Context: an optimization exercise on an open-source flow, tuned for small area and a short achievable clock period. The choices shown serve that exercise and are no tape-out recipe. The RTL was checked by simulation tests, not by an equivalence proof against the original design. Some runs may be left out. An edit can pass the tests and still lose a function that they never use. No activity file was given, so power comes from the tool's default toggle rates.

--- flow/design.v: outline only ---
// module fp32_mul: 1483 lines
// module fp32_mul_fa: 7 lines
// module fp32_mul_ha: 7 lines
module fp32_mul (
    input wire          clk         ,
    input wire          rst_n       ,
    input wire [31:0]   a           ,        
    input wire [31:0]   b           ,        
    input wire          in_valid    ,        
    output reg          out_valid   ,        
    output reg [31:0]   result               
);
  // ...
==> flow/flow/run.sh <==
#!/bin/bash
# The standard layout (standard.sh) with two changes: the ports are buffered
# by buf_2 cells instead of the default delay buffers, and the setup repair
# aims for a slack of 6 ns. Synthesis is unchanged.
set -euo pipefail
sed "s/SETUP_SLACK_MARGIN=[0-9.]*/SETUP_SLACK_MARGIN=6/" standard.sh > standard_margin.sh
bash standard_margin.sh BUFFER_PORTS_ARGS="-buffer_cell sky130_fd_sc_hd__buf_2" finish > flow_make.log 2>&1
==> flow/standard.sh <==
#!/bin/bash
# synth_recipe.tcl (not shown) runs the flow's synth.tcl, then flattens the netlist and writes it again
# the make line also repeats each setting of config.mk as NAME=value (left out here)
make -C /OpenROAD-flow-scripts/flow DESIGN_CONFIG=/design/flow/config.mk WORK_HOME=/design/flow/orfs CLKGATE_MAP_FILE= SYNTH_SCRIPT=/design/flow/synth_recipe.tcl "${@:-finish}"
==> flow/config.mk <==
export PLATFORM = sky130hd
export DESIGN_NAME = fp32_mul
export DESIGN_NICKNAME = fp32_mul
export VERILOG_FILES = /design/flow/design.v
export SDC_FILE = /design/flow/constraint.sdc
export NUM_CORES = 4
export LEC_CHECK = 0
export ABC_AREA = 1
export CAP_MARGIN = 20
export CORE_MARGIN = 2
export CORE_UTILIZATION = 40
export CTS_BUF_LIST = sky130_fd_sc_hd__clkbuf_8
export SETUP_SLACK_MARGIN = 5
export SLEW_MARGIN = 20
export SYNTH_HIERARCHICAL = 1
export SYNTH_MINIMUM_KEEP_SIZE = 0
==> flow/constraint.sdc <==
create_clock -name core_clock -period 10.0 [get_ports {clk}]
set_input_delay 2.0000 -clock core_clock [delete_from_list [all_inputs] [get_ports {clk}]]
set_output_delay 2.0000 -clock core_clock [all_outputs]
set_load 0.01 [all_outputs]
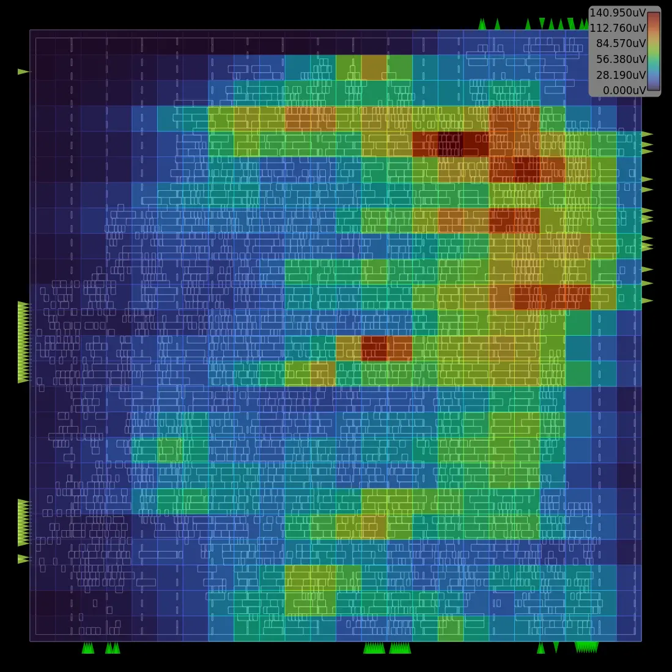
(run_1/ir_drop.png)
net load switching power: 3.87 mW
internal power: 3.45 mW

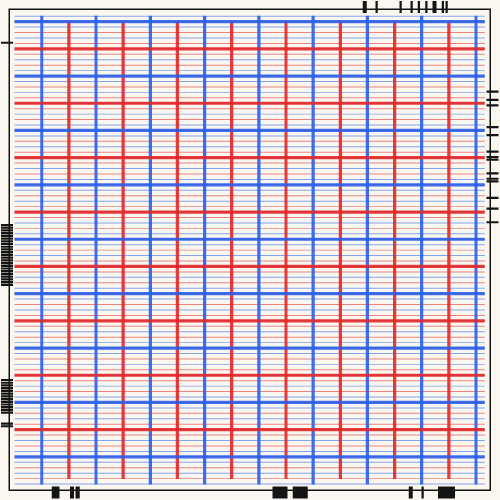
(run_1/power_grid.png)
Scale: 2 px per micron. Pins as bars on the die edge.
legend:
  blue:
    net: VSS
  red:
    net: VDD
met4 straps: 17
met1 rails: 87
Die W: 240 microns
Die Span Y: 240 microns
Worst IR Drop VDD: 0.000159 V

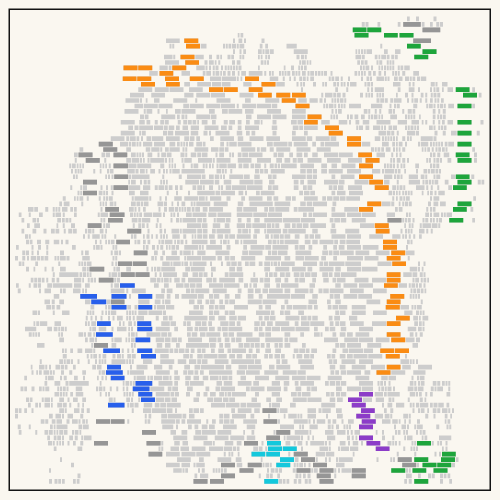
(run_1/flops_by_reg.png)
Scale: 2 px per micron. Other sequential cells in the stronger gray, the rest of the logic in the fainter gray.
legend:
  green:
    name_in_the_netlist: result
    flops: 32
    where: a vertical strip on the right
  purple:
    name_in_the_netlist: s2_e
    flops: 10
    where: bottom right
  cyan:
    name_in_the_netlist: s1_ea
    flops: 8
    where: bottom middle
  blue:
    name_in_the_netlist: s1_yf
    flops: 23
  orange:
    name_in_the_netlist: s2_hb
    flops: 60

==> results.ini, run 1 <==
[synth]
synth_xor_area_share_pct=11.1
yosysUniqueCellTypes=55
synth_common_cells=nand2_1 (501), o22ai_1 (286), inv_1 (277), xor2_1 (277), fa_1 (272)
synthCells=2768
ys_seq_area_share_pct=17.2
synth_top_family_by_area=adder cells
synth_area_leaders=fa_1 (24%), dfxtp_1 (17%), xor2_1 (11%)
synth_top_area_share_pct=24.5
synth_area_per_cell_sq_um=8.03
synth.most_common_cell=nand2_1
ys_ff_latch=190
synth_area_sq_um=22200
synth_simple_gate_area_share_pct=19.1
synth_adder_area_share_pct=30.3
synthMuxAreaShare_pct=0
ys_async_sr_fraction_pct=1.58

[critical_path]
cp.depth=11
worstPathMaxFanout=6
cp_top_family=adder cells
cp.arrival_ns=4.46
slowest_stage=fa_1
start_kind=register
end_kind=register
required_ns=10.42
max_stage_delay_ns=0.56

[floorplanning]
rows=86
ios=100

[timing]
fin_ws_ns=5.96
finalSetupViolCount=0
setup-tns-final_ns=0
skew_ns=0.0254
finalCritPeriodShare_pct=40.4
grt_setup_unrepaired=yes
maxSlewViolCount=0
final-hold-violation-count=0
worst_slew_pin_slew_ns=1.30
fin_crit_ns=4.04

[finish]
fin_area_sq_um=26000
largest_register_ffs=60
ff_latch_area_sq_um=3860
antenna_cells=0
final_common_cell=nand2_1
final_util_pct=47.3
multi_input_area_sq_um=17500
nFillCells=5266
syn_to_final_growth_pct=16.9
nets=3329
drive_above_1_share_pct=17.4

[placement]
port_buffers=99
hpwl_microns=52300
pre_cts_slack_ns=4.20
place_area_sq_um=23300
dpl.cell_count=3501

[clocking]
numCtsBuffers=17
numClockSinks=190
clock_latency_ns=0.55
root_buffer=clkbuf_8
tritoncts=built
cts_buffer_depth=2
path_clk_slew_ns=0.12

[drt]
routed_via_density=5.88
wirelength_microns=81000
vias=21460
drc=0
drt_iter0_drc=2525
first_pass_iters=6
drtAntennaViolNets=0

[global_route]
grt_usage_pct=26.8
antenna_found_initial=0
first_global_vias=21281
grt_pass1_wl_microns=119000
grt_max_degree=31

[power]
p_leak_nw=11.3

[run_status]
status=finished clean

[worst_hold_path]
hp-class=reg2reg

[run 1: worst reg2reg max path: cells and delay by family (launching register included)]
family                   cells  cell delay (ns)
buffers and inverters        3             0.48
XOR/XNOR                     1             0.23
AO/OA/AOI/OAI                2             0.39
flip-flops                   1             0.38
adder cells (fa/ha/maj)      5             2.45
[run 1: where the power goes]
group	switching, mW	leakage, nW	total, mW	internal, mW
combinational	3.43	9.51	5.63	2.19
sequential	0.0946	1.61	1.15	1.06
clock	0.343	0.213	0.540	0.197
[run 1: metal layers]
metal | vias up | GRT usage (%) | part of all wire [%]
li1 | 9507 | - | -
met2 | 1397 | 43.6 | 45
met1 | 10211 | 33.2 | 38
met4 | 0 | 14.7 | 6.0
met3 | 345 | 5.52 | 10
met5 | - | 0 | 0
[run 1: area by class of cell]
cell class | instances | share of cell area (%)
Tap cell | 748 | 3.60
Multi-Input combinational cell | 2145 | 67.3
Timing Repair inverter | 11 | 0.270
Inverter | 299 | 4.55
Timing Repair Buffer | 222 | 7.71
Clock buffer | 17 | 0.900
Clock inverter | 15 | 0.775
Sequential cell | 190 | 14.9
==> run_1/io_placement.png <==
Scale: 1.5 px per micron. Pins as bars across the die edge, other pins in gray.
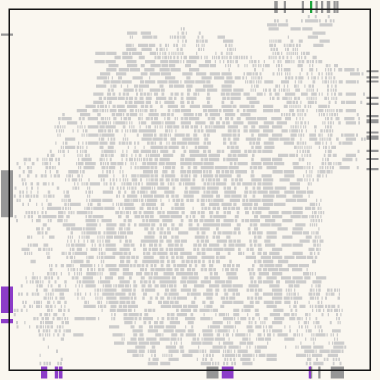

--- run 2 (diff from run 1) ---
--- a/flow/config.mk
+++ b/flow/config.mk
@@ -10,5 +10,5 @@
 export CORE_MARGIN = 2
 export CORE_UTILIZATION = 40
-export CTS_BUF_LIST = sky130_fd_sc_hd__clkbuf_8
+export GPL_ROUTABILITY_DRIVEN = 0
 export SETUP_SLACK_MARGIN = 5
 export SLEW_MARGIN = 20
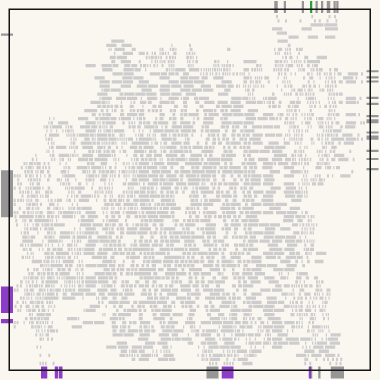
(run_2/io_placement.png)
Scale: 1.5 px per micron. Pins as bars across the die edge, other pins in gray.
legend:
  purple:
    port: b
    pins: 32
    direction: input
    edge: 17 bottom, 15 left
  green:
    port: in_valid
    pins: 1
    direction: input
    edge: top

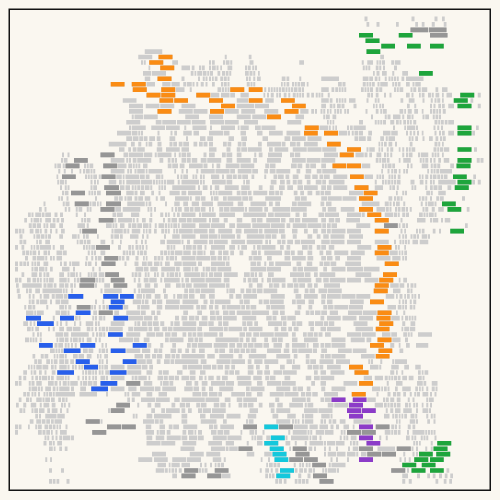
(run_2/flops_by_reg.png)
Scale: 2 px per micron. Other sequential cells in the stronger gray, the rest of the logic in the fainter gray.
legend:
  purple:
    name_in_the_netlist: s2_e
    flops: 10
    where: bottom right
  blue:
    name_in_the_netlist: s1_yf
    flops: 23
  cyan:
    name_in_the_netlist: s1_ea
    flops: 8
    where: bottom middle
  orange:
    name_in_the_netlist: s2_hb
    flops: 60
  green:
    name_in_the_netlist: result
    flops: 32
    where: a vertical strip on the right
not colored: 57
FF/Latch Area: 3860 sq um
seq pwr: 1.15 mW
fraction of area in registers: 14.7%
Finished Core Util: 47.8%

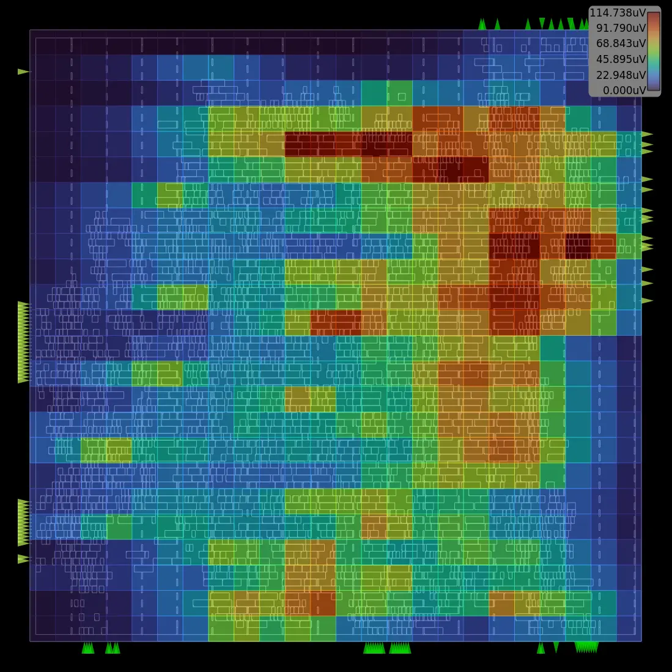
(run_2/ir_drop.png)
internal power: 3.58 mW
net load switching power: 3.86 mW
Total Power: 7.44 mW

==> results.ini, run 2 <==
[finish]
final_common_cell=nand2_1
final_cell_mix=nand2_1 (470), o22ai_1 (276), xor2_1 (276)
antenna_cells=0
drive_above_1_share_pct=18.2
largest_register_ffs=60
nFillCells=5198
nets=3358
syn_to_final_growth_pct=18.2

[clocking]
h-tree-depth=4
tritoncts=built
numCtsBuffers=17
path_clk_slew_ns=0.08
clock_latency_ns=0.51
cts_buffer_depth=2
root_buffer=clkbuf_16
hold_buffers=0
numClockSinks=190

[worst_hold_path]
whs_path_depth=0
hp-class=reg2reg

[synth]
synth_area_sq_um=22200
synth_xor_area_share_pct=11.1
synth_top_family_by_area=adder cells
synth.most_common_cell=nand2_1
synth_adder_area_share_pct=30.3
ys_ff_latch=190
synth_area_per_cell_sq_um=8.03
synth_top_area_share_pct=24.5
ys.flop_type=dfxtp_1
synthCells=2768
synth_simple_gate_area_share_pct=19.1
ys_warn_count=7
synth_common_cells=nand2_1 (501), o22ai_1 (286), inv_1 (277), xor2_1 (277), fa_1 (272)
synth_area_leaders=fa_1 (24%), dfxtp_1 (17%), xor2_1 (11%)
synth.largest_area_cell=fa_1
ys_async_sr_fraction_pct=1.58
yosysUniqueCellTypes=55
synth-edff-count=0
ys_seq_area_share_pct=17.2
synth_compound_area_share_pct=14.2
synthMuxAreaShare_pct=0

[critical_path]
cp.depth=12
start_kind=register
worstPathMaxFanout=5
worst_r2r_path_depth=12
cp.buffers_inverters=5
cp.arrival_ns=4.43
cp_top_family=adder cells
path_class=reg2reg
end_kind=register
required_ns=10.38
max_stage_delay_ns=0.58
regToRegSetupSlack_ns=5.96
path_cells=buf_12, clkinvlp_4, ha_4, buf_12, clkinvlp_4, o22ai_2, inv_2, fa_1, fa_1, fa_2, fa_2, fa_1
slowest_stage=fa_1
crit_top_cell=fa_1

[timing]
fmax_ghz=0.247
setup-tns-final_ns=0
maxSlewViolCount=0
skew_ns=0.0163
worst_slew_pin_slew_ns=1.17
grt_setup_unrepaired=yes
final-hold-violation-count=0
fin_ws_ns=5.96
fin_crit_ns=4.04
finalCritPeriodShare_pct=40.4
finalSetupViolCount=0
relSlewSlack_pct=21.4

[global_route]
grt_pass1_wl_microns=114000
grt_overflow=0
grt_usage_pct=25.9
antenna_found_initial=0
first_global_vias=20644
grt_max_degree=31

[power]
comb-power_mw=5.62
p_leak_nw=11.5
seqPwrFrac_pct=15.4
powerDensity_nw_per_um2=283
clockPowerShare_pct=9.0
switching_share_pct=51.8
comb_power_share_pct=75.5
p_clk_mw=0.670
top_power_group=combinational logic
max-vdd-ir-drop_v=0.000161

[floorplanning]
start_util_pct=40.4
rows=86
fp.dieH_microns=240
core_area_sq_um=55000
die_w_microns=240
ios=100
die_area_sq_um=57500

[placement]
hpwl_microns=51000
pre_cts_slack_ns=4.49
port_buffers=99

[run_status]
status=finished clean

[drt]
wirelength_microns=78200
drt_iter0_drc=2669
vias=21584
routed_via_density=5.87
wl_per_cell_microns=21.3
first_pass_iters=6
drtAntennaViolNets=0
drc=0

[job]
cap_violations=0

run 2: routing by layer:
layer	wire, microns	up-vias	track usage (%)	share of wire (%)
met3	9230	337	6.44	12
met5	0	-	0	0
met4	4850	0	14.4	6.2
met2	34300	1507	40.4	44
li1	-	9538	-	-
met1	29800	10202	32.8	38
run 2: what timing repair did:
item / CTS / global route
pin swaps: 8 / 33
setup buffers: 28 / 75
gates resized for setup: 125 / 135
setup endpoints to repair: 104 / 108
gates cloned: 21 / 19
run 2: per-stage QoR:
stage	cells	util, %	power [mW]	hold WS (ns)	area [sq um]
2_1_floorplan	2779	-	5.17	0.310	22300
3_5_place_dp	3501	42.4	6.57	0.315	23300
3_3_place_gp	3499	42.4	6.43	0.315	23300
4_1_cts	3581	45.3	7.34	0.323	24900
5_1_grt	3675	47.8	8.28	0.323	26300
6_report	3675	47.8	7.44	0.324	26300
run 2: final cells by class:
cell class	count	area [sq um]	area share (%)
Clock buffer	17	425	1.62
Multi-Input combinational cell	2143	17500	66.4
Timing Repair inverter	10	62.6	0.238
Clock inverter	14	145	0.552
Inverter	299	1180	4.48
Timing Repair Buffer	254	2210	8.43
Sequential cell	190	3860	14.7
Tap cell	748	936	3.56
==> run_2/logic_types.png <==
Scale: 1.5 px per micron.
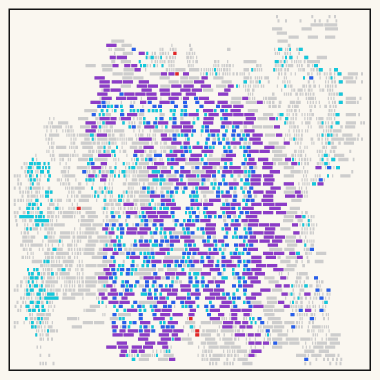

--- run 3 (diff from run 2) ---
--- a/flow/config.mk
+++ b/flow/config.mk
@@ -10,5 +10,5 @@
 export CORE_MARGIN = 2
 export CORE_UTILIZATION = 40
-export GPL_ROUTABILITY_DRIVEN = 0
+export PLACE_DENSITY = 0.7
 export SETUP_SLACK_MARGIN = 5
 export SLEW_MARGIN = 20
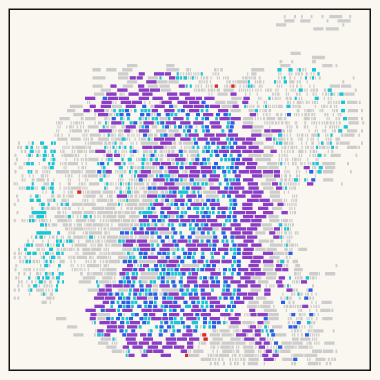
(run_3/logic_types.png)
Scale: 1.5 px per micron.
legend:
  blue:
    family: xor and xnor cells
    cells: 283
  purple:
    family: fa/ha/maj cells
    cells: 376
  red:
    family: non-inverting ao/oa cells
    cells: 6
  cyan:
    family: aoi and oai cells
    cells: 497
most common cell after layout, fill and taps aside: nand2_1
final cell count without fillers: 3638
multi-input combinational area share: 67.2%

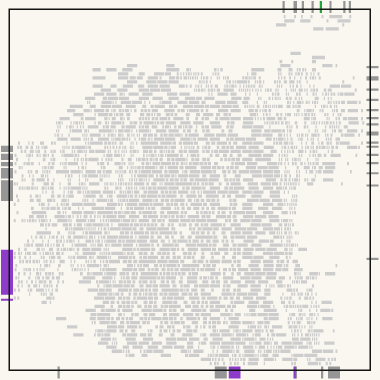
(run_3/io_placement.png)
Scale: 1.5 px per micron. Pins as bars across the die edge, other pins in gray.
legend:
  green:
    port: in_valid
    pins: 1
    direction: input
    edge: top
  purple:
    port: b
    pins: 32
    direction: input
    edge: 23 left, 9 bottom
all pins by edge: 46 left, 28 bottom, 17 right, 9 top

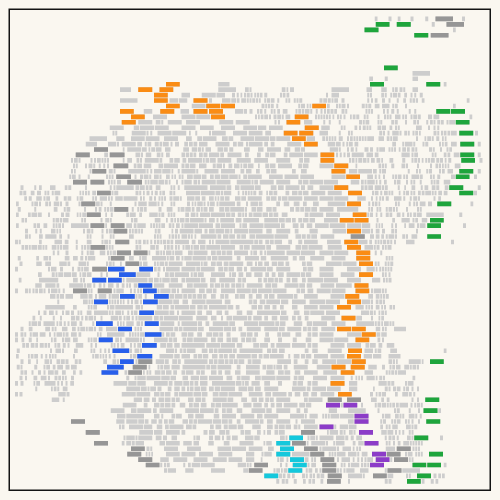
(run_3/flops_by_reg.png)
Scale: 2 px per micron. Other sequential cells in the stronger gray, the rest of the logic in the fainter gray.
legend:
  purple:
    name_in_the_netlist: s2_e
    flops: 10
    where: bottom right
  green:
    name_in_the_netlist: result
    flops: 32
    where: a vertical strip on the right
  cyan:
    name_in_the_netlist: s1_ea
    flops: 8
    where: bottom middle
  orange:
    name_in_the_netlist: s2_hb
    flops: 60
  blue:
    name_in_the_netlist: s1_yf
    flops: 23
not colored: 57
fraction of area in registers: 14.9%
Finished Core Util: 47.2%

==> results.ini, run 3 <==
[global_route]
antenna_found_initial=1
grt_use_met1_pct=31.1
grt_usage_pct=24.9
grt_use_met3_pct=8.32
gr-usage-met2_pct=37.8
grt_pass1_wl_microns=111000
busiest_layer=met2
grt_max_degree=31

[synth]
ys_warn_count=7
synth_area_per_cell_sq_um=8.03
ys.flop_type=dfxtp_1
synth.most_common_cell=nand2_1
synthCells=2768
synth_top_area_share_pct=24.5
synth_simple_gate_area_share_pct=19.1
synth_area_leaders=fa_1 (24%), dfxtp_1 (17%), xor2_1 (11%)
ys_seq_area_share_pct=17.2
synth_top_family_by_area=adder cells
ys_async_sr_fraction_pct=1.58
synthMuxAreaShare_pct=0

[run_status]
status=finished clean

[clocking]
cts_buffer_depth=2
clock_latency_ns=0.51
numClockSinks=190
ctsResizeCount=114
hold_buffers=0

[critical_path]
slowest_stage=fa_1
worst_r2r_path_depth=12
regToRegSetupSlack_ns=5.95
end_kind=register
max_stage_delay_ns=0.55
path_cells=buf_12, nor2_1, inv_2, nand2_4, nand2_8, o21ai_0, xor2_1, fa_2, fa_2, fa_1, fa_1, fa_1
cp_top_family=adder cells
worstPathMaxFanout=16
required_ns=10.38
cp.arrival_ns=4.43

[placement]
port_buffers=99
hpwl_microns=48200
place_area_sq_um=23400

[finish]
nets=3319
syn_to_final_growth_pct=16.8
largest_register_ffs=60
drive_above_1_share_pct=16.6

[timing]
grt_setup_unrepaired=yes
relSlewSlack_pct=44.2
fin_crit_ns=4.05

[worst_hold_path]
whs_path_depth=0

[drt]
wl_met3_microns=9510
highest-signal-layer=met5
first_pass_iters=8
routed_via_density=5.84
wl_per_cell_microns=20.7
drc=0

[power]
p_int_mw=3.65
p_sw_mw=3.86
comb_power_share_pct=74.6
p_leak_nw=11.4
top_power_group=combinational logic
seqPwrFrac_pct=15.3
powerDensity_nw_per_um2=289
max-vdd-ir-drop_v=0.000149
powerSeq_mw=1.15

[floorplanning]
die_area_sq_um=57500
start_util_pct=40.4
core_area_sq_um=55000
rows=86
ios=100
fp.dieH_microns=240

[job]
cap_violations=0

[run 3: cell count changes in the layout (fill, tap and decap cells not counted), sizes merged, moves of 2 or more]
cell / delta
bufinv: +2
buf: -37
clkinv: +2
clkinvlp: -6
[run 3: cell families (layout without fill, tap and decap cells)]
logic type,count (synthesis),count (layout)
other cells,2,14
fa+ha+maj,376,376
xor+xnor,283,283
compound gates,503,503
buf+inv,460,555
flops,190,190
simple gates,954,969
[run 3: final cells by class]
cell class                      count  area (sq um)
Timing Repair Buffer              216          1840
Clock inverter                     14           218
Timing Repair inverter              8          50.0
Sequential cell                   190          3860
Antenna cell                        1          2.50
Tap cell                          748           936
Clock buffer                       18           439
Inverter                          299          1170
Multi-Input combinational cell   2144         17500
Fill cell                        5143         29000
[run 3: stage by stage]
stage	std cells	hold slack [ns]	power (mW)	utilization (%)	setup WS (ns)
floorplan	2779	0.310	5.17	-	5.99
global placement	3506	0.311	6.37	42.5	4.37
detailed placement	3506	0.316	6.51	42.5	4.58
CTS	3577	0.334	7.38	45.4	5.98
global route	3637	0.336	8.32	47.2	5.90
finish	3638	0.335	7.50	47.2	5.95
==> run_3/ir_drop.png <==
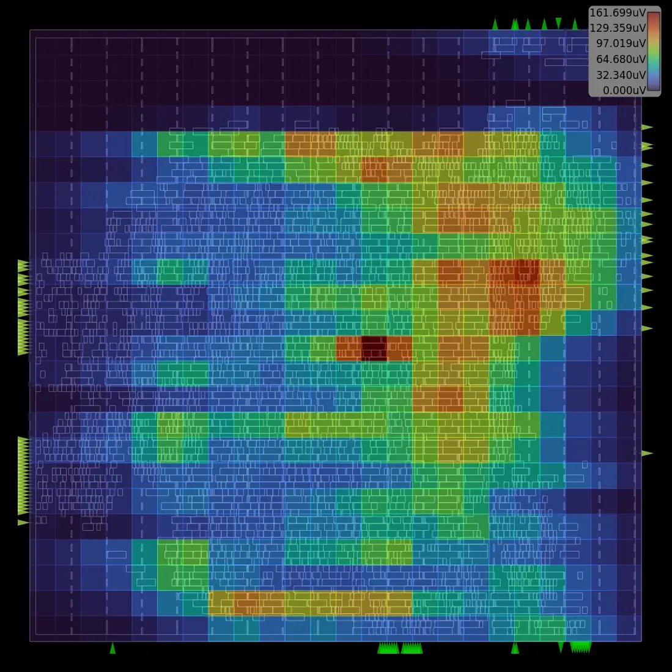

--- run 4 (diff from run 3) ---
--- a/flow/config.mk
+++ b/flow/config.mk
@@ -10,5 +10,4 @@
 export CORE_MARGIN = 2
 export CORE_UTILIZATION = 40
-export PLACE_DENSITY = 0.7
 export SETUP_SLACK_MARGIN = 5
 export SLEW_MARGIN = 20
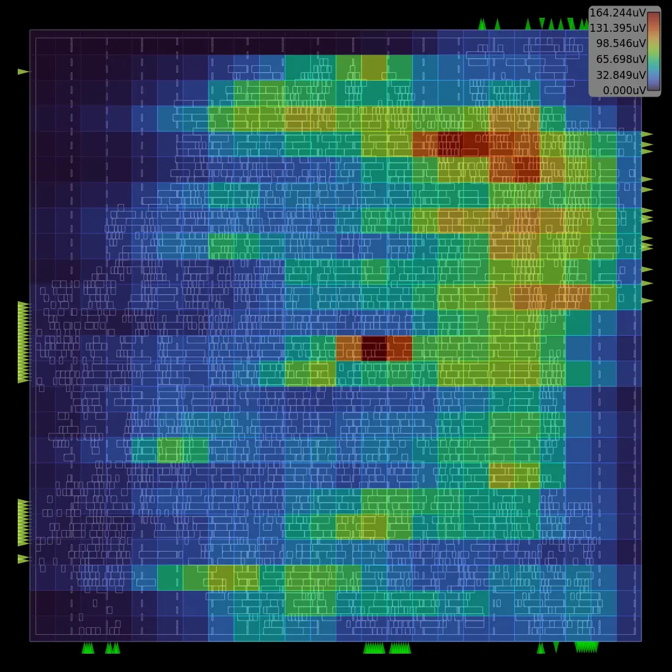
(run_4/ir_drop.png)
net load switching power: 3.88 mW
Total Power: 7.47 mW

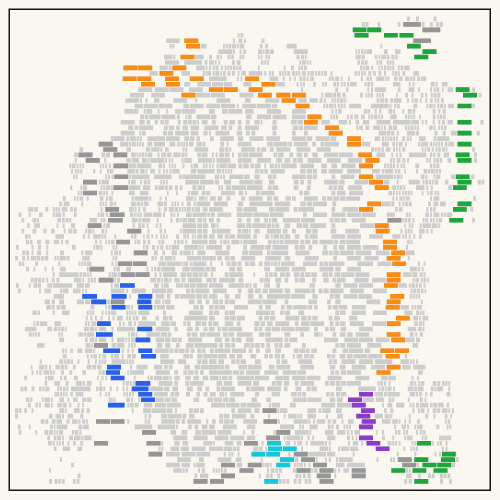
(run_4/flops_by_reg.png)
Scale: 2 px per micron. Other sequential cells in the stronger gray, the rest of the logic in the fainter gray.
legend:
  orange:
    name_in_the_netlist: s2_hb
    flops: 60
  cyan:
    name_in_the_netlist: s1_ea
    flops: 8
    where: bottom middle
  purple:
    name_in_the_netlist: s2_e
    flops: 10
    where: bottom right
  blue:
    name_in_the_netlist: s1_yf
    flops: 23
  green:
    name_in_the_netlist: result
    flops: 32
    where: a vertical strip on the right
FF/Latch Area: 3850 sq um
fraction of area in registers: 14.8%
Finished Core Util: 47.3%

==> results.ini, run 4 <==
[run_status]
status=finished clean

[drt]
wl_met3_microns=7810
routed_via_density=5.84
vias=21313
drtAntennaViolNets=0
dr_wl_met2_microns=36100
wirelength_microns=79700
highest-signal-layer=met4
drc=0

[placement]
port_buffers=99
hpwl_microns=52300

[finish]
nonClkBufAreaFrac_pct=7.32
antenna_cells=0
clock_buffers=17
dominant_cells=multi-input gates
flops_and_latches=190
syn_to_final_growth_pct=17.1
nets=3330
multi_input_area_sq_um=17500
nFillCells=5251
multi_input_cells=2146
drive_above_1_share_pct=17.2
final_cell_mix=nand2_1 (471), o22ai_1 (279), xor2_1 (276)
largest_register_ffs=60
nNonClkInverters=310
final_common_cell=nand2_1
n_all_buffers=222

[critical_path]
worstPathMaxFanout=6
start_kind=register
max_stage_delay_ns=0.53
regToRegSetupSlack_ns=6.01
required_ns=10.36
cp.depth=11
path_cells=buf_12, clkinvlp_4, o21ai_4, clkbuf_4, o22ai_1, xor2_1, fa_1, fa_1, fa_1, fa_1, fa_1
cp_top_family=adder cells
worst_r2r_path_depth=11
cp.arrival_ns=4.35
path_class=reg2reg
end_kind=register
crit_top_cell=fa_1

[floorplanning]
rows=86
start_util_pct=40.4
tap_cells=748
ios=100
core_area_sq_um=55000
fp.dieH_microns=240
die_w_microns=240

[synth]
synth_common_cells=nand2_1 (501), o22ai_1 (286), inv_1 (277), xor2_1 (277), fa_1 (272)
synth_top_area_share_pct=24.5
ys_ff_latch=190
synth_area_sq_um=22200
ys_warn_count=7
ys_seq_area_share_pct=17.2
synth_area_per_cell_sq_um=8.03
synth.most_common_cell=nand2_1
synth.largest_area_cell=fa_1
synth_area_leaders=fa_1 (24%), dfxtp_1 (17%), xor2_1 (11%)
ys_async_sr_fraction_pct=1.58
yosysUniqueCellTypes=55

[timing]
setup-tns-final_ns=0
grt_setup_unrepaired=yes
final-hold-violation-count=0
holdWs_ns=0.340
finalCritPeriodShare_pct=39.9
skew_ns=0.0157
fin_crit_ns=3.99
worst_slew_pin_slew_ns=1.39
maxSlewViolCount=0
fmax_ghz=0.251
relSlewSlack_pct=7.29

[global_route]
grt_overflow=0
busiest_layer=met2
antenna_found_initial=0
gr-usage-met2_pct=43.8
grt_usage_pct=26.9
grt_use_met3_pct=5.54
grt_use_met1_pct=33.5
grt_max_degree=31

[clocking]
numClockSinks=190
tritoncts=built
hold_buffers=0
root_buffer=clkbuf_16
h-tree-depth=4
clock_latency_ns=0.49

[power]
p_leak_nw=11.4
powerDensity_nw_per_um2=287

[worst_hold_path]
whs_path_depth=0

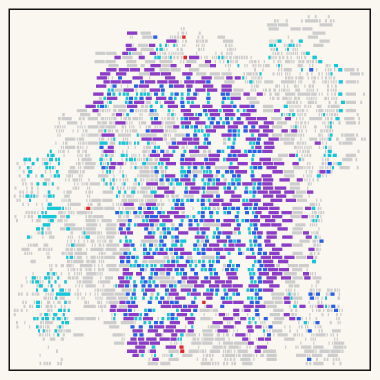
(run_4/logic_types.png)
Scale: 1.5 px per micron.
final cell count without fillers: 3648
multi-input combinational area share: 67.1%

run 4: logic make-up after synthesis:
kind of cell	share of synthesized area [%]
xor+xnor	11.1
fa+ha+maj	30.3
compound gates	14.2
simple gates	19.1
flops	17.2
other cells	0.0338
buf+inv	8.00
run 4: timing repair:
item / 4_1_cts / 5_1_grt
cloned: 24 / 18
pin swaps: 11 / 48
setup buffers: 26 / 47
endpoints found under the setup margin: 105 / 116
resized for setup: 140 / 122
run 4: where the power goes:
| part | leakage, nW | switching, mW | internal (mW) |
|---|---|---|---|
| clock | 0.301 | 0.368 | 0.343 |
| sequential | 1.60 | 0.0929 | 1.06 |
| combinational | 9.46 | 3.42 | 2.19 |
run 4: stage by stage:
stage	util, %	setup WS (ns)	cells	instance area (sq um)
2_1_floorplan	-	5.99	2779	22300
3_3_place_gp	42.4	4.22	3501	23300
3_5_place_dp	42.4	4.20	3501	23300
4_1_cts	45.6	6.00	3583	25100
5_1_grt	47.3	5.96	3648	26000
6_report	47.3	6.01	3648	26000
==> run_4/io_placement.png <==
Scale: 1.5 px per micron. Pins as bars across the die edge, other pins in gray.
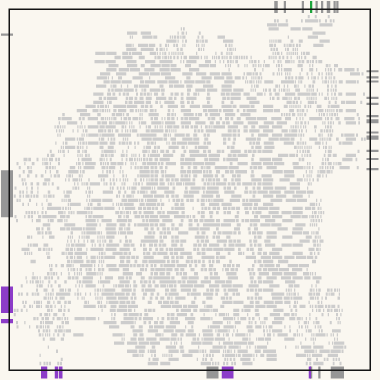

--- run 5 (diff from run 4) ---
==> flow/flow/run.sh (replaced) <==
#!/bin/bash
# The standard layout (standard.sh) with two changes: the ports are buffered
# by buf_2 cells instead of the default delay buffers, and the setup repair
# aims for a slack of 6.25 ns. Synthesis is unchanged.
set -euo pipefail
sed "s/SETUP_SLACK_MARGIN=[0-9.]*/SETUP_SLACK_MARGIN=6.25/" standard.sh > standard_margin.sh
bash standard_margin.sh BUFFER_PORTS_ARGS="-buffer_cell sky130_fd_sc_hd__buf_2" finish > flow_make.log 2>&1
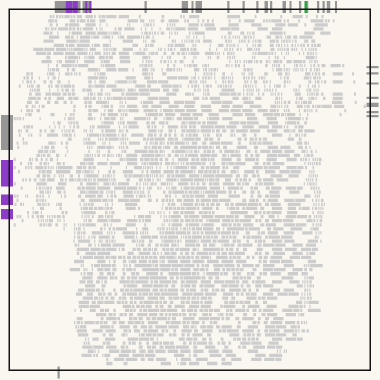
(run_5/io_placement.png)
Scale: 1.5 px per micron. Pins as bars across the die edge, other pins in gray.
legend:
  purple:
    port: b
    pins: 32
    direction: input
    edge: 23 left, 9 top
  green:
    port: in_valid
    pins: 1
    direction: input
    edge: top

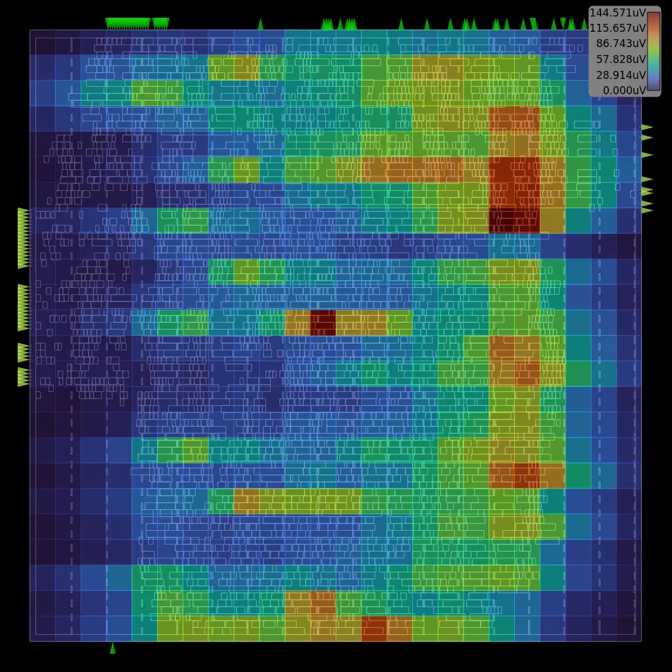
(run_5/ir_drop.png)
internal power: 3.72 mW
net load switching power: 4.00 mW

==> results.ini, run 5 <==
[finish]
fin_area_sq_um=27900
n_all_buffers=287
nFillCells=4989
nNonClkInverters=311
flops_and_latches=190
clock_buffers=17
nonClkBufAreaFrac_pct=9.37
multi_input_area_sq_um=18600
multi_input_cells=2159
final_util_pct=50.8
drive_above_1_share_pct=25.1
final_cell_mix=nand2_1 (444), xor2_1 (269), inv_1 (244)
seq_area_share_pct=13.9
syn_to_final_growth_pct=25.6
nets=3409
largest_register_ffs=60
antenna_cells=1
final_common_cell=nand2_1
dominant_cells=multi-input gates
ff_latch_area_sq_um=3880
clkCellAreaFrac_pct=2.32

[timing]
fin_ws_ns=6.02
fmax_ghz=0.252
holdWs_ns=0.334
maxSlewViolCount=0
final-hold-violation-count=0
skew_ns=0.0214
finalSetupViolCount=0
relSlewSlack_pct=40.2
grt_setup_unrepaired=yes
setup-tns-final_ns=0
finalCritPeriodShare_pct=39.8
worst_slew_pin_slew_ns=0.896
fin_crit_ns=3.98

[drt]
wirelength_microns=83200
drc=0
first_pass_iters=7
met1_length_microns=32000
drt_iter0_drc=2631
wl_per_cell_microns=22.3
wl_met3_microns=9720
vias=22302
routed_via_density=5.98
dr_wl_met2_microns=36500
drtAntennaViolNets=0
highest-signal-layer=met4

[clocking]
clock_latency_ns=0.52
cts_buffer_depth=2
path_clk_slew_ns=0.09
root_buffer=clkbuf_16
hold_buffers=0
numCtsBuffers=17
h-tree-depth=4
tritoncts=built
numClockSinks=190

[placement]
routabilityCongestion=0.897
port_buffers=99
place_area_sq_um=23400
dpl.cell_count=3497
hpwl_microns=50400
pre_cts_slack_ns=4.64

[global_route]
grt_use_met3_pct=7.61
gr-usage-met2_pct=43.4
grt_max_degree=27
busiest_layer=met2
grt_use_met1_pct=35.4
grt_pass1_wl_microns=124000
antenna_found_initial=2
first_global_vias=21843
grt_overflow=0
grt_usage_pct=28.2

[synth]
synth.largest_area_cell=fa_1
yosysUniqueCellTypes=55
synth-edff-count=0
synth_top_area_share_pct=24.5
ys_ff_latch=190
synth_area_sq_um=22200
synth_common_cells=nand2_1 (501), o22ai_1 (286), inv_1 (277), xor2_1 (277), fa_1 (272)
ys.flop_type=dfxtp_1
synth_area_leaders=fa_1 (24%), dfxtp_1 (17%), xor2_1 (11%)
ys_warn_count=7
ys_async_sr_fraction_pct=1.58
synthCells=2768
synth_area_per_cell_sq_um=8.03
ys_seq_area_share_pct=17.2
synth.most_common_cell=nand2_1

[floorplanning]
die_area_sq_um=57500
tap_cells=748
ios=100
die_w_microns=240
fp.dieH_microns=240
core_area_sq_um=55000
rows=86
start_util_pct=40.4

[critical_path]
path_class=reg2reg
worst_r2r_path_depth=13
worstPathMaxFanout=12
regToRegSetupSlack_ns=6.02
cp.arrival_ns=4.36
slowest_stage=fa_2
required_ns=10.38
start_kind=register
max_stage_delay_ns=0.55
path_cells=buf_12, nor2_1, inv_1, nand2_2, nand2_4, buf_12, o22ai_1, xor2_1, fa_1, fa_1, fa_2, fa_2, fa_1
crit_top_cell=fa_1
end_kind=register

[power]
p_leak_nw=12.0
power.total_mw=7.72
max-vdd-ir-drop_v=0.000157
powerDensity_nw_per_um2=277

[job]
cap_violations=0

[worst_hold_path]
whs_path_depth=0
hp-class=reg2reg

[run_status]
status=finished clean

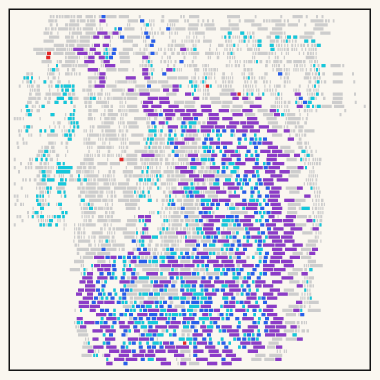
(run_5/logic_types.png)
Scale: 1.5 px per micron.
final cell count without fillers: 3728
multi-input combinational area share: 66.4%

## run 5: cell counts after synthesis
No cell type changed its count.
## run 5: logic make-up after synthesis
group	Yosys count	synth area share, %
adder cells (fa/ha/maj)	376	30.3
buffers and inverters	460	8.00
flip-flops	190	17.2
other	2	0.0338
AND/OR/NAND/NOR	954	19.1
AO/OA/AOI/OAI	503	14.2
XOR/XNOR	283	11.1
## run 5: power by group
group	total [mW]	switching [mW]	internal, mW
Clock	0.750	0.395	0.355
Sequential	1.15	0.0923	1.06
Combinational	5.82	3.52	2.31
Total	7.72	4.00	3.72
## run 5: what timing repair did
item | CTS | global route
pin swaps | 67 | 127
resized for setup | 260 | 226
gates cloned | 45 | 12
setup buffers | 84 | 57
endpoints found under the setup margin | 135 | 119
## run 5: critical path, delay by kind of cell (launching register included)
family	cells	cell delay, ns
xor gates and xnor gates	1	0.28
and+or+nand+nor	3	0.30
buffers and inverters	3	0.40
adders and majority gates	5	2.31
DFF	1	0.38
AOI/OAI and AO/OA	1	0.16
==> run_5/power_grid.png <==
Scale: 2 px per micron. Pins as bars on the die edge.
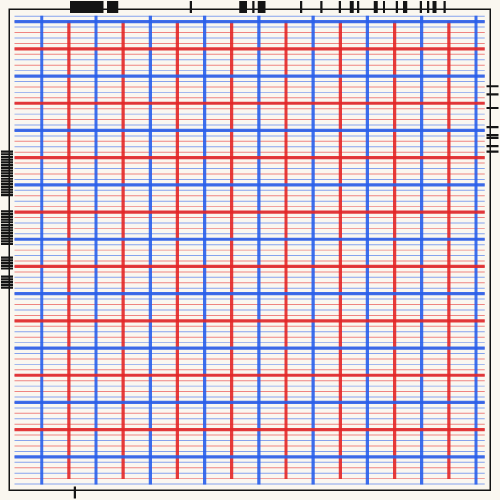

--- run 6 (diff from run 5) ---
--- a/flow/design.v
+++ b/flow/design.v
@@ -153,5 +153,5 @@
     reg         s1_valid;
     reg [22:0]  s1_xf, s1_yf;
-    reg [7:0]   s1_ea, s1_eb;
+    reg [8:0]   s1_esum;
     reg [4:0]   s1_lz;
     reg         s1_sign, s1_nan, s1_inf, s1_zero;
@@ -163,6 +163,5 @@
         s1_xf    <= asf;
         s1_yf    <= bsf;
-        s1_ea    <= {ea[7:1], ea[0] | a_e0};
-        s1_eb    <= {eb[7:1], eb[0] | b_e0};
+        s1_esum  <= {1'b0, ea[7:1], ea[0] | a_e0} + {1'b0, eb[7:1], eb[0] | b_e0};
         s1_lz    <= lza | lzb;
         s1_sign  <= a[31] ^ b[31];
@@ -173,5 +172,5 @@
     wire [23:0] xn  = {1'b1, s1_xf};
     wire [23:0] yn  = {1'b1, s1_yf};
-    wire [9:0]  e1  = {2'b0, s1_ea} + {2'b0, s1_eb} - 10'd127 - {5'd0, s1_lz};
+    wire [9:0]  e1  = {1'b0, s1_esum} - 10'd127 - {5'd0, s1_lz};
     wire [31:0] tzx_v = {8'hff, xn};
     wire tzx_a0_0 = tzx_v[0] | tzx_v[1];
==> flow/flow/run.sh (replaced) <==
#!/bin/bash
# The standard layout (standard.sh) with two changes: the ports are buffered
# by buf_2 cells instead of the default delay buffers, and the setup repair
# aims for a slack of 6 ns. Synthesis is unchanged.
set -euo pipefail
sed "s/SETUP_SLACK_MARGIN=[0-9.]*/SETUP_SLACK_MARGIN=6/" standard.sh > standard_margin.sh
bash standard_margin.sh BUFFER_PORTS_ARGS="-buffer_cell sky130_fd_sc_hd__buf_2" finish > flow_make.log 2>&1
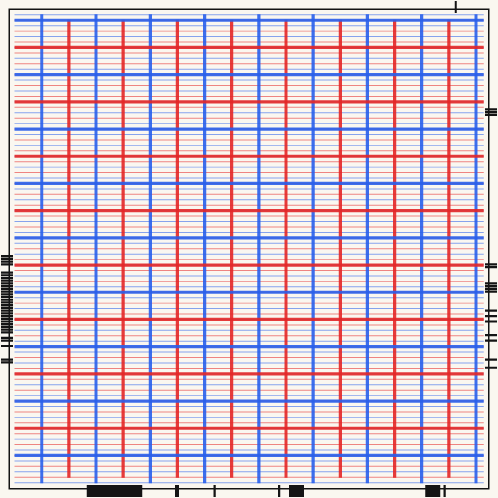
(run_6/power_grid.png)
Scale: 2 px per micron. Pins as bars on the die edge.
legend:
  blue:
    net: VSS
  red:
    net: VDD
rows: 86
met4 straps: 17

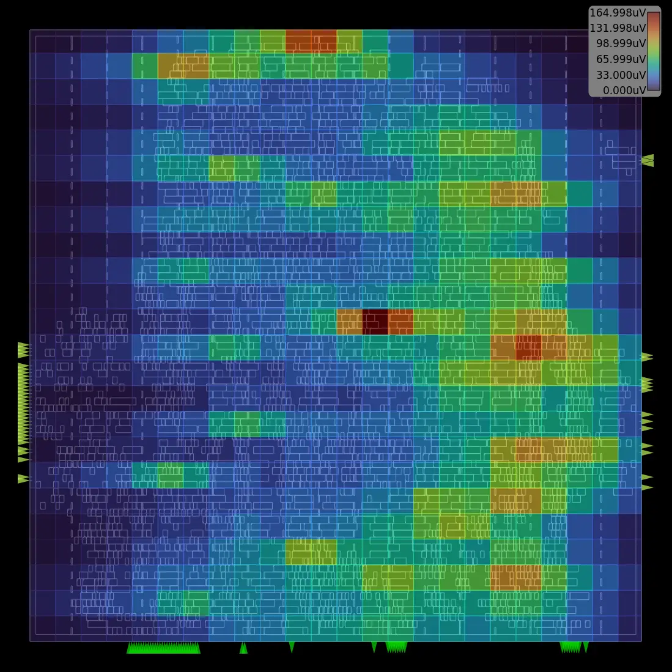
(run_6/ir_drop.png)
net load switching power: 3.86 mW
internal power: 3.60 mW
PwrDens: 288 nW/um^2

==> results.ini, run 6 <==
[finish]
multi_input_area_sq_um=17700
dominant_cells=multi-input gates
seq_area_share_pct=14.3
fin_area_sq_um=25900
flops_and_latches=183
antenna_cells=0
final_util_pct=47.3
nonClkBufAreaFrac_pct=6.98
final_common_cell=nand2_1
nFillCells=5252
nets=3292
multi_input_cells=2154
clkCellAreaFrac_pct=2.41
nNonClkInverters=289
clock_buffers=17
n_all_buffers=203
largest_register_ffs=60
ff_latch_area_sq_um=3710
final_cell_mix=nand2_1 (459), xor2_1 (287), o22ai_1 (264)
drive_above_1_share_pct=17.3
syn_to_final_growth_pct=17.3

[clocking]
hold_buffers=0
path_clk_slew_ns=0.09
h-tree-depth=4
tritoncts=built
clock_latency_ns=0.51
numCtsBuffers=17
numClockSinks=183
cts_buffer_depth=2
root_buffer=clkbuf_16

[synth]
ys.flop_type=dfxtp_1
synth_top_family_by_area=adder cells
ys_warn_count=7
synth-edff-count=0
yosysUniqueCellTypes=53
synth_area_per_cell_sq_um=8.04
synth_top_area_share_pct=24.2
ys_seq_area_share_pct=16.6
synth.most_common_cell=nand2_1
synth_simple_gate_area_share_pct=19.0
synth_adder_area_share_pct=30.4
synth_common_cells=nand2_1 (491), xor2_1 (287), o22ai_1 (285), fa_1 (267), inv_1 (254)
synth_xor_area_share_pct=11.7
ys_async_sr_fraction_pct=1.64
synth_compound_area_share_pct=14.6
synthMuxAreaShare_pct=0
synth.largest_area_cell=fa_1
synth_area_leaders=fa_1 (24%), dfxtp_1 (16%), xor2_1 (11%)
synth_area_sq_um=22100
ys_ff_latch=183
synthCells=2749

[power]
max-vdd-ir-drop_v=0.000157
p_leak_nw=11.2
power.total_mw=7.46

[global_route]
gr-usage-met2_pct=40.9
grt_max_degree=31
grt_use_met3_pct=6.27
busiest_layer=met2
antenna_found_initial=1
grt_usage_pct=25.9
grt_pass1_wl_microns=115000
grt_overflow=0
first_global_vias=20701
grt_use_met1_pct=33.3

[drt]
wirelength_microns=77200
routed_via_density=5.94
dr_wl_met2_microns=34800
wl_per_cell_microns=21.7
vias=21169
first_pass_iters=7
highest-signal-layer=met5
wl_met3_microns=7560
drc=0
drtAntennaViolNets=0
drt_iter0_drc=2377
met1_length_microns=31500

[critical_path]
worst_r2r_path_depth=12
worstPathMaxFanout=12
end_kind=register
regToRegSetupSlack_ns=5.98
cp.arrival_ns=4.40
start_kind=register
required_ns=10.38
path_class=reg2reg

[floorplanning]
die_w_microns=239
start_util_pct=40.3
fp.dieH_microns=239
core_area_sq_um=54900
die_area_sq_um=57100
rows=86
tap_cells=704
ios=100

[timing]
worst_slew_pin_slew_ns=1.12
relSlewSlack_pct=25.3
finalSetupViolCount=0
grt_setup_unrepaired=yes
final-hold-violation-count=0
setup-tns-final_ns=0
fmax_ghz=0.249
holdWs_ns=0.333
maxSlewViolCount=0
finalCritPeriodShare_pct=40.2
skew_ns=0.0145
fin_ws_ns=5.98
fin_crit_ns=4.02

[placement]
routabilityCongestion=0.930
place_area_sq_um=23100
hpwl_microns=50300
dpl.cell_count=3434
port_buffers=99
pre_cts_slack_ns=4.28

[job]
cap_violations=0

[worst_hold_path]
hp-class=reg2reg
whs_path_depth=0

[run_status]
status=finished clean

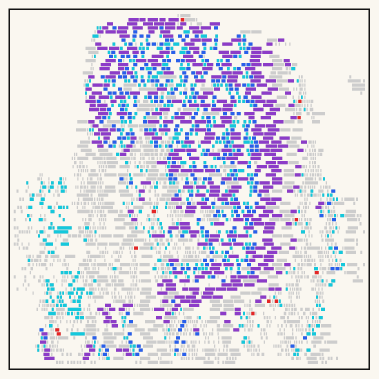
(run_6/logic_types.png)
Scale: 1.5 px per micron.
legend:
  cyan:
    family: aoi and oai cells
    cells: 506
    where: widely spread
  purple:
    family: fa/ha/maj cells
    cells: 377
  blue:
    family: xor and xnor cells
    cells: 295
  red:
    family: non-inverting ao/oa cells
    cells: 12
    where: widely spread
final cell count without fillers: 3565
multi-input combinational area share: 68.4%

-- run 6: what timing repair did --
item / 4_1_cts / 5_1_grt
gates resized for setup: 123 / 153
cloned: 22 / 19
pin swaps: 10 / 43
setup endpoints to repair: 124 / 115
setup buffers: 20 / 38
-- run 6: cells by family (layout without fill, tap and decap cells) --
| group | after synthesis | count (layout) |
|---|---|---|
| flops | 183 | 183 |
| buf+inv | 442 | 524 |
| other cells | 2 | 13 |
| simple gates | 933 | 951 |
| compound gates | 517 | 518 |
| fa+ha+maj | 377 | 377 |
| xor+xnor | 295 | 295 |
-- run 6: worst max-delay path, cell delays in order (launching register included) --
cell        delay, ns
dfxtp_4          0.37
buf_12           0.11
clkinvlp_4       0.11
buf_4            0.16
o21ai_2          0.18
buf_6            0.21
o22ai_1          0.10
xor2_1           0.25
fa_1             0.50
fa_2             0.53
fa_2             0.44
fa_1             0.53
fa_1             0.41
-- run 6: power breakdown --
part           internal (mW)  total [mW]  leakage (nW)  switching, mW
Sequential              1.04        1.14          1.55          0.101
Clock                  0.347       0.731         0.300          0.383
Combinational           2.22        5.59          9.36           3.38
Total                   3.60        7.46          11.2           3.86
==> run_6/flops_by_reg.png <==
Scale: 2 px per micron. Other sequential cells in the stronger gray, the rest of the logic in the fainter gray.
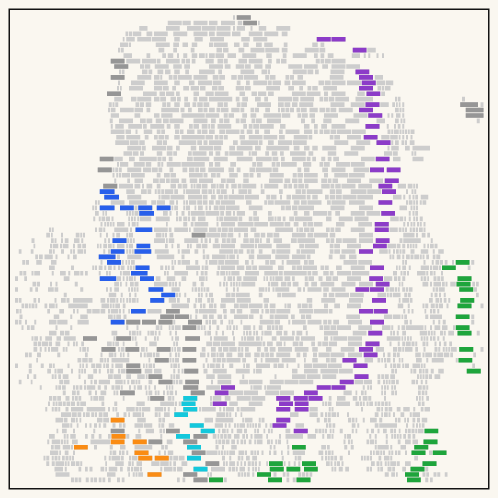

--- run 7 (diff from run 6) ---
--- a/flow/config.mk
+++ b/flow/config.mk
@@ -14,2 +14,3 @@
 export SYNTH_HIERARCHICAL = 1
 export SYNTH_MINIMUM_KEEP_SIZE = 0
+export TNS_END_PERCENT = 5
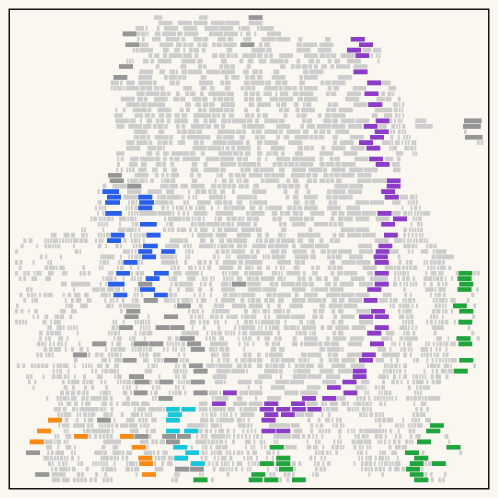
(run_7/flops_by_reg.png)
Scale: 2 px per micron. Other sequential cells in the stronger gray, the rest of the logic in the fainter gray.
legend:
  green:
    name_in_the_netlist: result
    flops: 32
  orange:
    name_in_the_netlist: s1_esum
    flops: 9
    where: bottom left
  cyan:
    name_in_the_netlist: s2_e
    flops: 10
  blue:
    name_in_the_netlist: s1_yf
    flops: 23
    where: left middle
  purple:
    name_in_the_netlist: s2_hb
    flops: 60
    where: a vertical strip on the right
not colored: 49
FF/Latch Area: 3700 sq um
fraction of area in registers: 14.6%
Finished Core Util: 46.1%

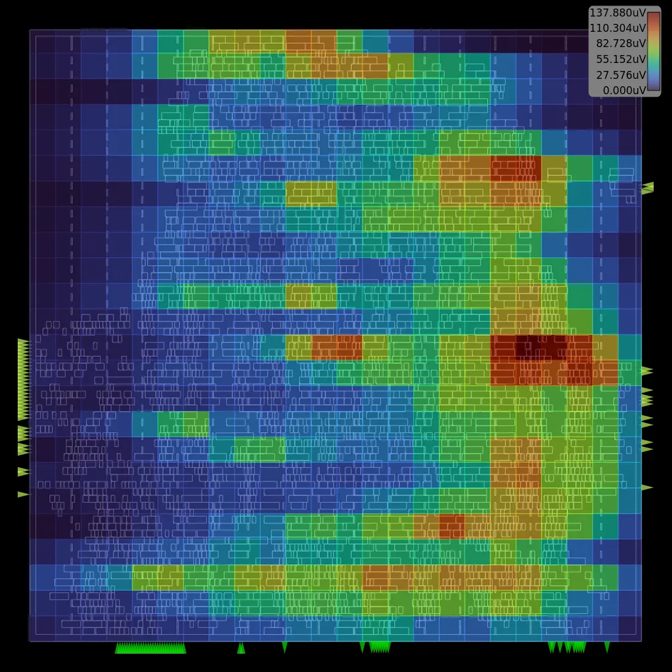
(run_7/ir_drop.png)
Total Power: 7.37 mW
internal power: 3.57 mW
net load switching power: 3.81 mW
PwrDens: 292 nW/um^2

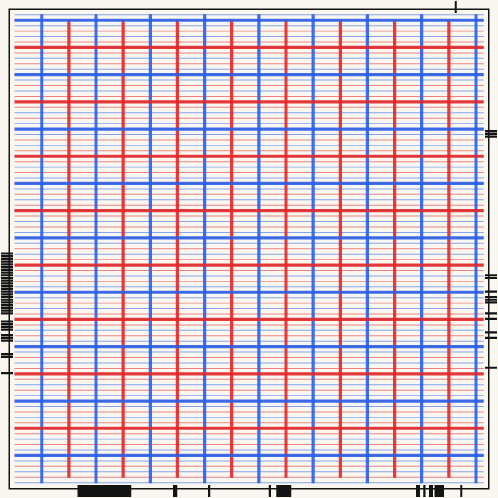
(run_7/power_grid.png)
Scale: 2 px per micron. Pins as bars on the die edge.
legend:
  red:
    net: VDD
  blue:
    net: VSS
met5 straps: 17
met4 straps: 17
rows: 86
signal pins: 100

==> results.ini, run 7 <==
[run_status]
status=finished clean

[synth]
synth_area_sq_um=22100
ys_seq_area_share_pct=16.6
synth_common_cells=nand2_1 (491), xor2_1 (287), o22ai_1 (285), fa_1 (267), inv_1 (254)
ys_warn_count=7
synth-edff-count=0
synth_top_area_share_pct=24.2
ys_ff_latch=183
synth.most_common_cell=nand2_1
synth.largest_area_cell=fa_1

[drt]
dr_wl_met2_microns=34200
vias=20850
highest-signal-layer=met4
drc=0
wl_per_cell_microns=21.0
drt_iter0_drc=2160
first_pass_iters=6
drtAntennaViolNets=0
routed_via_density=5.89
wl_met3_microns=6860
met1_length_microns=30300

[critical_path]
max_stage_delay_ns=0.51
worstPathMaxFanout=23
start_kind=register
cp.depth=12
regToRegSetupSlack_ns=5.96
path_class=reg2reg
path_cells=buf_12, inv_1, nand2_1, nand2_1, buf_12, o22ai_1, xor2_1, fa_1, fa_1, fa_1, fa_1, fa_1
slowest_stage=fa_1

[finish]
final_common_cell=nand2_1
final_cells=3539
final_cell_mix=nand2_1 (463), xor2_1 (287), o22ai_1 (283)
drive_above_1_share_pct=14.6
syn_to_final_growth_pct=14.4
largest_register_ffs=60
nets=3266

[global_route]
grt_use_met3_pct=5.58
grt_pass1_wl_microns=113000
gr-usage-met2_pct=40.5
grt_use_met1_pct=32.8

[worst_hold_path]
whs_path_depth=0

[clocking]
clock_latency_ns=0.52
tritoncts=built
root_buffer=clkbuf_16
cts_buffer_depth=2
hold_buffers=0
h-tree-depth=4

[placement]
routabilityCongestion=0.924
place_area_sq_um=23200
hpwl_microns=50400

[timing]
setup-tns-final_ns=0
maxSlewViolCount=0
fin_ws_ns=5.96
relSlewSlack_pct=25.8
final-hold-violation-count=0
holdWs_ns=0.331
fin_crit_ns=4.04
finalSetupViolCount=0

[floorplanning]
rows=86
start_util_pct=40.3
ios=100

[power]
switching_share_pct=51.6
seqPwrFrac_pct=15.4
comb_power_share_pct=74.6
clockPowerShare_pct=10.0

run 7: cell count changes in the layout (fill, tap and decap cells not counted), moves of 4 or more:
cell,change
o22ai_1,+19
o22ai_2,-19
buf_4,-17
fa_1,+14
fa_2,-14
nand2_8,-6
clkinvlp_4,-4
inv_1,+4
inv_12,-4
nand2_1,+4
run 7: cell type report:
| type | count | area, sq um |
|---|---|---|
| fillers | 5317 | 29600 |
| multi-input cells | 2151 | 17400 |
| flip-flops and latches | 183 | 3700 |
| repair buffers | 181 | 1550 |
| inverters | 281 | 1090 |
| well taps | 704 | 881 |
| clock buffers | 17 | 425 |
| clock inverters | 15 | 201 |
| repair inverters | 7 | 42.5 |
run 7: logic make-up (layout without fill, tap and decap cells):
family,count (synthesis),after routing,share of synthesized area [%]
buf+inv,442,501,7.69
simple gates,933,948,19.0
other cells,2,13,0.0340
fa+ha+maj,377,377,30.4
flops,183,183,16.6
compound gates,517,518,14.6
xor+xnor,295,295,11.7
run 7: power groups by stage:
stage	clock network (mW)	registers (mW)	logic (mW)
after CTS	0.759	1.14	5.45
after global routing	0.782	1.16	6.30
after floorplan	0	1.14	4.06
after detailed placement	0	1.15	5.38
final	0.737	1.14	5.50
after global placement	0	1.15	5.24
--- run 8 (diff from run 7) ---
--- a/flow/config.mk
+++ b/flow/config.mk
@@ -14,3 +14,3 @@
 export SYNTH_HIERARCHICAL = 1
 export SYNTH_MINIMUM_KEEP_SIZE = 0
-export TNS_END_PERCENT = 5
+export TNS_END_PERCENT = 10
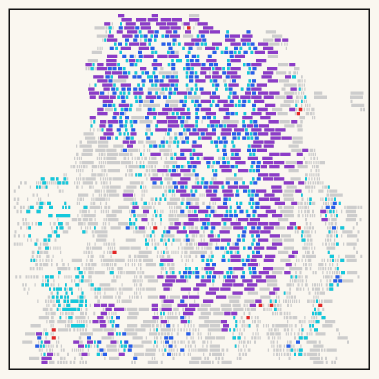
(run_8/logic_types.png)
Scale: 1.5 px per micron.
legend:
  cyan:
    family: aoi and oai cells
    cells: 506
    where: widely spread
  purple:
    family: fa/ha/maj cells
    cells: 377
  red:
    family: non-inverting ao/oa cells
    cells: 12
    where: widely spread
  blue:
    family: xor and xnor cells
    cells: 295
multi-input combinational area share: 68.8%
final cell count without fillers: 3539

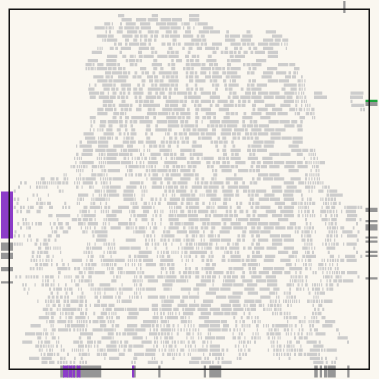
(run_8/io_placement.png)
Scale: 1.5 px per micron. Pins as bars across the die edge, other pins in gray.
port bufs: 99
Die Span Y: 239 microns
Die W: 239 microns

==> results.ini, run 8 <==
[clocking]
numClockSinks=183
numCtsBuffers=17
tritoncts=built
path_clk_slew_ns=0.09
clock_latency_ns=0.52
root_buffer=clkbuf_16
cts_buffer_depth=2
h-tree-depth=4

[drt]
met1_length_microns=30300
wirelength_microns=74500
dr_wl_met2_microns=34200
first_pass_iters=6
vias=20850
drt_iter0_drc=2160
drc=0
highest-signal-layer=met4
drtAntennaViolNets=0
wl_per_cell_microns=21.0
wl_met3_microns=6860
routed_via_density=5.89

[placement]
pre_cts_slack_ns=4.13
hpwl_microns=50400
place_area_sq_um=23200
dpl.cell_count=3436
routabilityCongestion=0.924

[finish]
final_cell_mix=nand2_1 (463), xor2_1 (287), o22ai_1 (283)
fin_area_sq_um=25300
nets=3266
drive_above_1_share_pct=14.6
final_common_cell=nand2_1
antenna_cells=0
largest_register_ffs=60
syn_to_final_growth_pct=14.4
final_util_pct=46.1

[timing]
grt_setup_unrepaired=yes
finalSetupViolCount=0
worst_slew_pin_slew_ns=1.11
fmax_ghz=0.248
maxSlewViolCount=0
finalCritPeriodShare_pct=40.4
holdWs_ns=0.331
final-hold-violation-count=0
setup-tns-final_ns=0
fin_crit_ns=4.04
fin_ws_ns=5.96
relSlewSlack_pct=25.8
skew_ns=0.0231

[floorplanning]
ios=100
start_util_pct=40.3
core_area_sq_um=54900
die_area_sq_um=57100
rows=86

[global_route]
grt_overflow=0
grt_use_met1_pct=32.8
grt_pass1_wl_microns=113000
grt_use_met3_pct=5.58
grt_usage_pct=25.3
grt_max_degree=31
first_global_vias=20448
gr-usage-met2_pct=40.5
busiest_layer=met2
antenna_found_initial=0

[critical_path]
path_cells=buf_12, inv_1, nand2_1, nand2_1, buf_12, o22ai_1, xor2_1, fa_1, fa_1, fa_1, fa_1, fa_1
worst_r2r_path_depth=12
path_class=reg2reg
regToRegSetupSlack_ns=5.96
slowest_stage=fa_1
max_stage_delay_ns=0.51
required_ns=10.38
worstPathMaxFanout=23
cp.arrival_ns=4.42
start_kind=register
end_kind=register
cp_top_family=adder cells
cp.buffers_inverters=3
cp.depth=12
crit_top_cell=fa_1

[synth]
synth_common_cells=nand2_1 (491), xor2_1 (287), o22ai_1 (285), fa_1 (267), inv_1 (254)
ys_ff_latch=183
ys.flop_type=dfxtp_1
synth_area_sq_um=22100
ys_seq_area_share_pct=16.6
synth_area_per_cell_sq_um=8.04
synth-edff-count=0
ys_warn_count=7
synth.most_common_cell=nand2_1
synth_top_area_share_pct=24.2
synthCells=2749
synth_area_leaders=fa_1 (24%), dfxtp_1 (16%), xor2_1 (11%)
yosysUniqueCellTypes=53
synth.largest_area_cell=fa_1
ys_async_sr_fraction_pct=1.64

[power]
max-vdd-ir-drop_v=0.000166
p_leak_nw=11.0
powerDensity_nw_per_um2=292
power.total_mw=7.37

[worst_hold_path]
whs_path_depth=0
hp-class=reg2reg

[job]
cap_violations=0

[run_status]
status=finished clean

## run 8: cell counts in the layout (fill, tap and decap cells not counted)
Identical to the previous run, type by type.
## run 8: final cells by class
class	count	area, sq um
clock buffers	17	425
repair inverters	7	42.5
well taps	704	881
inverters	281	1090
fillers	5317	29600
repair buffers	181	1550
flip-flops and latches	183	3700
multi-input cells	2151	17400
clock inverters	15	201
## run 8: cells by family (layout without fill, tap and decap cells)
logic type | after synthesis | count (layout) | synth area share [%]
other | 2 | 13 | 0.0340
adder cells (fa/ha/maj) | 377 | 377 | 30.4
AO/OA/AOI/OAI | 517 | 518 | 14.6
AND/OR/NAND/NOR | 933 | 948 | 19.0
buffers and inverters | 442 | 501 | 7.69
XOR/XNOR | 295 | 295 | 11.7
flip-flops | 183 | 183 | 16.6
## run 8: power by group
| group | switching (mW) | internal (mW) |
|---|---|---|
| Sequential | 0.0993 | 1.04 |
| Combinational | 3.33 | 2.17 |
| Clock | 0.374 | 0.363 |
| Total | 3.81 | 3.57 |
## run 8: timing repair
item	4_1_cts	5_1_grt
setup buffers	18	19
setup endpoints to repair	126	129
pin swaps	12	20
gates cloned	19	15
hold buffers	0	0
gates resized for setup	111	90
--- run 9 (diff from run 8) ---
--- a/flow/config.mk
+++ b/flow/config.mk
@@ -10,4 +10,5 @@
 export CORE_MARGIN = 2
 export CORE_UTILIZATION = 40
+export GPL_TIMING_DRIVEN = 0
 export SETUP_SLACK_MARGIN = 5
 export SLEW_MARGIN = 20
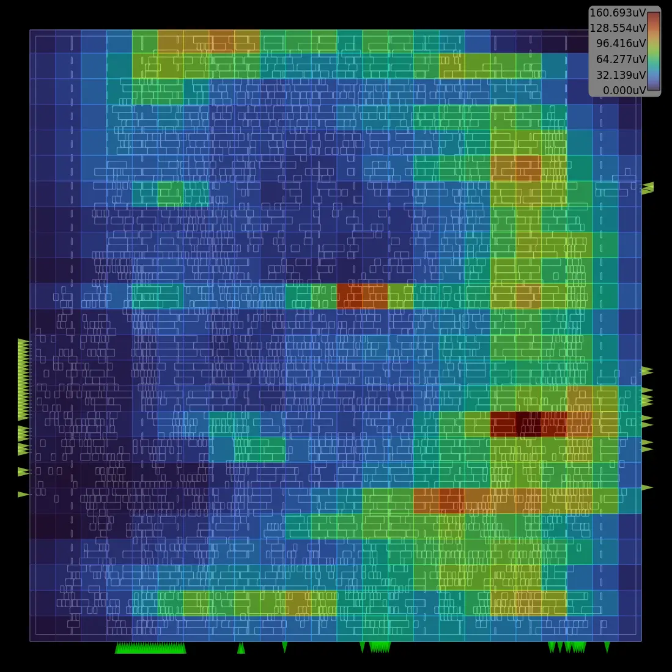
(run_9/ir_drop.png)
PwrDens: 295 nW/um^2
internal power: 3.61 mW

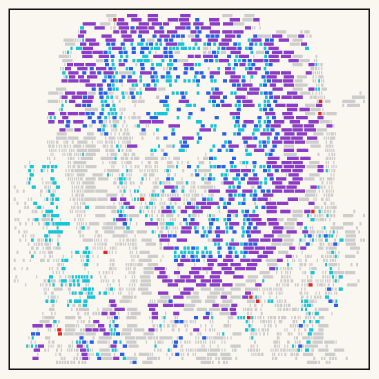
(run_9/logic_types.png)
Scale: 1.5 px per micron.
legend:
  blue:
    family: xor and xnor cells
    cells: 295
  cyan:
    family: aoi and oai cells
    cells: 505
    where: widely spread
  purple:
    family: fa/ha/maj cells
    cells: 377
  red:
    family: non-inverting ao/oa cells
    cells: 12
    where: widely spread

==> results.ini, run 9 <==
[timing]
relSlewSlack_pct=41.4
skew_ns=0.0175
finalSetupViolCount=0
holdWs_ns=0.334
worst_slew_pin_slew_ns=0.879
finalCritPeriodShare_pct=40.5
fin_crit_ns=4.05
fmax_ghz=0.247
grt_setup_unrepaired=yes
final-hold-violation-count=0
setup-tns-final_ns=0
maxSlewViolCount=0
fin_ws_ns=5.95

[drt]
drt_iter0_drc=2356
vias=21083
wirelength_microns=79900
routed_via_density=5.83
wl_per_cell_microns=22.1
drc=0
first_pass_iters=6
drtAntennaViolNets=0

[clocking]
h-tree-depth=4
cts_buffer_depth=2
hold_buffers=0
path_clk_slew_ns=0.09
ctsResizeCount=247
numCtsBuffers=17
post_cts_buffers=4
clock_latency_ns=0.51
root_buffer=clkbuf_16
numClockSinks=183
tritoncts=built

[finish]
nets=3343
syn_to_final_growth_pct=15.2
drive_above_1_share_pct=16.9
final_common_cell=nand2_1
final_cells=3616
nFillCells=5411
largest_register_ffs=60
final_util_pct=46.4
antenna_cells=0
final_cell_mix=nand2_1 (468), xor2_1 (283), o22ai_1 (265)
fin_area_sq_um=25500

[synth]
synth-edff-count=0
synthMuxAreaShare_pct=0
synth.largest_area_cell=fa_1
synthCells=2749
synth_top_area_share_pct=24.2
synth_simple_gate_area_share_pct=19.0
synth_compound_area_share_pct=14.6
ys_ff_latch=183
ys_warn_count=7
synth_area_per_cell_sq_um=8.04
synth_adder_area_share_pct=30.4
ys_async_sr_fraction_pct=1.64
yosysUniqueCellTypes=53
synth.most_common_cell=nand2_1
synth_common_cells=nand2_1 (491), xor2_1 (287), o22ai_1 (285), fa_1 (267), inv_1 (254)
synth_top_family_by_area=adder cells
synth_area_sq_um=22100
ys_seq_area_share_pct=16.6
synth_area_leaders=fa_1 (24%), dfxtp_1 (16%), xor2_1 (11%)
ys.flop_type=dfxtp_1
synth_xor_area_share_pct=11.7

[floorplanning]
ios=100
die_w_microns=239
die_area_sq_um=57100
fp.dieH_microns=239
core_area_sq_um=54900
start_util_pct=40.3
rows=86

[global_route]
grt_pass1_wl_microns=121000
first_global_vias=20915
antenna_found_initial=0
grt_max_degree=24
grt_overflow=0
grt_usage_pct=28.0

[placement]
pre_cts_slack_ns=4.88
place_area_sq_um=23500
port_buffers=99
dpl.cell_count=3563
routabilityCongestion=1.02
hpwl_microns=63800

[critical_path]
path_class=reg2reg
crit_top_cell=fa_1
end_kind=register
regToRegSetupSlack_ns=5.95
worst_r2r_path_depth=11
cp.buffers_inverters=2
cp.arrival_ns=4.43
cp_top_family=adder cells
slowest_stage=fa_1
start_kind=register
required_ns=10.38
worstPathMaxFanout=10
cp.depth=11
max_stage_delay_ns=0.59
path_cells=clkbuf_16, nand2_1, nand2_2, buf_2, o22ai_1, xor2_1, fa_2, fa_1, fa_2, fa_1, fa_1

[worst_hold_path]
hp-class=reg2reg
whs_path_depth=0

[run_status]
status=finished clean

[job]
cap_violations=0

[power]
power.total_mw=7.50
max-vdd-ir-drop_v=0.000156
p_leak_nw=11.2

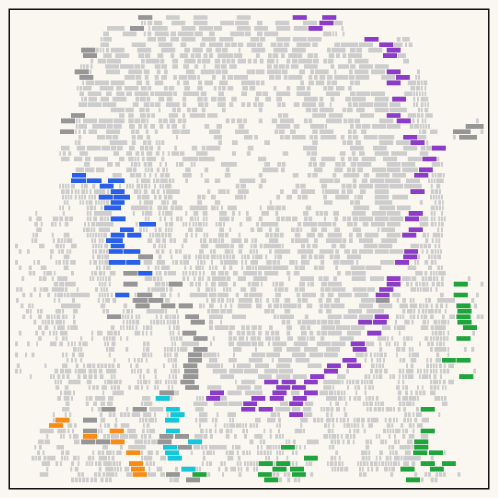
(run_9/flops_by_reg.png)
Scale: 2 px per micron. Other sequential cells in the stronger gray, the rest of the logic in the fainter gray.
legend:
  blue:
    name_in_the_netlist: s1_yf
    flops: 23
    where: left middle
  green:
    name_in_the_netlist: result
    flops: 32
  purple:
    name_in_the_netlist: s2_hb
    flops: 60
  orange:
    name_in_the_netlist: s1_esum
    flops: 9
    where: bottom left
  cyan:
    name_in_the_netlist: s2_e
    flops: 10

==> run 9: layout make-up <==
| cell class | count | area [sq um] | share of cell area (%) |
|---|---|---|---|
| multi-input cells | 2135 | 17300 | 68.1 |
| inverters | 281 | 1090 | 4.27 |
| well taps | 704 | 881 | 3.46 |
| repair buffers | 120 | 671 | 2.63 |
| flip-flops and latches | 183 | 3720 | 14.6 |
| clock buffers | 17 | 425 | 1.67 |
| plain buffers | 161 | 1130 | 4.44 |
| clock inverters | 15 | 224 | 0.880 |
==> run 9: report_power, final <==
part	switching, mW	internal, mW	total [mW]
combinational	3.41	2.23	5.64
clock	0.377	0.354	0.731
sequential	0.0972	1.04	1.13
total	3.89	3.61	7.50
==> run 9: cells by family after synthesis <==
family,count (synthesis)
XOR/XNOR,295
buffers and inverters,442
other,2
AO/OA/AOI/OAI,517
flip-flops,183
adder cells (fa/ha/maj),377
AND/OR/NAND/NOR,933
==> run 9: layer usage <==
layer | GRT usage (%) | vias up | share of wire [%]
li1 | - | 9518 | -
met1 | 36.8 | 10140 | 41
met3 | 5.83 | 233 | 9.1
met5 | 0 | - | 0
met2 | 44.0 | 1192 | 45
met4 | 12.9 | 0 | 4.7
==> run_9/io_placement.png <==
Scale: 1.5 px per micron. Pins as bars across the die edge, other pins in gray.
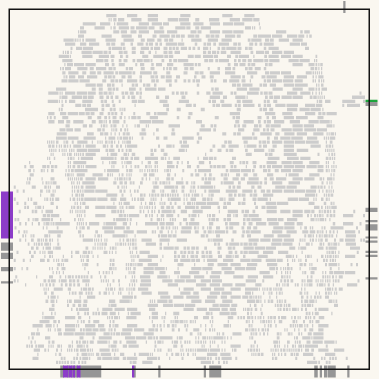

--- run 10 (diff from run 9) ---
--- a/flow/config.mk
+++ b/flow/config.mk
@@ -9,6 +9,5 @@
 export CAP_MARGIN = 20
 export CORE_MARGIN = 2
-export CORE_UTILIZATION = 40
-export GPL_TIMING_DRIVEN = 0
+export CORE_UTILIZATION = 35
 export SETUP_SLACK_MARGIN = 5
 export SLEW_MARGIN = 20
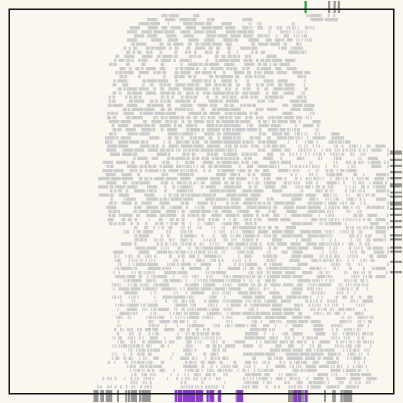
(run_10/io_placement.png)
Scale: 1.5 px per micron. Pins as bars across the die edge, other pins in gray.
legend:
  green:
    port: in_valid
    pins: 1
    direction: input
    edge: top
  purple:
    port: b
    pins: 32
    direction: input
    edge: bottom
all pins by edge: 74 bottom, 22 right, 4 top

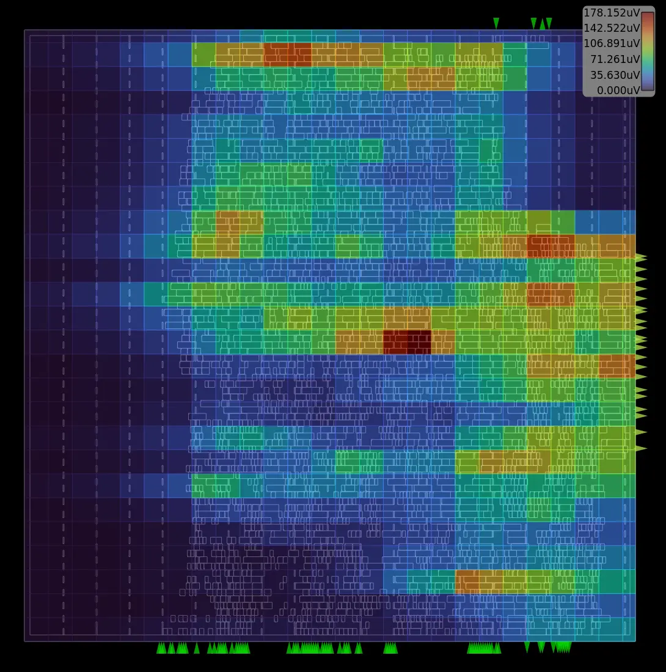
(run_10/ir_drop.png)
internal power: 3.67 mW
net load switching power: 3.90 mW

==> results.ini, run 10 <==
[run_status]
status=finished clean

[finish]
antenna_cells=0
final_common_cell=nand2_1
final_util_pct=40.9
fin_area_sq_um=25700
final_cell_mix=nand2_1 (471), xor2_1 (287), o22ai_1 (282)
syn_to_final_growth_pct=16.2
drive_above_1_share_pct=15.3

[drt]
routed_via_density=5.55
drt_iter0_drc=2064
wirelength_microns=75600
vias=20516
met1_length_microns=30500
dr_wl_met2_microns=34000
first_pass_iters=6
highest-signal-layer=met4
wl_per_cell_microns=20.4
drc=0

[critical_path]
end_kind=register
worstPathMaxFanout=15
regToRegSetupSlack_ns=5.96
cp_top_family=adder cells
cp.depth=11
path_cells=buf_12, nor2_2, o21ai_2, buf_6, o22ai_1, xor2_1, fa_1, fa_1, fa_1, fa_1, fa_1
slowest_stage=fa_1
required_ns=10.33
worst_r2r_path_depth=11
path_class=reg2reg
crit_top_cell=fa_1
max_stage_delay_ns=0.57
cp.buffers_inverters=2
start_kind=register

[synth]
ys.flop_type=dfxtp_1
synth-edff-count=0
synthCells=2749
ys_warn_count=7
ys_seq_area_share_pct=16.6
synth.most_common_cell=nand2_1
yosysUniqueCellTypes=53
synth_common_cells=nand2_1 (491), xor2_1 (287), o22ai_1 (285), fa_1 (267), inv_1 (254)
synth_area_per_cell_sq_um=8.04
synth_area_sq_um=22100
ys_ff_latch=183
synth_top_area_share_pct=24.2
synth_area_leaders=fa_1 (24%), dfxtp_1 (16%), xor2_1 (11%)
ys_async_sr_fraction_pct=1.64
synth.largest_area_cell=fa_1

[power]
max-vdd-ir-drop_v=0.000147
power.total_mw=7.58
p_leak_nw=11.1
powerDensity_nw_per_um2=295

[placement]
pre_cts_slack_ns=4.36
port_buffers=99
hpwl_microns=49600
place_area_sq_um=23400
dpl.cell_count=3589
routabilityCongestion=0.938

[clocking]
numCtsBuffers=17
ctsResizeCount=93
cts_buffer_depth=2
post_cts_buffers=19
h-tree-depth=4
numClockSinks=183
root_buffer=clkbuf_16
hold_buffers=0
clock_latency_ns=0.48
tritoncts=built

[global_route]
first_global_vias=19555
grt_pass1_wl_microns=112000
grt_overflow=0
grt_max_degree=32
antenna_found_initial=0

[timing]
fin_crit_ns=4.04
skew_ns=0.0158
setup-tns-final_ns=0
fin_ws_ns=5.96
grt_setup_unrepaired=yes
finalSetupViolCount=0
final-hold-violation-count=0
fmax_ghz=0.248
relSlewSlack_pct=27.7
worst_slew_pin_slew_ns=1.08
maxSlewViolCount=0

[floorplanning]
start_util_pct=35.2
die_area_sq_um=65200
die_w_microns=255
fp.dieH_microns=255
ios=100

[worst_hold_path]
whs_path_depth=0
hp-class=reg2reg

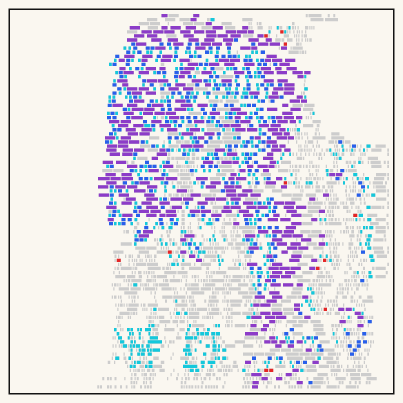
(run_10/logic_types.png)
Scale: 1.5 px per micron.
legend:
  blue:
    family: xor and xnor cells
    cells: 295
  purple:
    family: fa/ha/maj cells
    cells: 377
  cyan:
    family: aoi and oai cells
    cells: 506
  red:
    family: non-inverting ao/oa cells
    cells: 12
final cell count without fillers: 3699
multi-input combinational area share: 67.3%

==> run 10: cell counts after synthesis <==
No cell type changed its count.
==> run 10: layer usage <==
| layer | GRT usage [%] | up-vias |
|---|---|---|
| li1 | - | 9446 |
| met4 | 9.51 | 0 |
| met2 | 36.2 | 1105 |
| met1 | 28.8 | 9733 |
| met3 | 4.17 | 232 |
| met5 | 0 | - |
==> run 10: where the power goes <==
group | internal [mW] | switching (mW)
clock | 0.374 | 0.381
sequential | 1.04 | 0.119
combinational | 2.26 | 3.41
==> run 10: cell families after synthesis <==
kind of cell    after synthesis  synth area share, %
other cells                   2               0.0340
flops                       183                 16.6
xor+xnor                    295                 11.7
buf+inv                     442                 7.69
simple gates                933                 19.0
fa+ha+maj                   377                 30.4
compound gates              517                 14.6
==> run 10: area by class of cell <==
cell class                      count  area [sq um]  area share, %
Inverter                          281          1100           4.27
Timing Repair inverter              5          27.5          0.107
Clock inverter                     15           233          0.906
Clock buffer                       17           425           1.66
Timing Repair Buffer              208          1830           7.11
Tap cell                          846          1060           4.12
Multi-Input combinational cell   2144         17300           67.3
Sequential cell                   183          3720           14.5
==> run_10/power_grid.png <==
Scale: 2 px per micron. Pins as bars on the die edge.
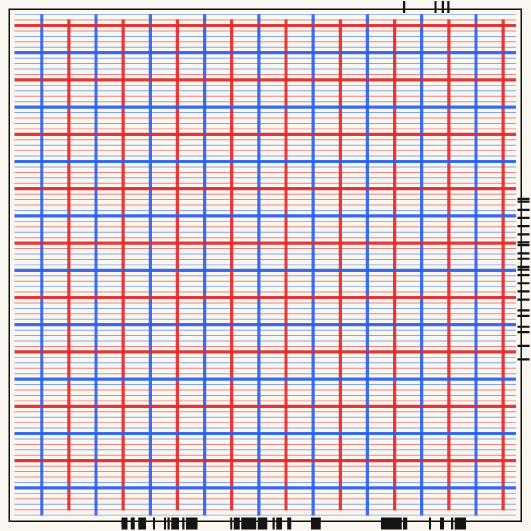

--- run 11 (diff from run 10) ---
--- a/flow/config.mk
+++ b/flow/config.mk
@@ -9,5 +9,5 @@
 export CAP_MARGIN = 20
 export CORE_MARGIN = 2
-export CORE_UTILIZATION = 35
+export CORE_UTILIZATION = 45
 export SETUP_SLACK_MARGIN = 5
 export SLEW_MARGIN = 20
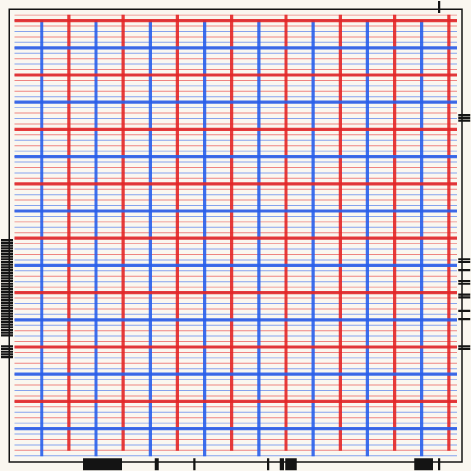
(run_11/power_grid.png)
Scale: 2 px per micron. Pins as bars on the die edge.
Worst IR Drop VDD: 0.000161 V
Die W: 226 microns
Die Span Y: 226 microns
CORE AREA: 48700 sq um

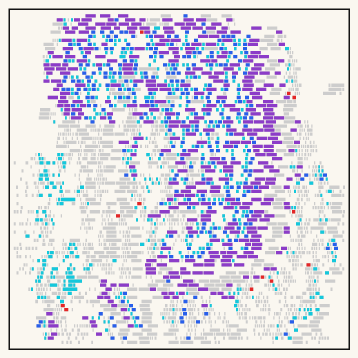
(run_11/logic_types.png)
Scale: 1.5 px per micron.
legend:
  red:
    family: non-inverting ao/oa cells
    cells: 12
    where: widely spread
  purple:
    family: fa/ha/maj cells
    cells: 377
  cyan:
    family: aoi and oai cells
    cells: 506
    where: widely spread
  blue:
    family: xor and xnor cells
    cells: 295

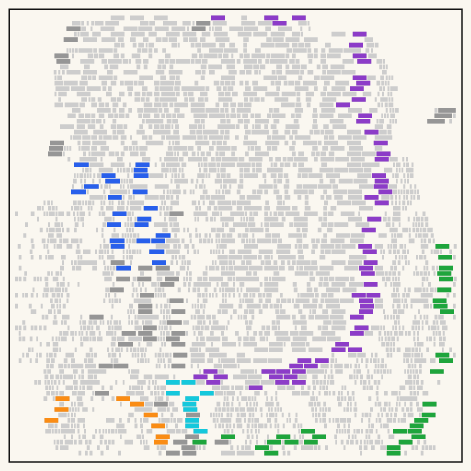
(run_11/flops_by_reg.png)
Scale: 2 px per micron. Other sequential cells in the stronger gray, the rest of the logic in the fainter gray.
legend:
  cyan:
    name_in_the_netlist: s2_e
    flops: 10
    where: bottom middle
  green:
    name_in_the_netlist: result
    flops: 32
  purple:
    name_in_the_netlist: s2_hb
    flops: 60
  orange:
    name_in_the_netlist: s1_esum
    flops: 9
    where: bottom left
  blue:
    name_in_the_netlist: s1_yf
    flops: 23
not colored: 49

==> results.ini, run 11 <==
[placement]
pre_cts_slack_ns=4.15
hpwl_microns=49800
routabilityCongestion=0.900
port_buffers=99
place_area_sq_um=23100
dpl.cell_count=3393

[run_status]
status=finished clean

[clocking]
tritoncts=built
root_buffer=clkbuf_16
cts_buffer_depth=2
ctsResizeCount=99
numCtsBuffers=17
hold_buffers=0
h-tree-depth=4
clock_latency_ns=0.50
numClockSinks=183
post_cts_buffers=14
path_clk_slew_ns=0.08

[global_route]
antenna_found_initial=0
first_global_vias=20166
grt_pass1_wl_microns=110000
grt_overflow=0
grt_usage_pct=27.8
grt_max_degree=32

[critical_path]
slowest_stage=dfxtp_1
regToRegSetupSlack_ns=5.93
start_kind=register
worst_r2r_path_depth=8
path_cells=clkinvlp_4, o22ai_1, xor2_1, fa_1, fa_1, fa_1, fa_1, fa_1
cp_top_family=adder cells
required_ns=10.37
worstPathMaxFanout=12
cp.buffers_inverters=1
max_stage_delay_ns=0.65
crit_top_cell=fa_1
cp.depth=8
path_class=reg2reg
end_kind=register
cp.arrival_ns=4.44

[synth]
synth-edff-count=0
synth_area_leaders=fa_1 (24%), dfxtp_1 (16%), xor2_1 (11%)
synth.largest_area_cell=fa_1
synth_area_sq_um=22100
synth_common_cells=nand2_1 (491), xor2_1 (287), o22ai_1 (285), fa_1 (267), inv_1 (254)
synth_area_per_cell_sq_um=8.04
synth_top_area_share_pct=24.2
synthCells=2749
synth.most_common_cell=nand2_1
ys_async_sr_fraction_pct=1.64
ys_seq_area_share_pct=16.6
yosysUniqueCellTypes=53
ys_ff_latch=183
ys_warn_count=7
ys.flop_type=dfxtp_1

[worst_hold_path]
hp-class=reg2reg
whs_path_depth=0

[timing]
skew_ns=0.0168
fmax_ghz=0.246
relSlewSlack_pct=27.5
maxSlewViolCount=0
grt_setup_unrepaired=yes
setup-tns-final_ns=0
worst_slew_pin_slew_ns=1.08
fin_ws_ns=5.93
final-hold-violation-count=0
fin_crit_ns=4.07
holdWs_ns=0.327
finalCritPeriodShare_pct=40.7
finalSetupViolCount=0

[floorplanning]
ios=100
rows=81
start_util_pct=45.3
die_area_sq_um=50900

[finish]
drive_above_1_share_pct=14.4
final_cells=3488
final_cell_mix=nand2_1 (460), xor2_1 (287), o22ai_1 (281)
antenna_cells=0
fin_area_sq_um=25100
final_util_pct=51.5
final_common_cell=nand2_1
nets=3255
syn_to_final_growth_pct=13.6
largest_register_ffs=60

[drt]
vias=20800
drt_iter0_drc=2085
wirelength_microns=73100
drtAntennaViolNets=0
first_pass_iters=5
wl_per_cell_microns=21.0
routed_via_density=5.96
drc=0

[power]
power.total_mw=7.33
p_leak_nw=10.9
powerDensity_nw_per_um2=292

[job]
cap_violations=0

## run 11: per-layer routing
metal | track usage (%) | vias up | wire, microns
met5 | 0 | - | 0
met4 | 11.4 | 0 | 3290
met3 | 5.46 | 231 | 6640
met2 | 43.9 | 1134 | 32700
met1 | 37.2 | 10072 | 30500
li1 | - | 9363 | -
## run 11: where the power goes
group | switching [mW] | internal, mW
clock network | 0.340 | 0.358
registers | 0.104 | 1.04
logic | 3.33 | 2.16
## run 11: kinds of logic (layout without fill, tap and decap cells)
logic type	Yosys count	count (layout)	synth area share (%)
xor gates and xnor gates	295	295	11.7
buffers and inverters	442	492	7.69
and+or+nand+nor	933	946	19.0
other	2	13	0.0340
DFF	183	183	16.6
AOI/OAI and AO/OA	517	518	14.6
adders and majority gates	377	377	30.4
## run 11: area by class of cell
class / count / area, sq um
Tap cell: 664 / 831
Fill cell: 4645 / 23600
Inverter: 281 / 1090
Timing Repair Buffer: 171 / 1410
Sequential cell: 183 / 3690
Clock buffer: 18 / 429
Timing Repair inverter: 8 / 47.5
Clock inverter: 14 / 178
Multi-Input combinational cell: 2149 / 17400
==> run_11/io_placement.png <==
Scale: 1.5 px per micron. Pins as bars across the die edge, other pins in gray.
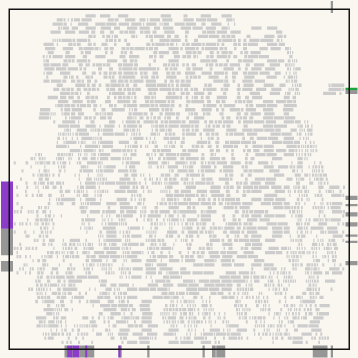

--- run 12 (diff from run 11) ---
--- a/flow/config.mk
+++ b/flow/config.mk
@@ -7,9 +7,9 @@
 export LEC_CHECK = 0
 export ABC_AREA = 1
-export CAP_MARGIN = 20
+export CAP_MARGIN = 10
 export CORE_MARGIN = 2
-export CORE_UTILIZATION = 45
+export CORE_UTILIZATION = 40
 export SETUP_SLACK_MARGIN = 5
-export SLEW_MARGIN = 20
+export SLEW_MARGIN = 10
 export SYNTH_HIERARCHICAL = 1
 export SYNTH_MINIMUM_KEEP_SIZE = 0
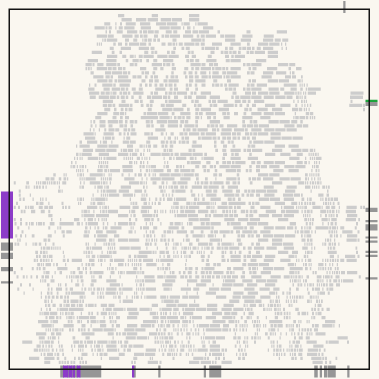
(run_12/io_placement.png)
Scale: 1.5 px per micron. Pins as bars across the die edge, other pins in gray.
legend:
  green:
    port: in_valid
    pins: 1
    direction: input
    edge: right
  purple:
    port: b
    pins: 32
    direction: input
    edge: 23 left, 9 bottom
all pins by edge: 52 bottom, 33 left, 14 right, 1 top

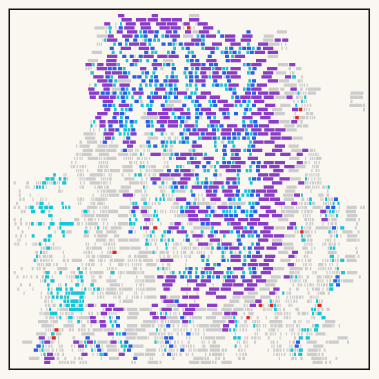
(run_12/logic_types.png)
Scale: 1.5 px per micron.
multi-input combinational area share: 69.5%
final cell count without fillers: 3514

==> results.ini, run 12 <==
[run_status]
status=finished clean

[synth]
synthCells=2749
yosysUniqueCellTypes=53
synthMuxAreaShare_pct=0
ys.flop_type=dfxtp_1
synth_area_per_cell_sq_um=8.04
synth-edff-count=0
synth_top_area_share_pct=24.2
ys_warn_count=7
synth_common_cells=nand2_1 (491), xor2_1 (287), o22ai_1 (285), fa_1 (267), inv_1 (254)
synth.most_common_cell=nand2_1
synth_area_leaders=fa_1 (24%), dfxtp_1 (16%), xor2_1 (11%)
synth_top_family_by_area=adder cells
ys_async_sr_fraction_pct=1.64
synth_area_sq_um=22100
synth_adder_area_share_pct=30.4
synth_simple_gate_area_share_pct=19.0
ys_ff_latch=183
synth_compound_area_share_pct=14.6
synth.largest_area_cell=fa_1
synth_xor_area_share_pct=11.7

[floorplanning]
fp.dieH_microns=239
start_util_pct=40.3
ios=100
rows=86
die_area_sq_um=57100
core_area_sq_um=54900
die_w_microns=239

[global_route]
busiest_layer=met2
grt_max_degree=31
grt_use_met3_pct=5.43
first_global_vias=20291
grt_overflow=0
antenna_found_initial=0
grt_usage_pct=25.1
gr-usage-met2_pct=40.0
grt_pass1_wl_microns=112000
grt_use_met1_pct=32.9

[power]
max-vdd-ir-drop_v=0.000159

[finish]
antenna_cells=0
nets=3241
final_util_pct=45.0
largest_register_ffs=60
drive_above_1_share_pct=12.5
final_common_cell=nand2_1
syn_to_final_growth_pct=11.8
final_cell_mix=nand2_1 (476), xor2_1 (287), o22ai_1 (285)

[drt]
drc=0
vias=20545
first_pass_iters=5
routed_via_density=5.85
drtAntennaViolNets=0
wl_per_cell_microns=20.5
drt_iter0_drc=1935
wirelength_microns=72100

[placement]
place_area_sq_um=23100
pre_cts_slack_ns=3.99
dpl.cell_count=3436
port_buffers=99
hpwl_microns=50300

[clocking]
hold_buffers=0
tritoncts=built
clock_latency_ns=0.51
path_clk_slew_ns=0.10
numCtsBuffers=17
numClockSinks=183
root_buffer=clkbuf_16
cts_buffer_depth=2

[critical_path]
worst_r2r_path_depth=12
cp.arrival_ns=4.54
cp.depth=12
slowest_stage=fa_1
regToRegSetupSlack_ns=5.83
start_kind=register
path_cells=buf_12, inv_1, nand2_1, nand2_1, buf_6, o22ai_1, xor2_1, fa_1, fa_1, fa_1, fa_1, fa_1
required_ns=10.37
cp_top_family=adder cells
cp.buffers_inverters=3
worstPathMaxFanout=30
crit_top_cell=fa_1
path_class=reg2reg

[timing]
fin_crit_ns=4.17
holdWs_ns=0.331
finalCritPeriodShare_pct=41.7
maxSlewViolCount=0
grt_setup_unrepaired=yes
setup-tns-final_ns=0
skew_ns=0.0214
worst_slew_pin_slew_ns=1.04
fin_ws_ns=5.83
final-hold-violation-count=0

[job]
cap_violations=0

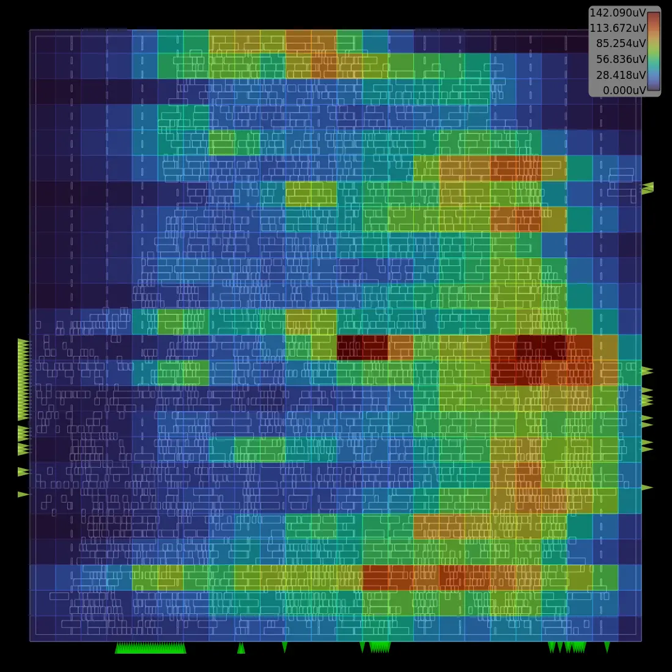
(run_12/ir_drop.png)
net load switching power: 3.79 mW
internal power: 3.56 mW
Total Power: 7.34 mW
PwrDens: 297 nW/um^2

run 12: cell counts after synthesis:
Identical to the previous run, type by type.
run 12: where the power goes:
| part | switching (mW) | total, mW | internal, mW | leakage (nW) |
|---|---|---|---|---|
| Combinational | 3.32 | 5.47 | 2.15 | 8.92 |
| Sequential | 0.0966 | 1.13 | 1.04 | 1.54 |
| Clock | 0.370 | 0.741 | 0.370 | 0.308 |
| Total | 3.79 | 7.34 | 3.56 | 10.8 |
run 12: timing repair:
action,4_1_cts,5_1_grt
pin swaps,10,5
endpoints found under the hold margin,0,0
setup endpoints to repair,121,126
buffers inserted,17,10
gates cloned,17,2
resized for setup,108,14
run 12: layout make-up:
| cell class | instances | area (sq um) |
|---|---|---|
| clock buffers | 18 | 439 |
| clock inverters | 14 | 196 |
| multi-input cells | 2145 | 17200 |
| well taps | 704 | 881 |
| repair inverters | 6 | 37.5 |
| inverters | 281 | 1080 |
| repair buffers | 163 | 1220 |
| fillers | 5372 | 30200 |
| flip-flops and latches | 183 | 3680 |
run 12: routing by layer:
layer | up-vias | wire [microns]
met5 | - | 0
met4 | 0 | 2820
met3 | 189 | 6280
met2 | 1027 | 33100
met1 | 9997 | 29900
li1 | 9332 | -
==> run_12/flops_by_reg.png <==
Scale: 2 px per micron. Other sequential cells in the stronger gray, the rest of the logic in the fainter gray.
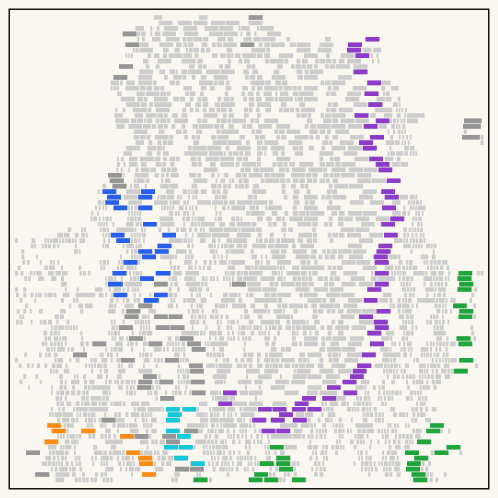

--- run 13 (diff from run 12) ---
==> flow/flow/run.sh (replaced) <==
#!/bin/bash
# The standard layout (standard.sh) with two changes: the ports are buffered
# by buf_2 cells instead of the default delay buffers, and the setup repair
# aims for a slack of 5.85 ns. Synthesis is unchanged.
set -euo pipefail
sed "s/SETUP_SLACK_MARGIN=[0-9.]*/SETUP_SLACK_MARGIN=5.85/" standard.sh > standard_margin.sh
bash standard_margin.sh BUFFER_PORTS_ARGS="-buffer_cell sky130_fd_sc_hd__buf_2" finish > flow_make.log 2>&1
--- a/flow/config.mk
+++ b/flow/config.mk
@@ -7,9 +7,9 @@
 export LEC_CHECK = 0
 export ABC_AREA = 1
-export CAP_MARGIN = 10
+export CAP_MARGIN = 20
 export CORE_MARGIN = 2
 export CORE_UTILIZATION = 40
 export SETUP_SLACK_MARGIN = 5
-export SLEW_MARGIN = 10
+export SLEW_MARGIN = 20
 export SYNTH_HIERARCHICAL = 1
 export SYNTH_MINIMUM_KEEP_SIZE = 0
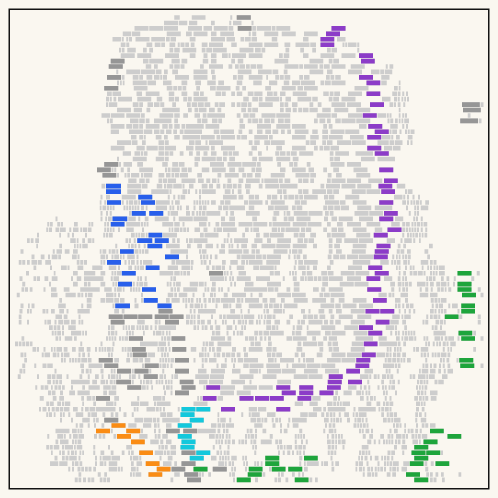
(run_13/flops_by_reg.png)
Scale: 2 px per micron. Other sequential cells in the stronger gray, the rest of the logic in the fainter gray.
legend:
  green:
    name_in_the_netlist: result
    flops: 32
  cyan:
    name_in_the_netlist: s2_e
    flops: 10
  orange:
    name_in_the_netlist: s1_esum
    flops: 9
    where: bottom left
  purple:
    name_in_the_netlist: s2_hb
    flops: 60
    where: a vertical strip on the right
  blue:
    name_in_the_netlist: s1_yf
    flops: 23
    where: left middle
Finished Core Util: 45.6%
FF/Latch Area: 3690 sq um
seq pwr: 1.14 mW

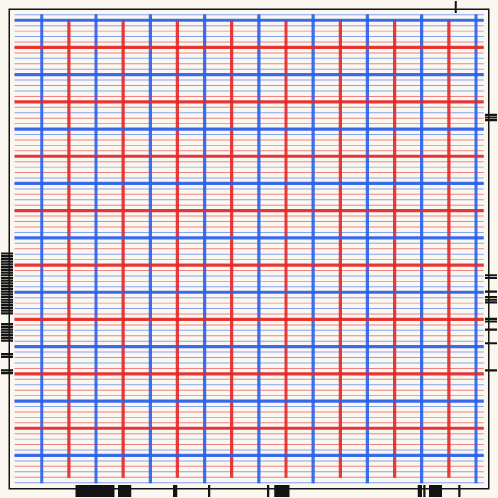
(run_13/power_grid.png)
Scale: 2 px per micron. Pins as bars on the die edge.
legend:
  blue:
    net: VSS
  red:
    net: VDD
met4 straps: 17
rows: 86
met5 straps: 17
met1 rails: 87
signal pins: 100

==> results.ini, run 13 <==
[run_status]
status=finished clean

[clocking]
path_clk_slew_ns=0.08
h-tree-depth=4
numClockSinks=183
cts_buffer_depth=2
root_buffer=clkbuf_16
tritoncts=built
numCtsBuffers=17
clock_latency_ns=0.47

[critical_path]
cp_top_family=adder cells
regToRegSetupSlack_ns=5.79
worst_r2r_path_depth=12
max_stage_delay_ns=0.55
crit_top_cell=fa_1
end_kind=register
slowest_stage=fa_1
cp.depth=12
path_class=reg2reg
path_cells=buf_12, nand2_1, nand2_1, o21ai_1, buf_4, o22ai_1, xor2_1, fa_1, fa_1, fa_1, fa_1, fa_1
start_kind=register
cp.arrival_ns=4.56
cp.buffers_inverters=2
required_ns=10.34
worstPathMaxFanout=30

[global_route]
grt_use_met1_pct=32.0
first_global_vias=20135
busiest_layer=met2
antenna_found_initial=0
grt_usage_pct=24.5
grt_overflow=0
grt_max_degree=32
grt_use_met3_pct=4.65
grt_pass1_wl_microns=111000
gr-usage-met2_pct=39.6

[floorplanning]
rows=86
start_util_pct=40.3
die_w_microns=239
fp.dieH_microns=239
ios=100
die_area_sq_um=57100
core_area_sq_um=54900

[synth]
synthCells=2749
ys.flop_type=dfxtp_1
ys_ff_latch=183
synth_top_area_share_pct=24.2
ys_warn_count=7
synth_common_cells=nand2_1 (491), xor2_1 (287), o22ai_1 (285), fa_1 (267), inv_1 (254)
yosysUniqueCellTypes=53
ys_async_sr_fraction_pct=1.64
synth_area_leaders=fa_1 (24%), dfxtp_1 (16%), xor2_1 (11%)
synth-edff-count=0
ys_seq_area_share_pct=16.6
synth.most_common_cell=nand2_1
synth_area_sq_um=22100
synth.largest_area_cell=fa_1

[placement]
port_buffers=99
routabilityCongestion=0.912
place_area_sq_um=23100
hpwl_microns=50100
dpl.cell_count=3434
pre_cts_slack_ns=4.02

[timing]
final-hold-violation-count=0
fin_ws_ns=5.79
finalCritPeriodShare_pct=42.1
skew_ns=0.0186
finalSetupViolCount=0
fmax_ghz=0.237
holdWs_ns=0.327
worst_slew_pin_slew_ns=0.906
relSlewSlack_pct=39.6
maxSlewViolCount=0
grt_setup_unrepaired=yes
fin_crit_ns=4.21
setup-tns-final_ns=0

[finish]
final_cell_mix=nand2_1 (473), xor2_1 (287), o22ai_1 (284)
largest_register_ffs=60
antenna_cells=0
multi_input_area_sq_um=17300
drive_above_1_share_pct=13.5
fin_area_sq_um=25000
nFillCells=5378
syn_to_final_growth_pct=13.1
nets=3256
final_cells=3529
final_common_cell=nand2_1

[drt]
met1_length_microns=29900
highest-signal-layer=met4
drt_iter0_drc=2148
wl_met3_microns=6600
drtAntennaViolNets=0
wl_per_cell_microns=20.5
dr_wl_met2_microns=33000
routed_via_density=5.85
wirelength_microns=72300
vias=20652
first_pass_iters=6
drc=0

[job]
cap_violations=0

[worst_hold_path]
hp-class=reg2reg
whs_path_depth=0

[power]
p_leak_nw=10.9
max-vdd-ir-drop_v=0.000176

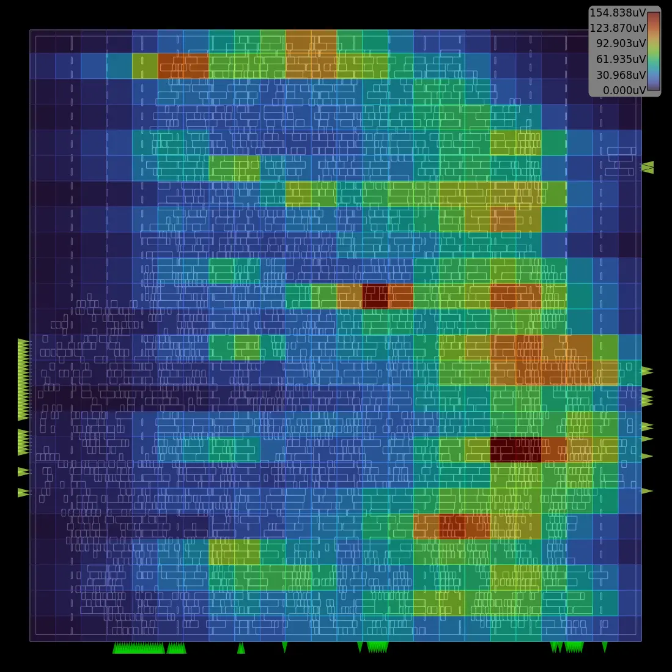
(run_13/ir_drop.png)
PwrDens: 293 nW/um^2
net load switching power: 3.79 mW
Total Power: 7.31 mW
internal power: 3.52 mW

[run 13: cell counts after synthesis]
Identical to the previous run, type by type.
[run 13: area by class of cell]
cell class                 count  share of cell area (%)
clock inverter                15                   0.806
timing repair inverter         6                   0.140
tap                          704                    3.52
timing repair buffer         175                    5.48
clock buffer                  17                    1.70
inverter                     281                    4.36
multi-input combinational   2148                    69.2
sequential                   183                    14.7
[run 13: cells by family (layout without fill, tap and decap cells)]
kind of cell	Yosys count	after routing	share of synthesized area, %
and+or+nand+nor	933	945	19.0
adders and majority gates	377	377	30.4
AOI/OAI and AO/OA	517	518	14.6
other	2	13	0.0340
xor gates and xnor gates	295	295	11.7
DFF	183	183	16.6
buffers and inverters	442	494	7.69
[run 13: repair_timing]
action,4_1_cts,5_1_grt
gates cloned,9,18
setup buffers,3,33
gates resized for setup,77,87
hold buffers,0,0
endpoints found under the setup margin,96,113
pin swaps,8,13
[run 13: where the power goes]
part	switching, mW	internal [mW]
Clock	0.372	0.348
Sequential	0.100	1.04
Combinational	3.32	2.14
Total	3.79	3.52
==> run_13/io_placement.png <==
Scale: 1.5 px per micron. Pins as bars across the die edge, other pins in gray.
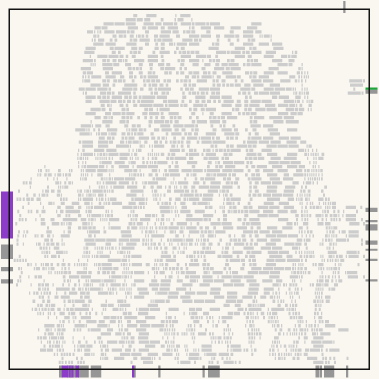

--- run 14 (diff from run 13) ---
==> flow/flow/run.sh (replaced) <==
#!/bin/bash
# The standard layout (standard.sh) with two changes: the ports are buffered
# by buf_2 cells instead of the default delay buffers, and the setup repair
# aims for a slack of 6.15 ns. Synthesis is unchanged.
set -euo pipefail
sed "s/SETUP_SLACK_MARGIN=[0-9.]*/SETUP_SLACK_MARGIN=6.15/" standard.sh > standard_margin.sh
bash standard_margin.sh BUFFER_PORTS_ARGS="-buffer_cell sky130_fd_sc_hd__buf_2" finish > flow_make.log 2>&1
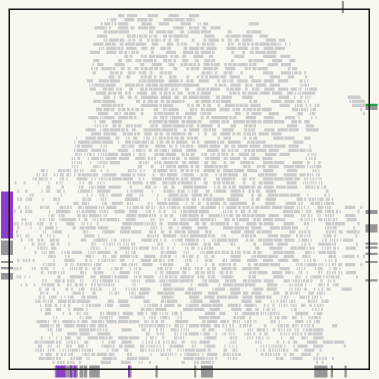
(run_14/io_placement.png)
Scale: 1.5 px per micron. Pins as bars across the die edge, other pins in gray.
legend:
  purple:
    port: b
    pins: 32
    direction: input
    edge: 23 left, 9 bottom
  green:
    port: in_valid
    pins: 1
    direction: input
    edge: right
all pins by edge: 50 bottom, 35 left, 14 right, 1 top
Die Span Y: 239 microns
Die W: 239 microns

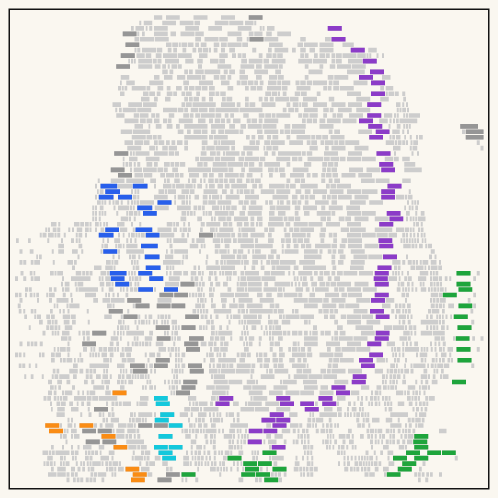
(run_14/flops_by_reg.png)
Scale: 2 px per micron. Other sequential cells in the stronger gray, the rest of the logic in the fainter gray.
fraction of area in registers: 14.3%
Finished Core Util: 47.2%
FF/Latch Area: 3710 sq um

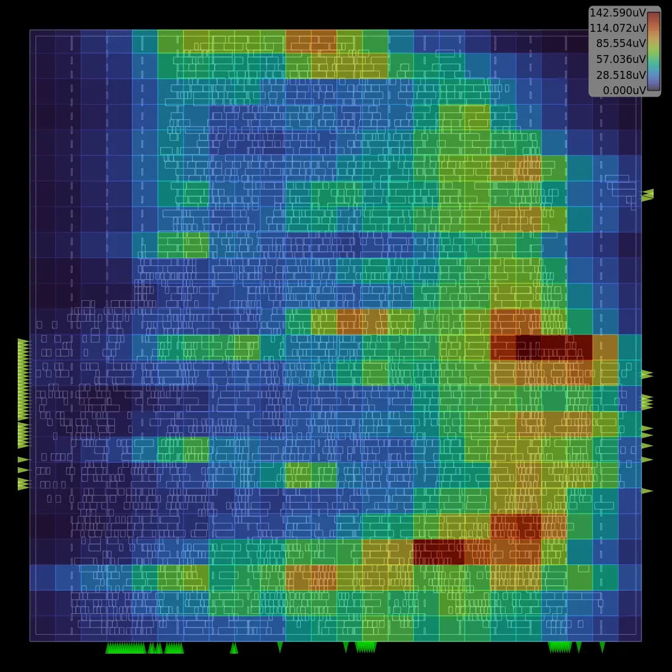
(run_14/ir_drop.png)
Total Power: 7.44 mW
internal power: 3.60 mW
PwrDens: 287 nW/um^2

==> results.ini, run 14 <==
[global_route]
grt_usage_pct=25.9
grt_overflow=0
first_global_vias=20857
grt_max_degree=31
grt_pass1_wl_microns=116000
antenna_found_initial=1

[finish]
final_cells=3571
nets=3297
syn_to_final_growth_pct=17.3
fin_area_sq_um=25900
flops_and_latches=183
final_common_cell=nand2_1
clkCellAreaFrac_pct=2.50
nonClkBufAreaFrac_pct=7.15
clock_buffers=17
dominant_cells=multi-input gates
nFillCells=5290
nNonClkInverters=286
final_cell_mix=nand2_1 (457), xor2_1 (287), o22ai_1 (278)
multi_input_area_sq_um=17700
multi_input_cells=2157
antenna_cells=1
n_all_buffers=208
drive_above_1_share_pct=16.7
largest_register_ffs=60
multi_input_area_share_pct=68.3

[critical_path]
cp.arrival_ns=4.36
path_cells=buf_12, nor2_1, inv_2, buf_12, nand2_8, o22ai_1, xor2_1, fa_2, fa_1, fa_1, fa_1, fa_1
crit_top_cell=fa_1
required_ns=10.37
worstPathMaxFanout=15
end_kind=register
regToRegSetupSlack_ns=6.01
slowest_stage=fa_1
start_kind=register
worst_r2r_path_depth=12
path_class=reg2reg
max_stage_delay_ns=0.53

[floorplanning]
die_area_sq_um=57100
core_area_sq_um=54900
ios=100
rows=86
tap_cells=704
start_util_pct=40.3

[synth]
ys_async_sr_fraction_pct=1.64
synthCells=2749
synth.most_common_cell=nand2_1
ys.flop_type=dfxtp_1
synth_top_area_share_pct=24.2
synth_area_sq_um=22100
synth_area_per_cell_sq_um=8.04
yosysUniqueCellTypes=53
ys_warn_count=7
synth_area_leaders=fa_1 (24%), dfxtp_1 (16%), xor2_1 (11%)
synth-edff-count=0
synth.largest_area_cell=fa_1
ys_ff_latch=183
synth_common_cells=nand2_1 (491), xor2_1 (287), o22ai_1 (285), fa_1 (267), inv_1 (254)
ys_seq_area_share_pct=16.6

[worst_hold_path]
hp-class=reg2reg
whs_path_depth=0

[timing]
setup-tns-final_ns=0
maxSlewViolCount=0
grt_setup_unrepaired=yes
holdWs_ns=0.333
skew_ns=0.0193
finalCritPeriodShare_pct=39.9
relSlewSlack_pct=15.9
fin_crit_ns=3.99
fin_ws_ns=6.01
fmax_ghz=0.251
worst_slew_pin_slew_ns=1.26
final-hold-violation-count=0

[placement]
hpwl_microns=49900
pre_cts_slack_ns=4.11
port_buffers=99
place_area_sq_um=23200
dpl.cell_count=3435

[drt]
routed_via_density=5.89
drt_iter0_drc=2247
drtAntennaViolNets=0
vias=21038
first_pass_iters=6
wirelength_microns=75600
wl_per_cell_microns=21.2

[power]
p_leak_nw=11.3
comb_power_share_pct=75.2
top_power_group=combinational logic
comb-power_mw=5.60
powerSeq_mw=1.14
p_clk_mw=0.712
clockPowerShare_pct=9.6
seqPwrFrac_pct=15.3
p_sw_mw=3.85

[clocking]
path_clk_slew_ns=0.08
numClockSinks=183
numCtsBuffers=17
root_buffer=clkbuf_16
cts_buffer_depth=2
tritoncts=built
clock_latency_ns=0.50

[run_status]
status=finished clean

[job]
cap_violations=0

-- run 14: repair_timing --
| action | 4_1_cts | 5_1_grt |
|---|---|---|
| pin swaps | 20 | 39 |
| resized for setup | 171 | 73 |
| cloned | 28 | 11 |
| setup buffers | 28 | 36 |
| setup endpoints to repair | 136 | 127 |
-- run 14: layer usage --
layer | vias up | wire length [microns] | global-route usage [%]
met3 | 241 | 7300 | 5.51
met5 | - | 10 | 0
met1 | 10109 | 30400 | 33.2
li1 | 9488 | - | -
met4 | 2 | 3510 | 12.9
met2 | 1198 | 34400 | 41.4
-- run 14: worst max-delay path, delay by kind of cell (launching register included) --
family | cells | cell delay [ns]
compound gates | 1 | 0.26
xor+xnor | 1 | 0.23
fa+ha+maj | 5 | 2.36
buf+inv | 3 | 0.43
flops | 1 | 0.38
simple gates | 2 | 0.17
-- run 14: kinds of logic after synthesis --
logic type | share of synthesized area (%)
adders and majority gates | 30.4
other | 0.0340
AOI/OAI and AO/OA | 14.6
and+or+nand+nor | 19.0
DFF | 16.6
xor gates and xnor gates | 11.7
buffers and inverters | 7.69
==> run_14/logic_types.png <==
Scale: 1.5 px per micron.
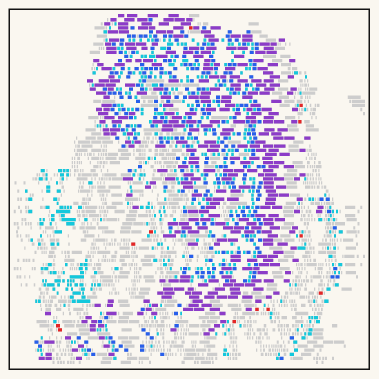

--- run 15 (diff from run 14) ---
--- a/flow/config.mk
+++ b/flow/config.mk
@@ -7,9 +7,9 @@
 export LEC_CHECK = 0
 export ABC_AREA = 1
-export CAP_MARGIN = 20
+export CAP_MARGIN = 10
 export CORE_MARGIN = 2
 export CORE_UTILIZATION = 40
 export SETUP_SLACK_MARGIN = 5
-export SLEW_MARGIN = 20
+export SLEW_MARGIN = 10
 export SYNTH_HIERARCHICAL = 1
 export SYNTH_MINIMUM_KEEP_SIZE = 0
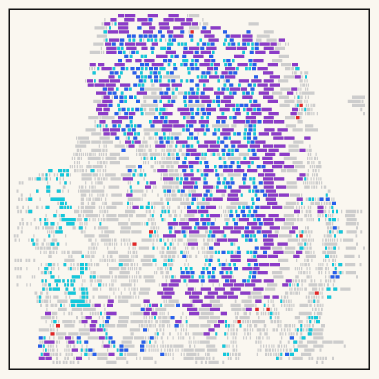
(run_15/logic_types.png)
Scale: 1.5 px per micron.
final cell count without fillers: 3555
multi-input combinational area share: 68.8%

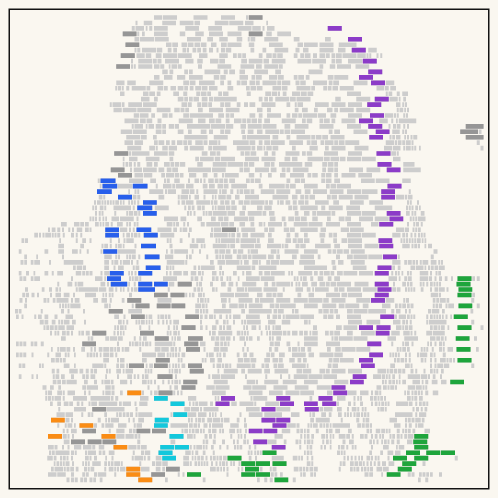
(run_15/flops_by_reg.png)
Scale: 2 px per micron. Other sequential cells in the stronger gray, the rest of the logic in the fainter gray.
legend:
  orange:
    name_in_the_netlist: s1_esum
    flops: 9
    where: bottom left
  green:
    name_in_the_netlist: result
    flops: 32
  purple:
    name_in_the_netlist: s2_hb
    flops: 60
    where: a vertical strip on the right
  cyan:
    name_in_the_netlist: s2_e
    flops: 10
  blue:
    name_in_the_netlist: s1_yf
    flops: 23
    where: left middle

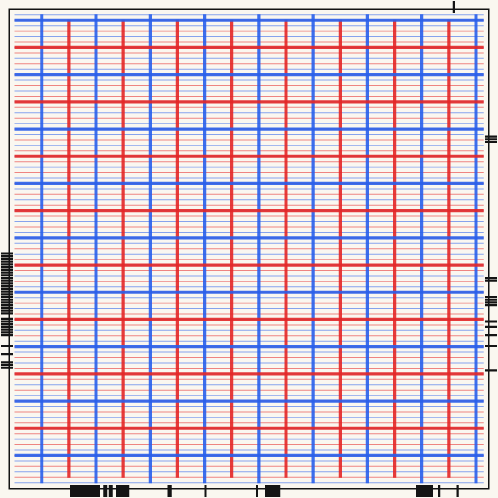
(run_15/power_grid.png)
Scale: 2 px per micron. Pins as bars on the die edge.
Worst IR Drop VDD: 0.000144 V
CORE AREA: 54900 sq um

==> results.ini, run 15 <==
[run_status]
status=finished clean

[floorplanning]
tap_cells=704
die_area_sq_um=57100
start_util_pct=40.3
rows=86

[global_route]
grt_max_degree=31
grt_overflow=0
grt_usage_pct=25.7
grt_pass1_wl_microns=115000
antenna_found_initial=1
first_global_vias=20785

[timing]
holdWs_ns=0.332
worst_slew_pin_slew_ns=1.30
finalSetupViolCount=0
maxSlewViolCount=0
relSlewSlack_pct=13.3
grt_setup_unrepaired=yes
skew_ns=0.0203
fmax_ghz=0.249
setup-tns-final_ns=0
fin_crit_ns=4.02
finalCritPeriodShare_pct=40.2

[clocking]
cts_buffer_depth=2
root_buffer=clkbuf_16
tritoncts=built
h-tree-depth=4
clock_latency_ns=0.50
numClockSinks=183
numCtsBuffers=17
path_clk_slew_ns=0.08

[critical_path]
path_cells=buf_12, clkinvlp_4, ha_4, clkinvlp_4, buf_4, o22ai_1, inv_1, fa_1, fa_1, fa_1, fa_1, fa_1
cp.buffers_inverters=5
cp.arrival_ns=4.37
worstPathMaxFanout=8
required_ns=10.35
max_stage_delay_ns=0.57
worst_r2r_path_depth=12
path_class=reg2reg
cp.depth=12
regToRegSetupSlack_ns=5.98
start_kind=register
crit_top_cell=fa_1

[drt]
wirelength_microns=75200
first_pass_iters=6
wl_per_cell_microns=21.2
drc=0
drtAntennaViolNets=0

[power]
p_leak_nw=11.1
clockPowerShare_pct=8.9
powerDensity_nw_per_um2=287
p_sw_mw=3.80
comb-power_mw=5.57
seqPwrFrac_pct=15.4
powerSeq_mw=1.14
comb_power_share_pct=75.7
p_clk_mw=0.655
top_power_group=combinational logic

[synth]
yosysUniqueCellTypes=53
synth_common_cells=nand2_1 (491), xor2_1 (287), o22ai_1 (285), fa_1 (267), inv_1 (254)
synth.largest_area_cell=fa_1
ys.flop_type=dfxtp_1
synth_area_sq_um=22100
ys_ff_latch=183
ys_seq_area_share_pct=16.6
synthCells=2749
synth_area_per_cell_sq_um=8.04

[finish]
nonClkBufAreaFrac_pct=6.73
multi_input_area_sq_um=17700
clock_buffers=18
nets=3283
n_all_buffers=195
antenna_cells=0
final_cell_mix=nand2_1 (456), xor2_1 (287), o22ai_1 (280)
dominant_cells=multi-input gates
flops_and_latches=183
seq_area_share_pct=14.4
largest_register_ffs=60
final_common_cell=nand2_1
fin_area_sq_um=25600
ff_latch_area_sq_um=3700
clkCellAreaFrac_pct=2.20

[placement]
routabilityCongestion=0.935
dpl.cell_count=3435
place_area_sq_um=23200
hpwl_microns=49900

[worst_hold_path]
whs_path_depth=0
hp-class=reg2reg

[job]
cap_violations=0

[run 15: cell counts after synthesis]
No cell type changed its count.
[run 15: per-layer routing]
layer	up-vias	track usage, %	wire length, microns
met2	1242	41.4	34400
met4	2	12.3	3190
li1	9445	-	-
met5	-	0	12
met3	222	5.22	7100
met1	10148	33.1	30500
[run 15: logic make-up after synthesis]
kind of cell,count (synthesis),share of synthesized area [%]
xor gates and xnor gates,295,11.7
and+or+nand+nor,933,19.0
adders and majority gates,377,30.4
DFF,183,16.6
buffers and inverters,442,7.69
AOI/OAI and AO/OA,517,14.6
other,2,0.0340
[run 15: stage by stage]
stage | total power, mW | setup WS, ns
final | 7.36 | 5.98
after global routing | 8.24 | 5.94
after CTS | 7.28 | 6.07
after detailed placement | 6.50 | 4.01
after global placement | 6.38 | 4.18
after floorplan | 5.21 | 6.12
[run 15: timing repair]
| action | in CTS | in global routing |
|---|---|---|
| gates resized for setup | 173 | 60 |
| cloned | 28 | 10 |
| pin swaps | 22 | 28 |
| buffers inserted | 29 | 22 |
| hold buffers | 0 | 0 |
| endpoints found under the setup margin | 132 | 128 |

[what the ideal ports hide]
In the flow no input, the clock included, has a driving cell. The finished layouts below were timed again as built, in two steps. Step 1, drivers: a clkbuf_16 drives clk and a buf_2 each remaining input, both assumed. Step 2 times the ports against the registers' clock, not the clock port: input delays grow and output delays shrink by t, the midpoint of the rising clock arrivals with the driver on. a / b / c = no drivers / after step 1 / after step 2; a / b = the first two.
| run | shift t [ns] | slack for setup (ns) | hold WS [ns] | slew at the worst register clock pin (ns) | worst slew at a driven data input, ns |
|---|---|---|---|---|---|
| run 1 | 0.591 | 5.957 / 5.957 / 5.514 | 0.349 / 0.349 / 0.349 | 0.13 / 0.13 | 0.03 |
| run 2 | 0.556 | 5.957 / 5.957 / 5.490 | 0.324 / 0.324 / 0.324 | 0.08 / 0.08 | 0.04 |
| run 3 | 0.564 | 5.950 / 5.950 / 5.564 | 0.335 / 0.335 / 0.335 | 0.09 / 0.09 | 0.04 |
| run 4 | 0.540 | 6.015 / 6.015 / 5.626 | 0.340 / 0.340 / 0.340 | 0.09 / 0.09 | 0.03 |
| run 5 | 0.566 | 6.024 / 6.024 / 5.759 | 0.334 / 0.334 / 0.334 | 0.10 / 0.10 | 0.05 |
| run 6 | 0.557 | 5.979 / 5.979 / 5.585 | 0.333 / 0.333 / 0.333 | 0.09 / 0.09 | 0.06 |
| run 7 | 0.566 | 5.964 / 5.964 / 5.520 | 0.331 / 0.331 / 0.331 | 0.10 / 0.10 | 0.06 |
| run 8 | 0.566 | 5.964 / 5.964 / 5.520 | 0.331 / 0.331 / 0.331 | 0.10 / 0.10 | 0.06 |
| run 9 | 0.558 | 5.949 / 5.949 / 5.534 | 0.334 / 0.334 / 0.334 | 0.09 / 0.09 | 0.06 |
| run 10 | 0.526 | 5.960 / 5.960 / 5.603 | 0.335 / 0.335 / 0.335 | 0.09 / 0.09 | 0.04 |
| run 11 | 0.547 | 5.929 / 5.929 / 5.528 | 0.327 / 0.327 / 0.327 | 0.08 / 0.08 | 0.05 |
| run 12 | 0.557 | 5.829 / 5.829 / 5.355 | 0.330 / 0.331 / 0.331 | 0.10 / 0.10 | 0.06 |
| run 13 | 0.516 | 5.786 / 5.786 / 5.441 | 0.327 / 0.327 / 0.327 | 0.09 / 0.09 | 0.06 |
| run 14 | 0.548 | 6.012 / 6.012 / 5.652 | 0.333 / 0.333 / 0.333 | 0.09 / 0.09 | 0.06 |
| run 15 | 0.546 | 5.984 / 5.984 / 5.606 | 0.332 / 0.332 / 0.332 | 0.08 / 0.08 | 0.06 |
After both steps setup and hold are still met in every run listed. For run 12, which loses most, drivers alone change the setup slack by 0.000 ns; drivers and shift together by -0.474 ns.
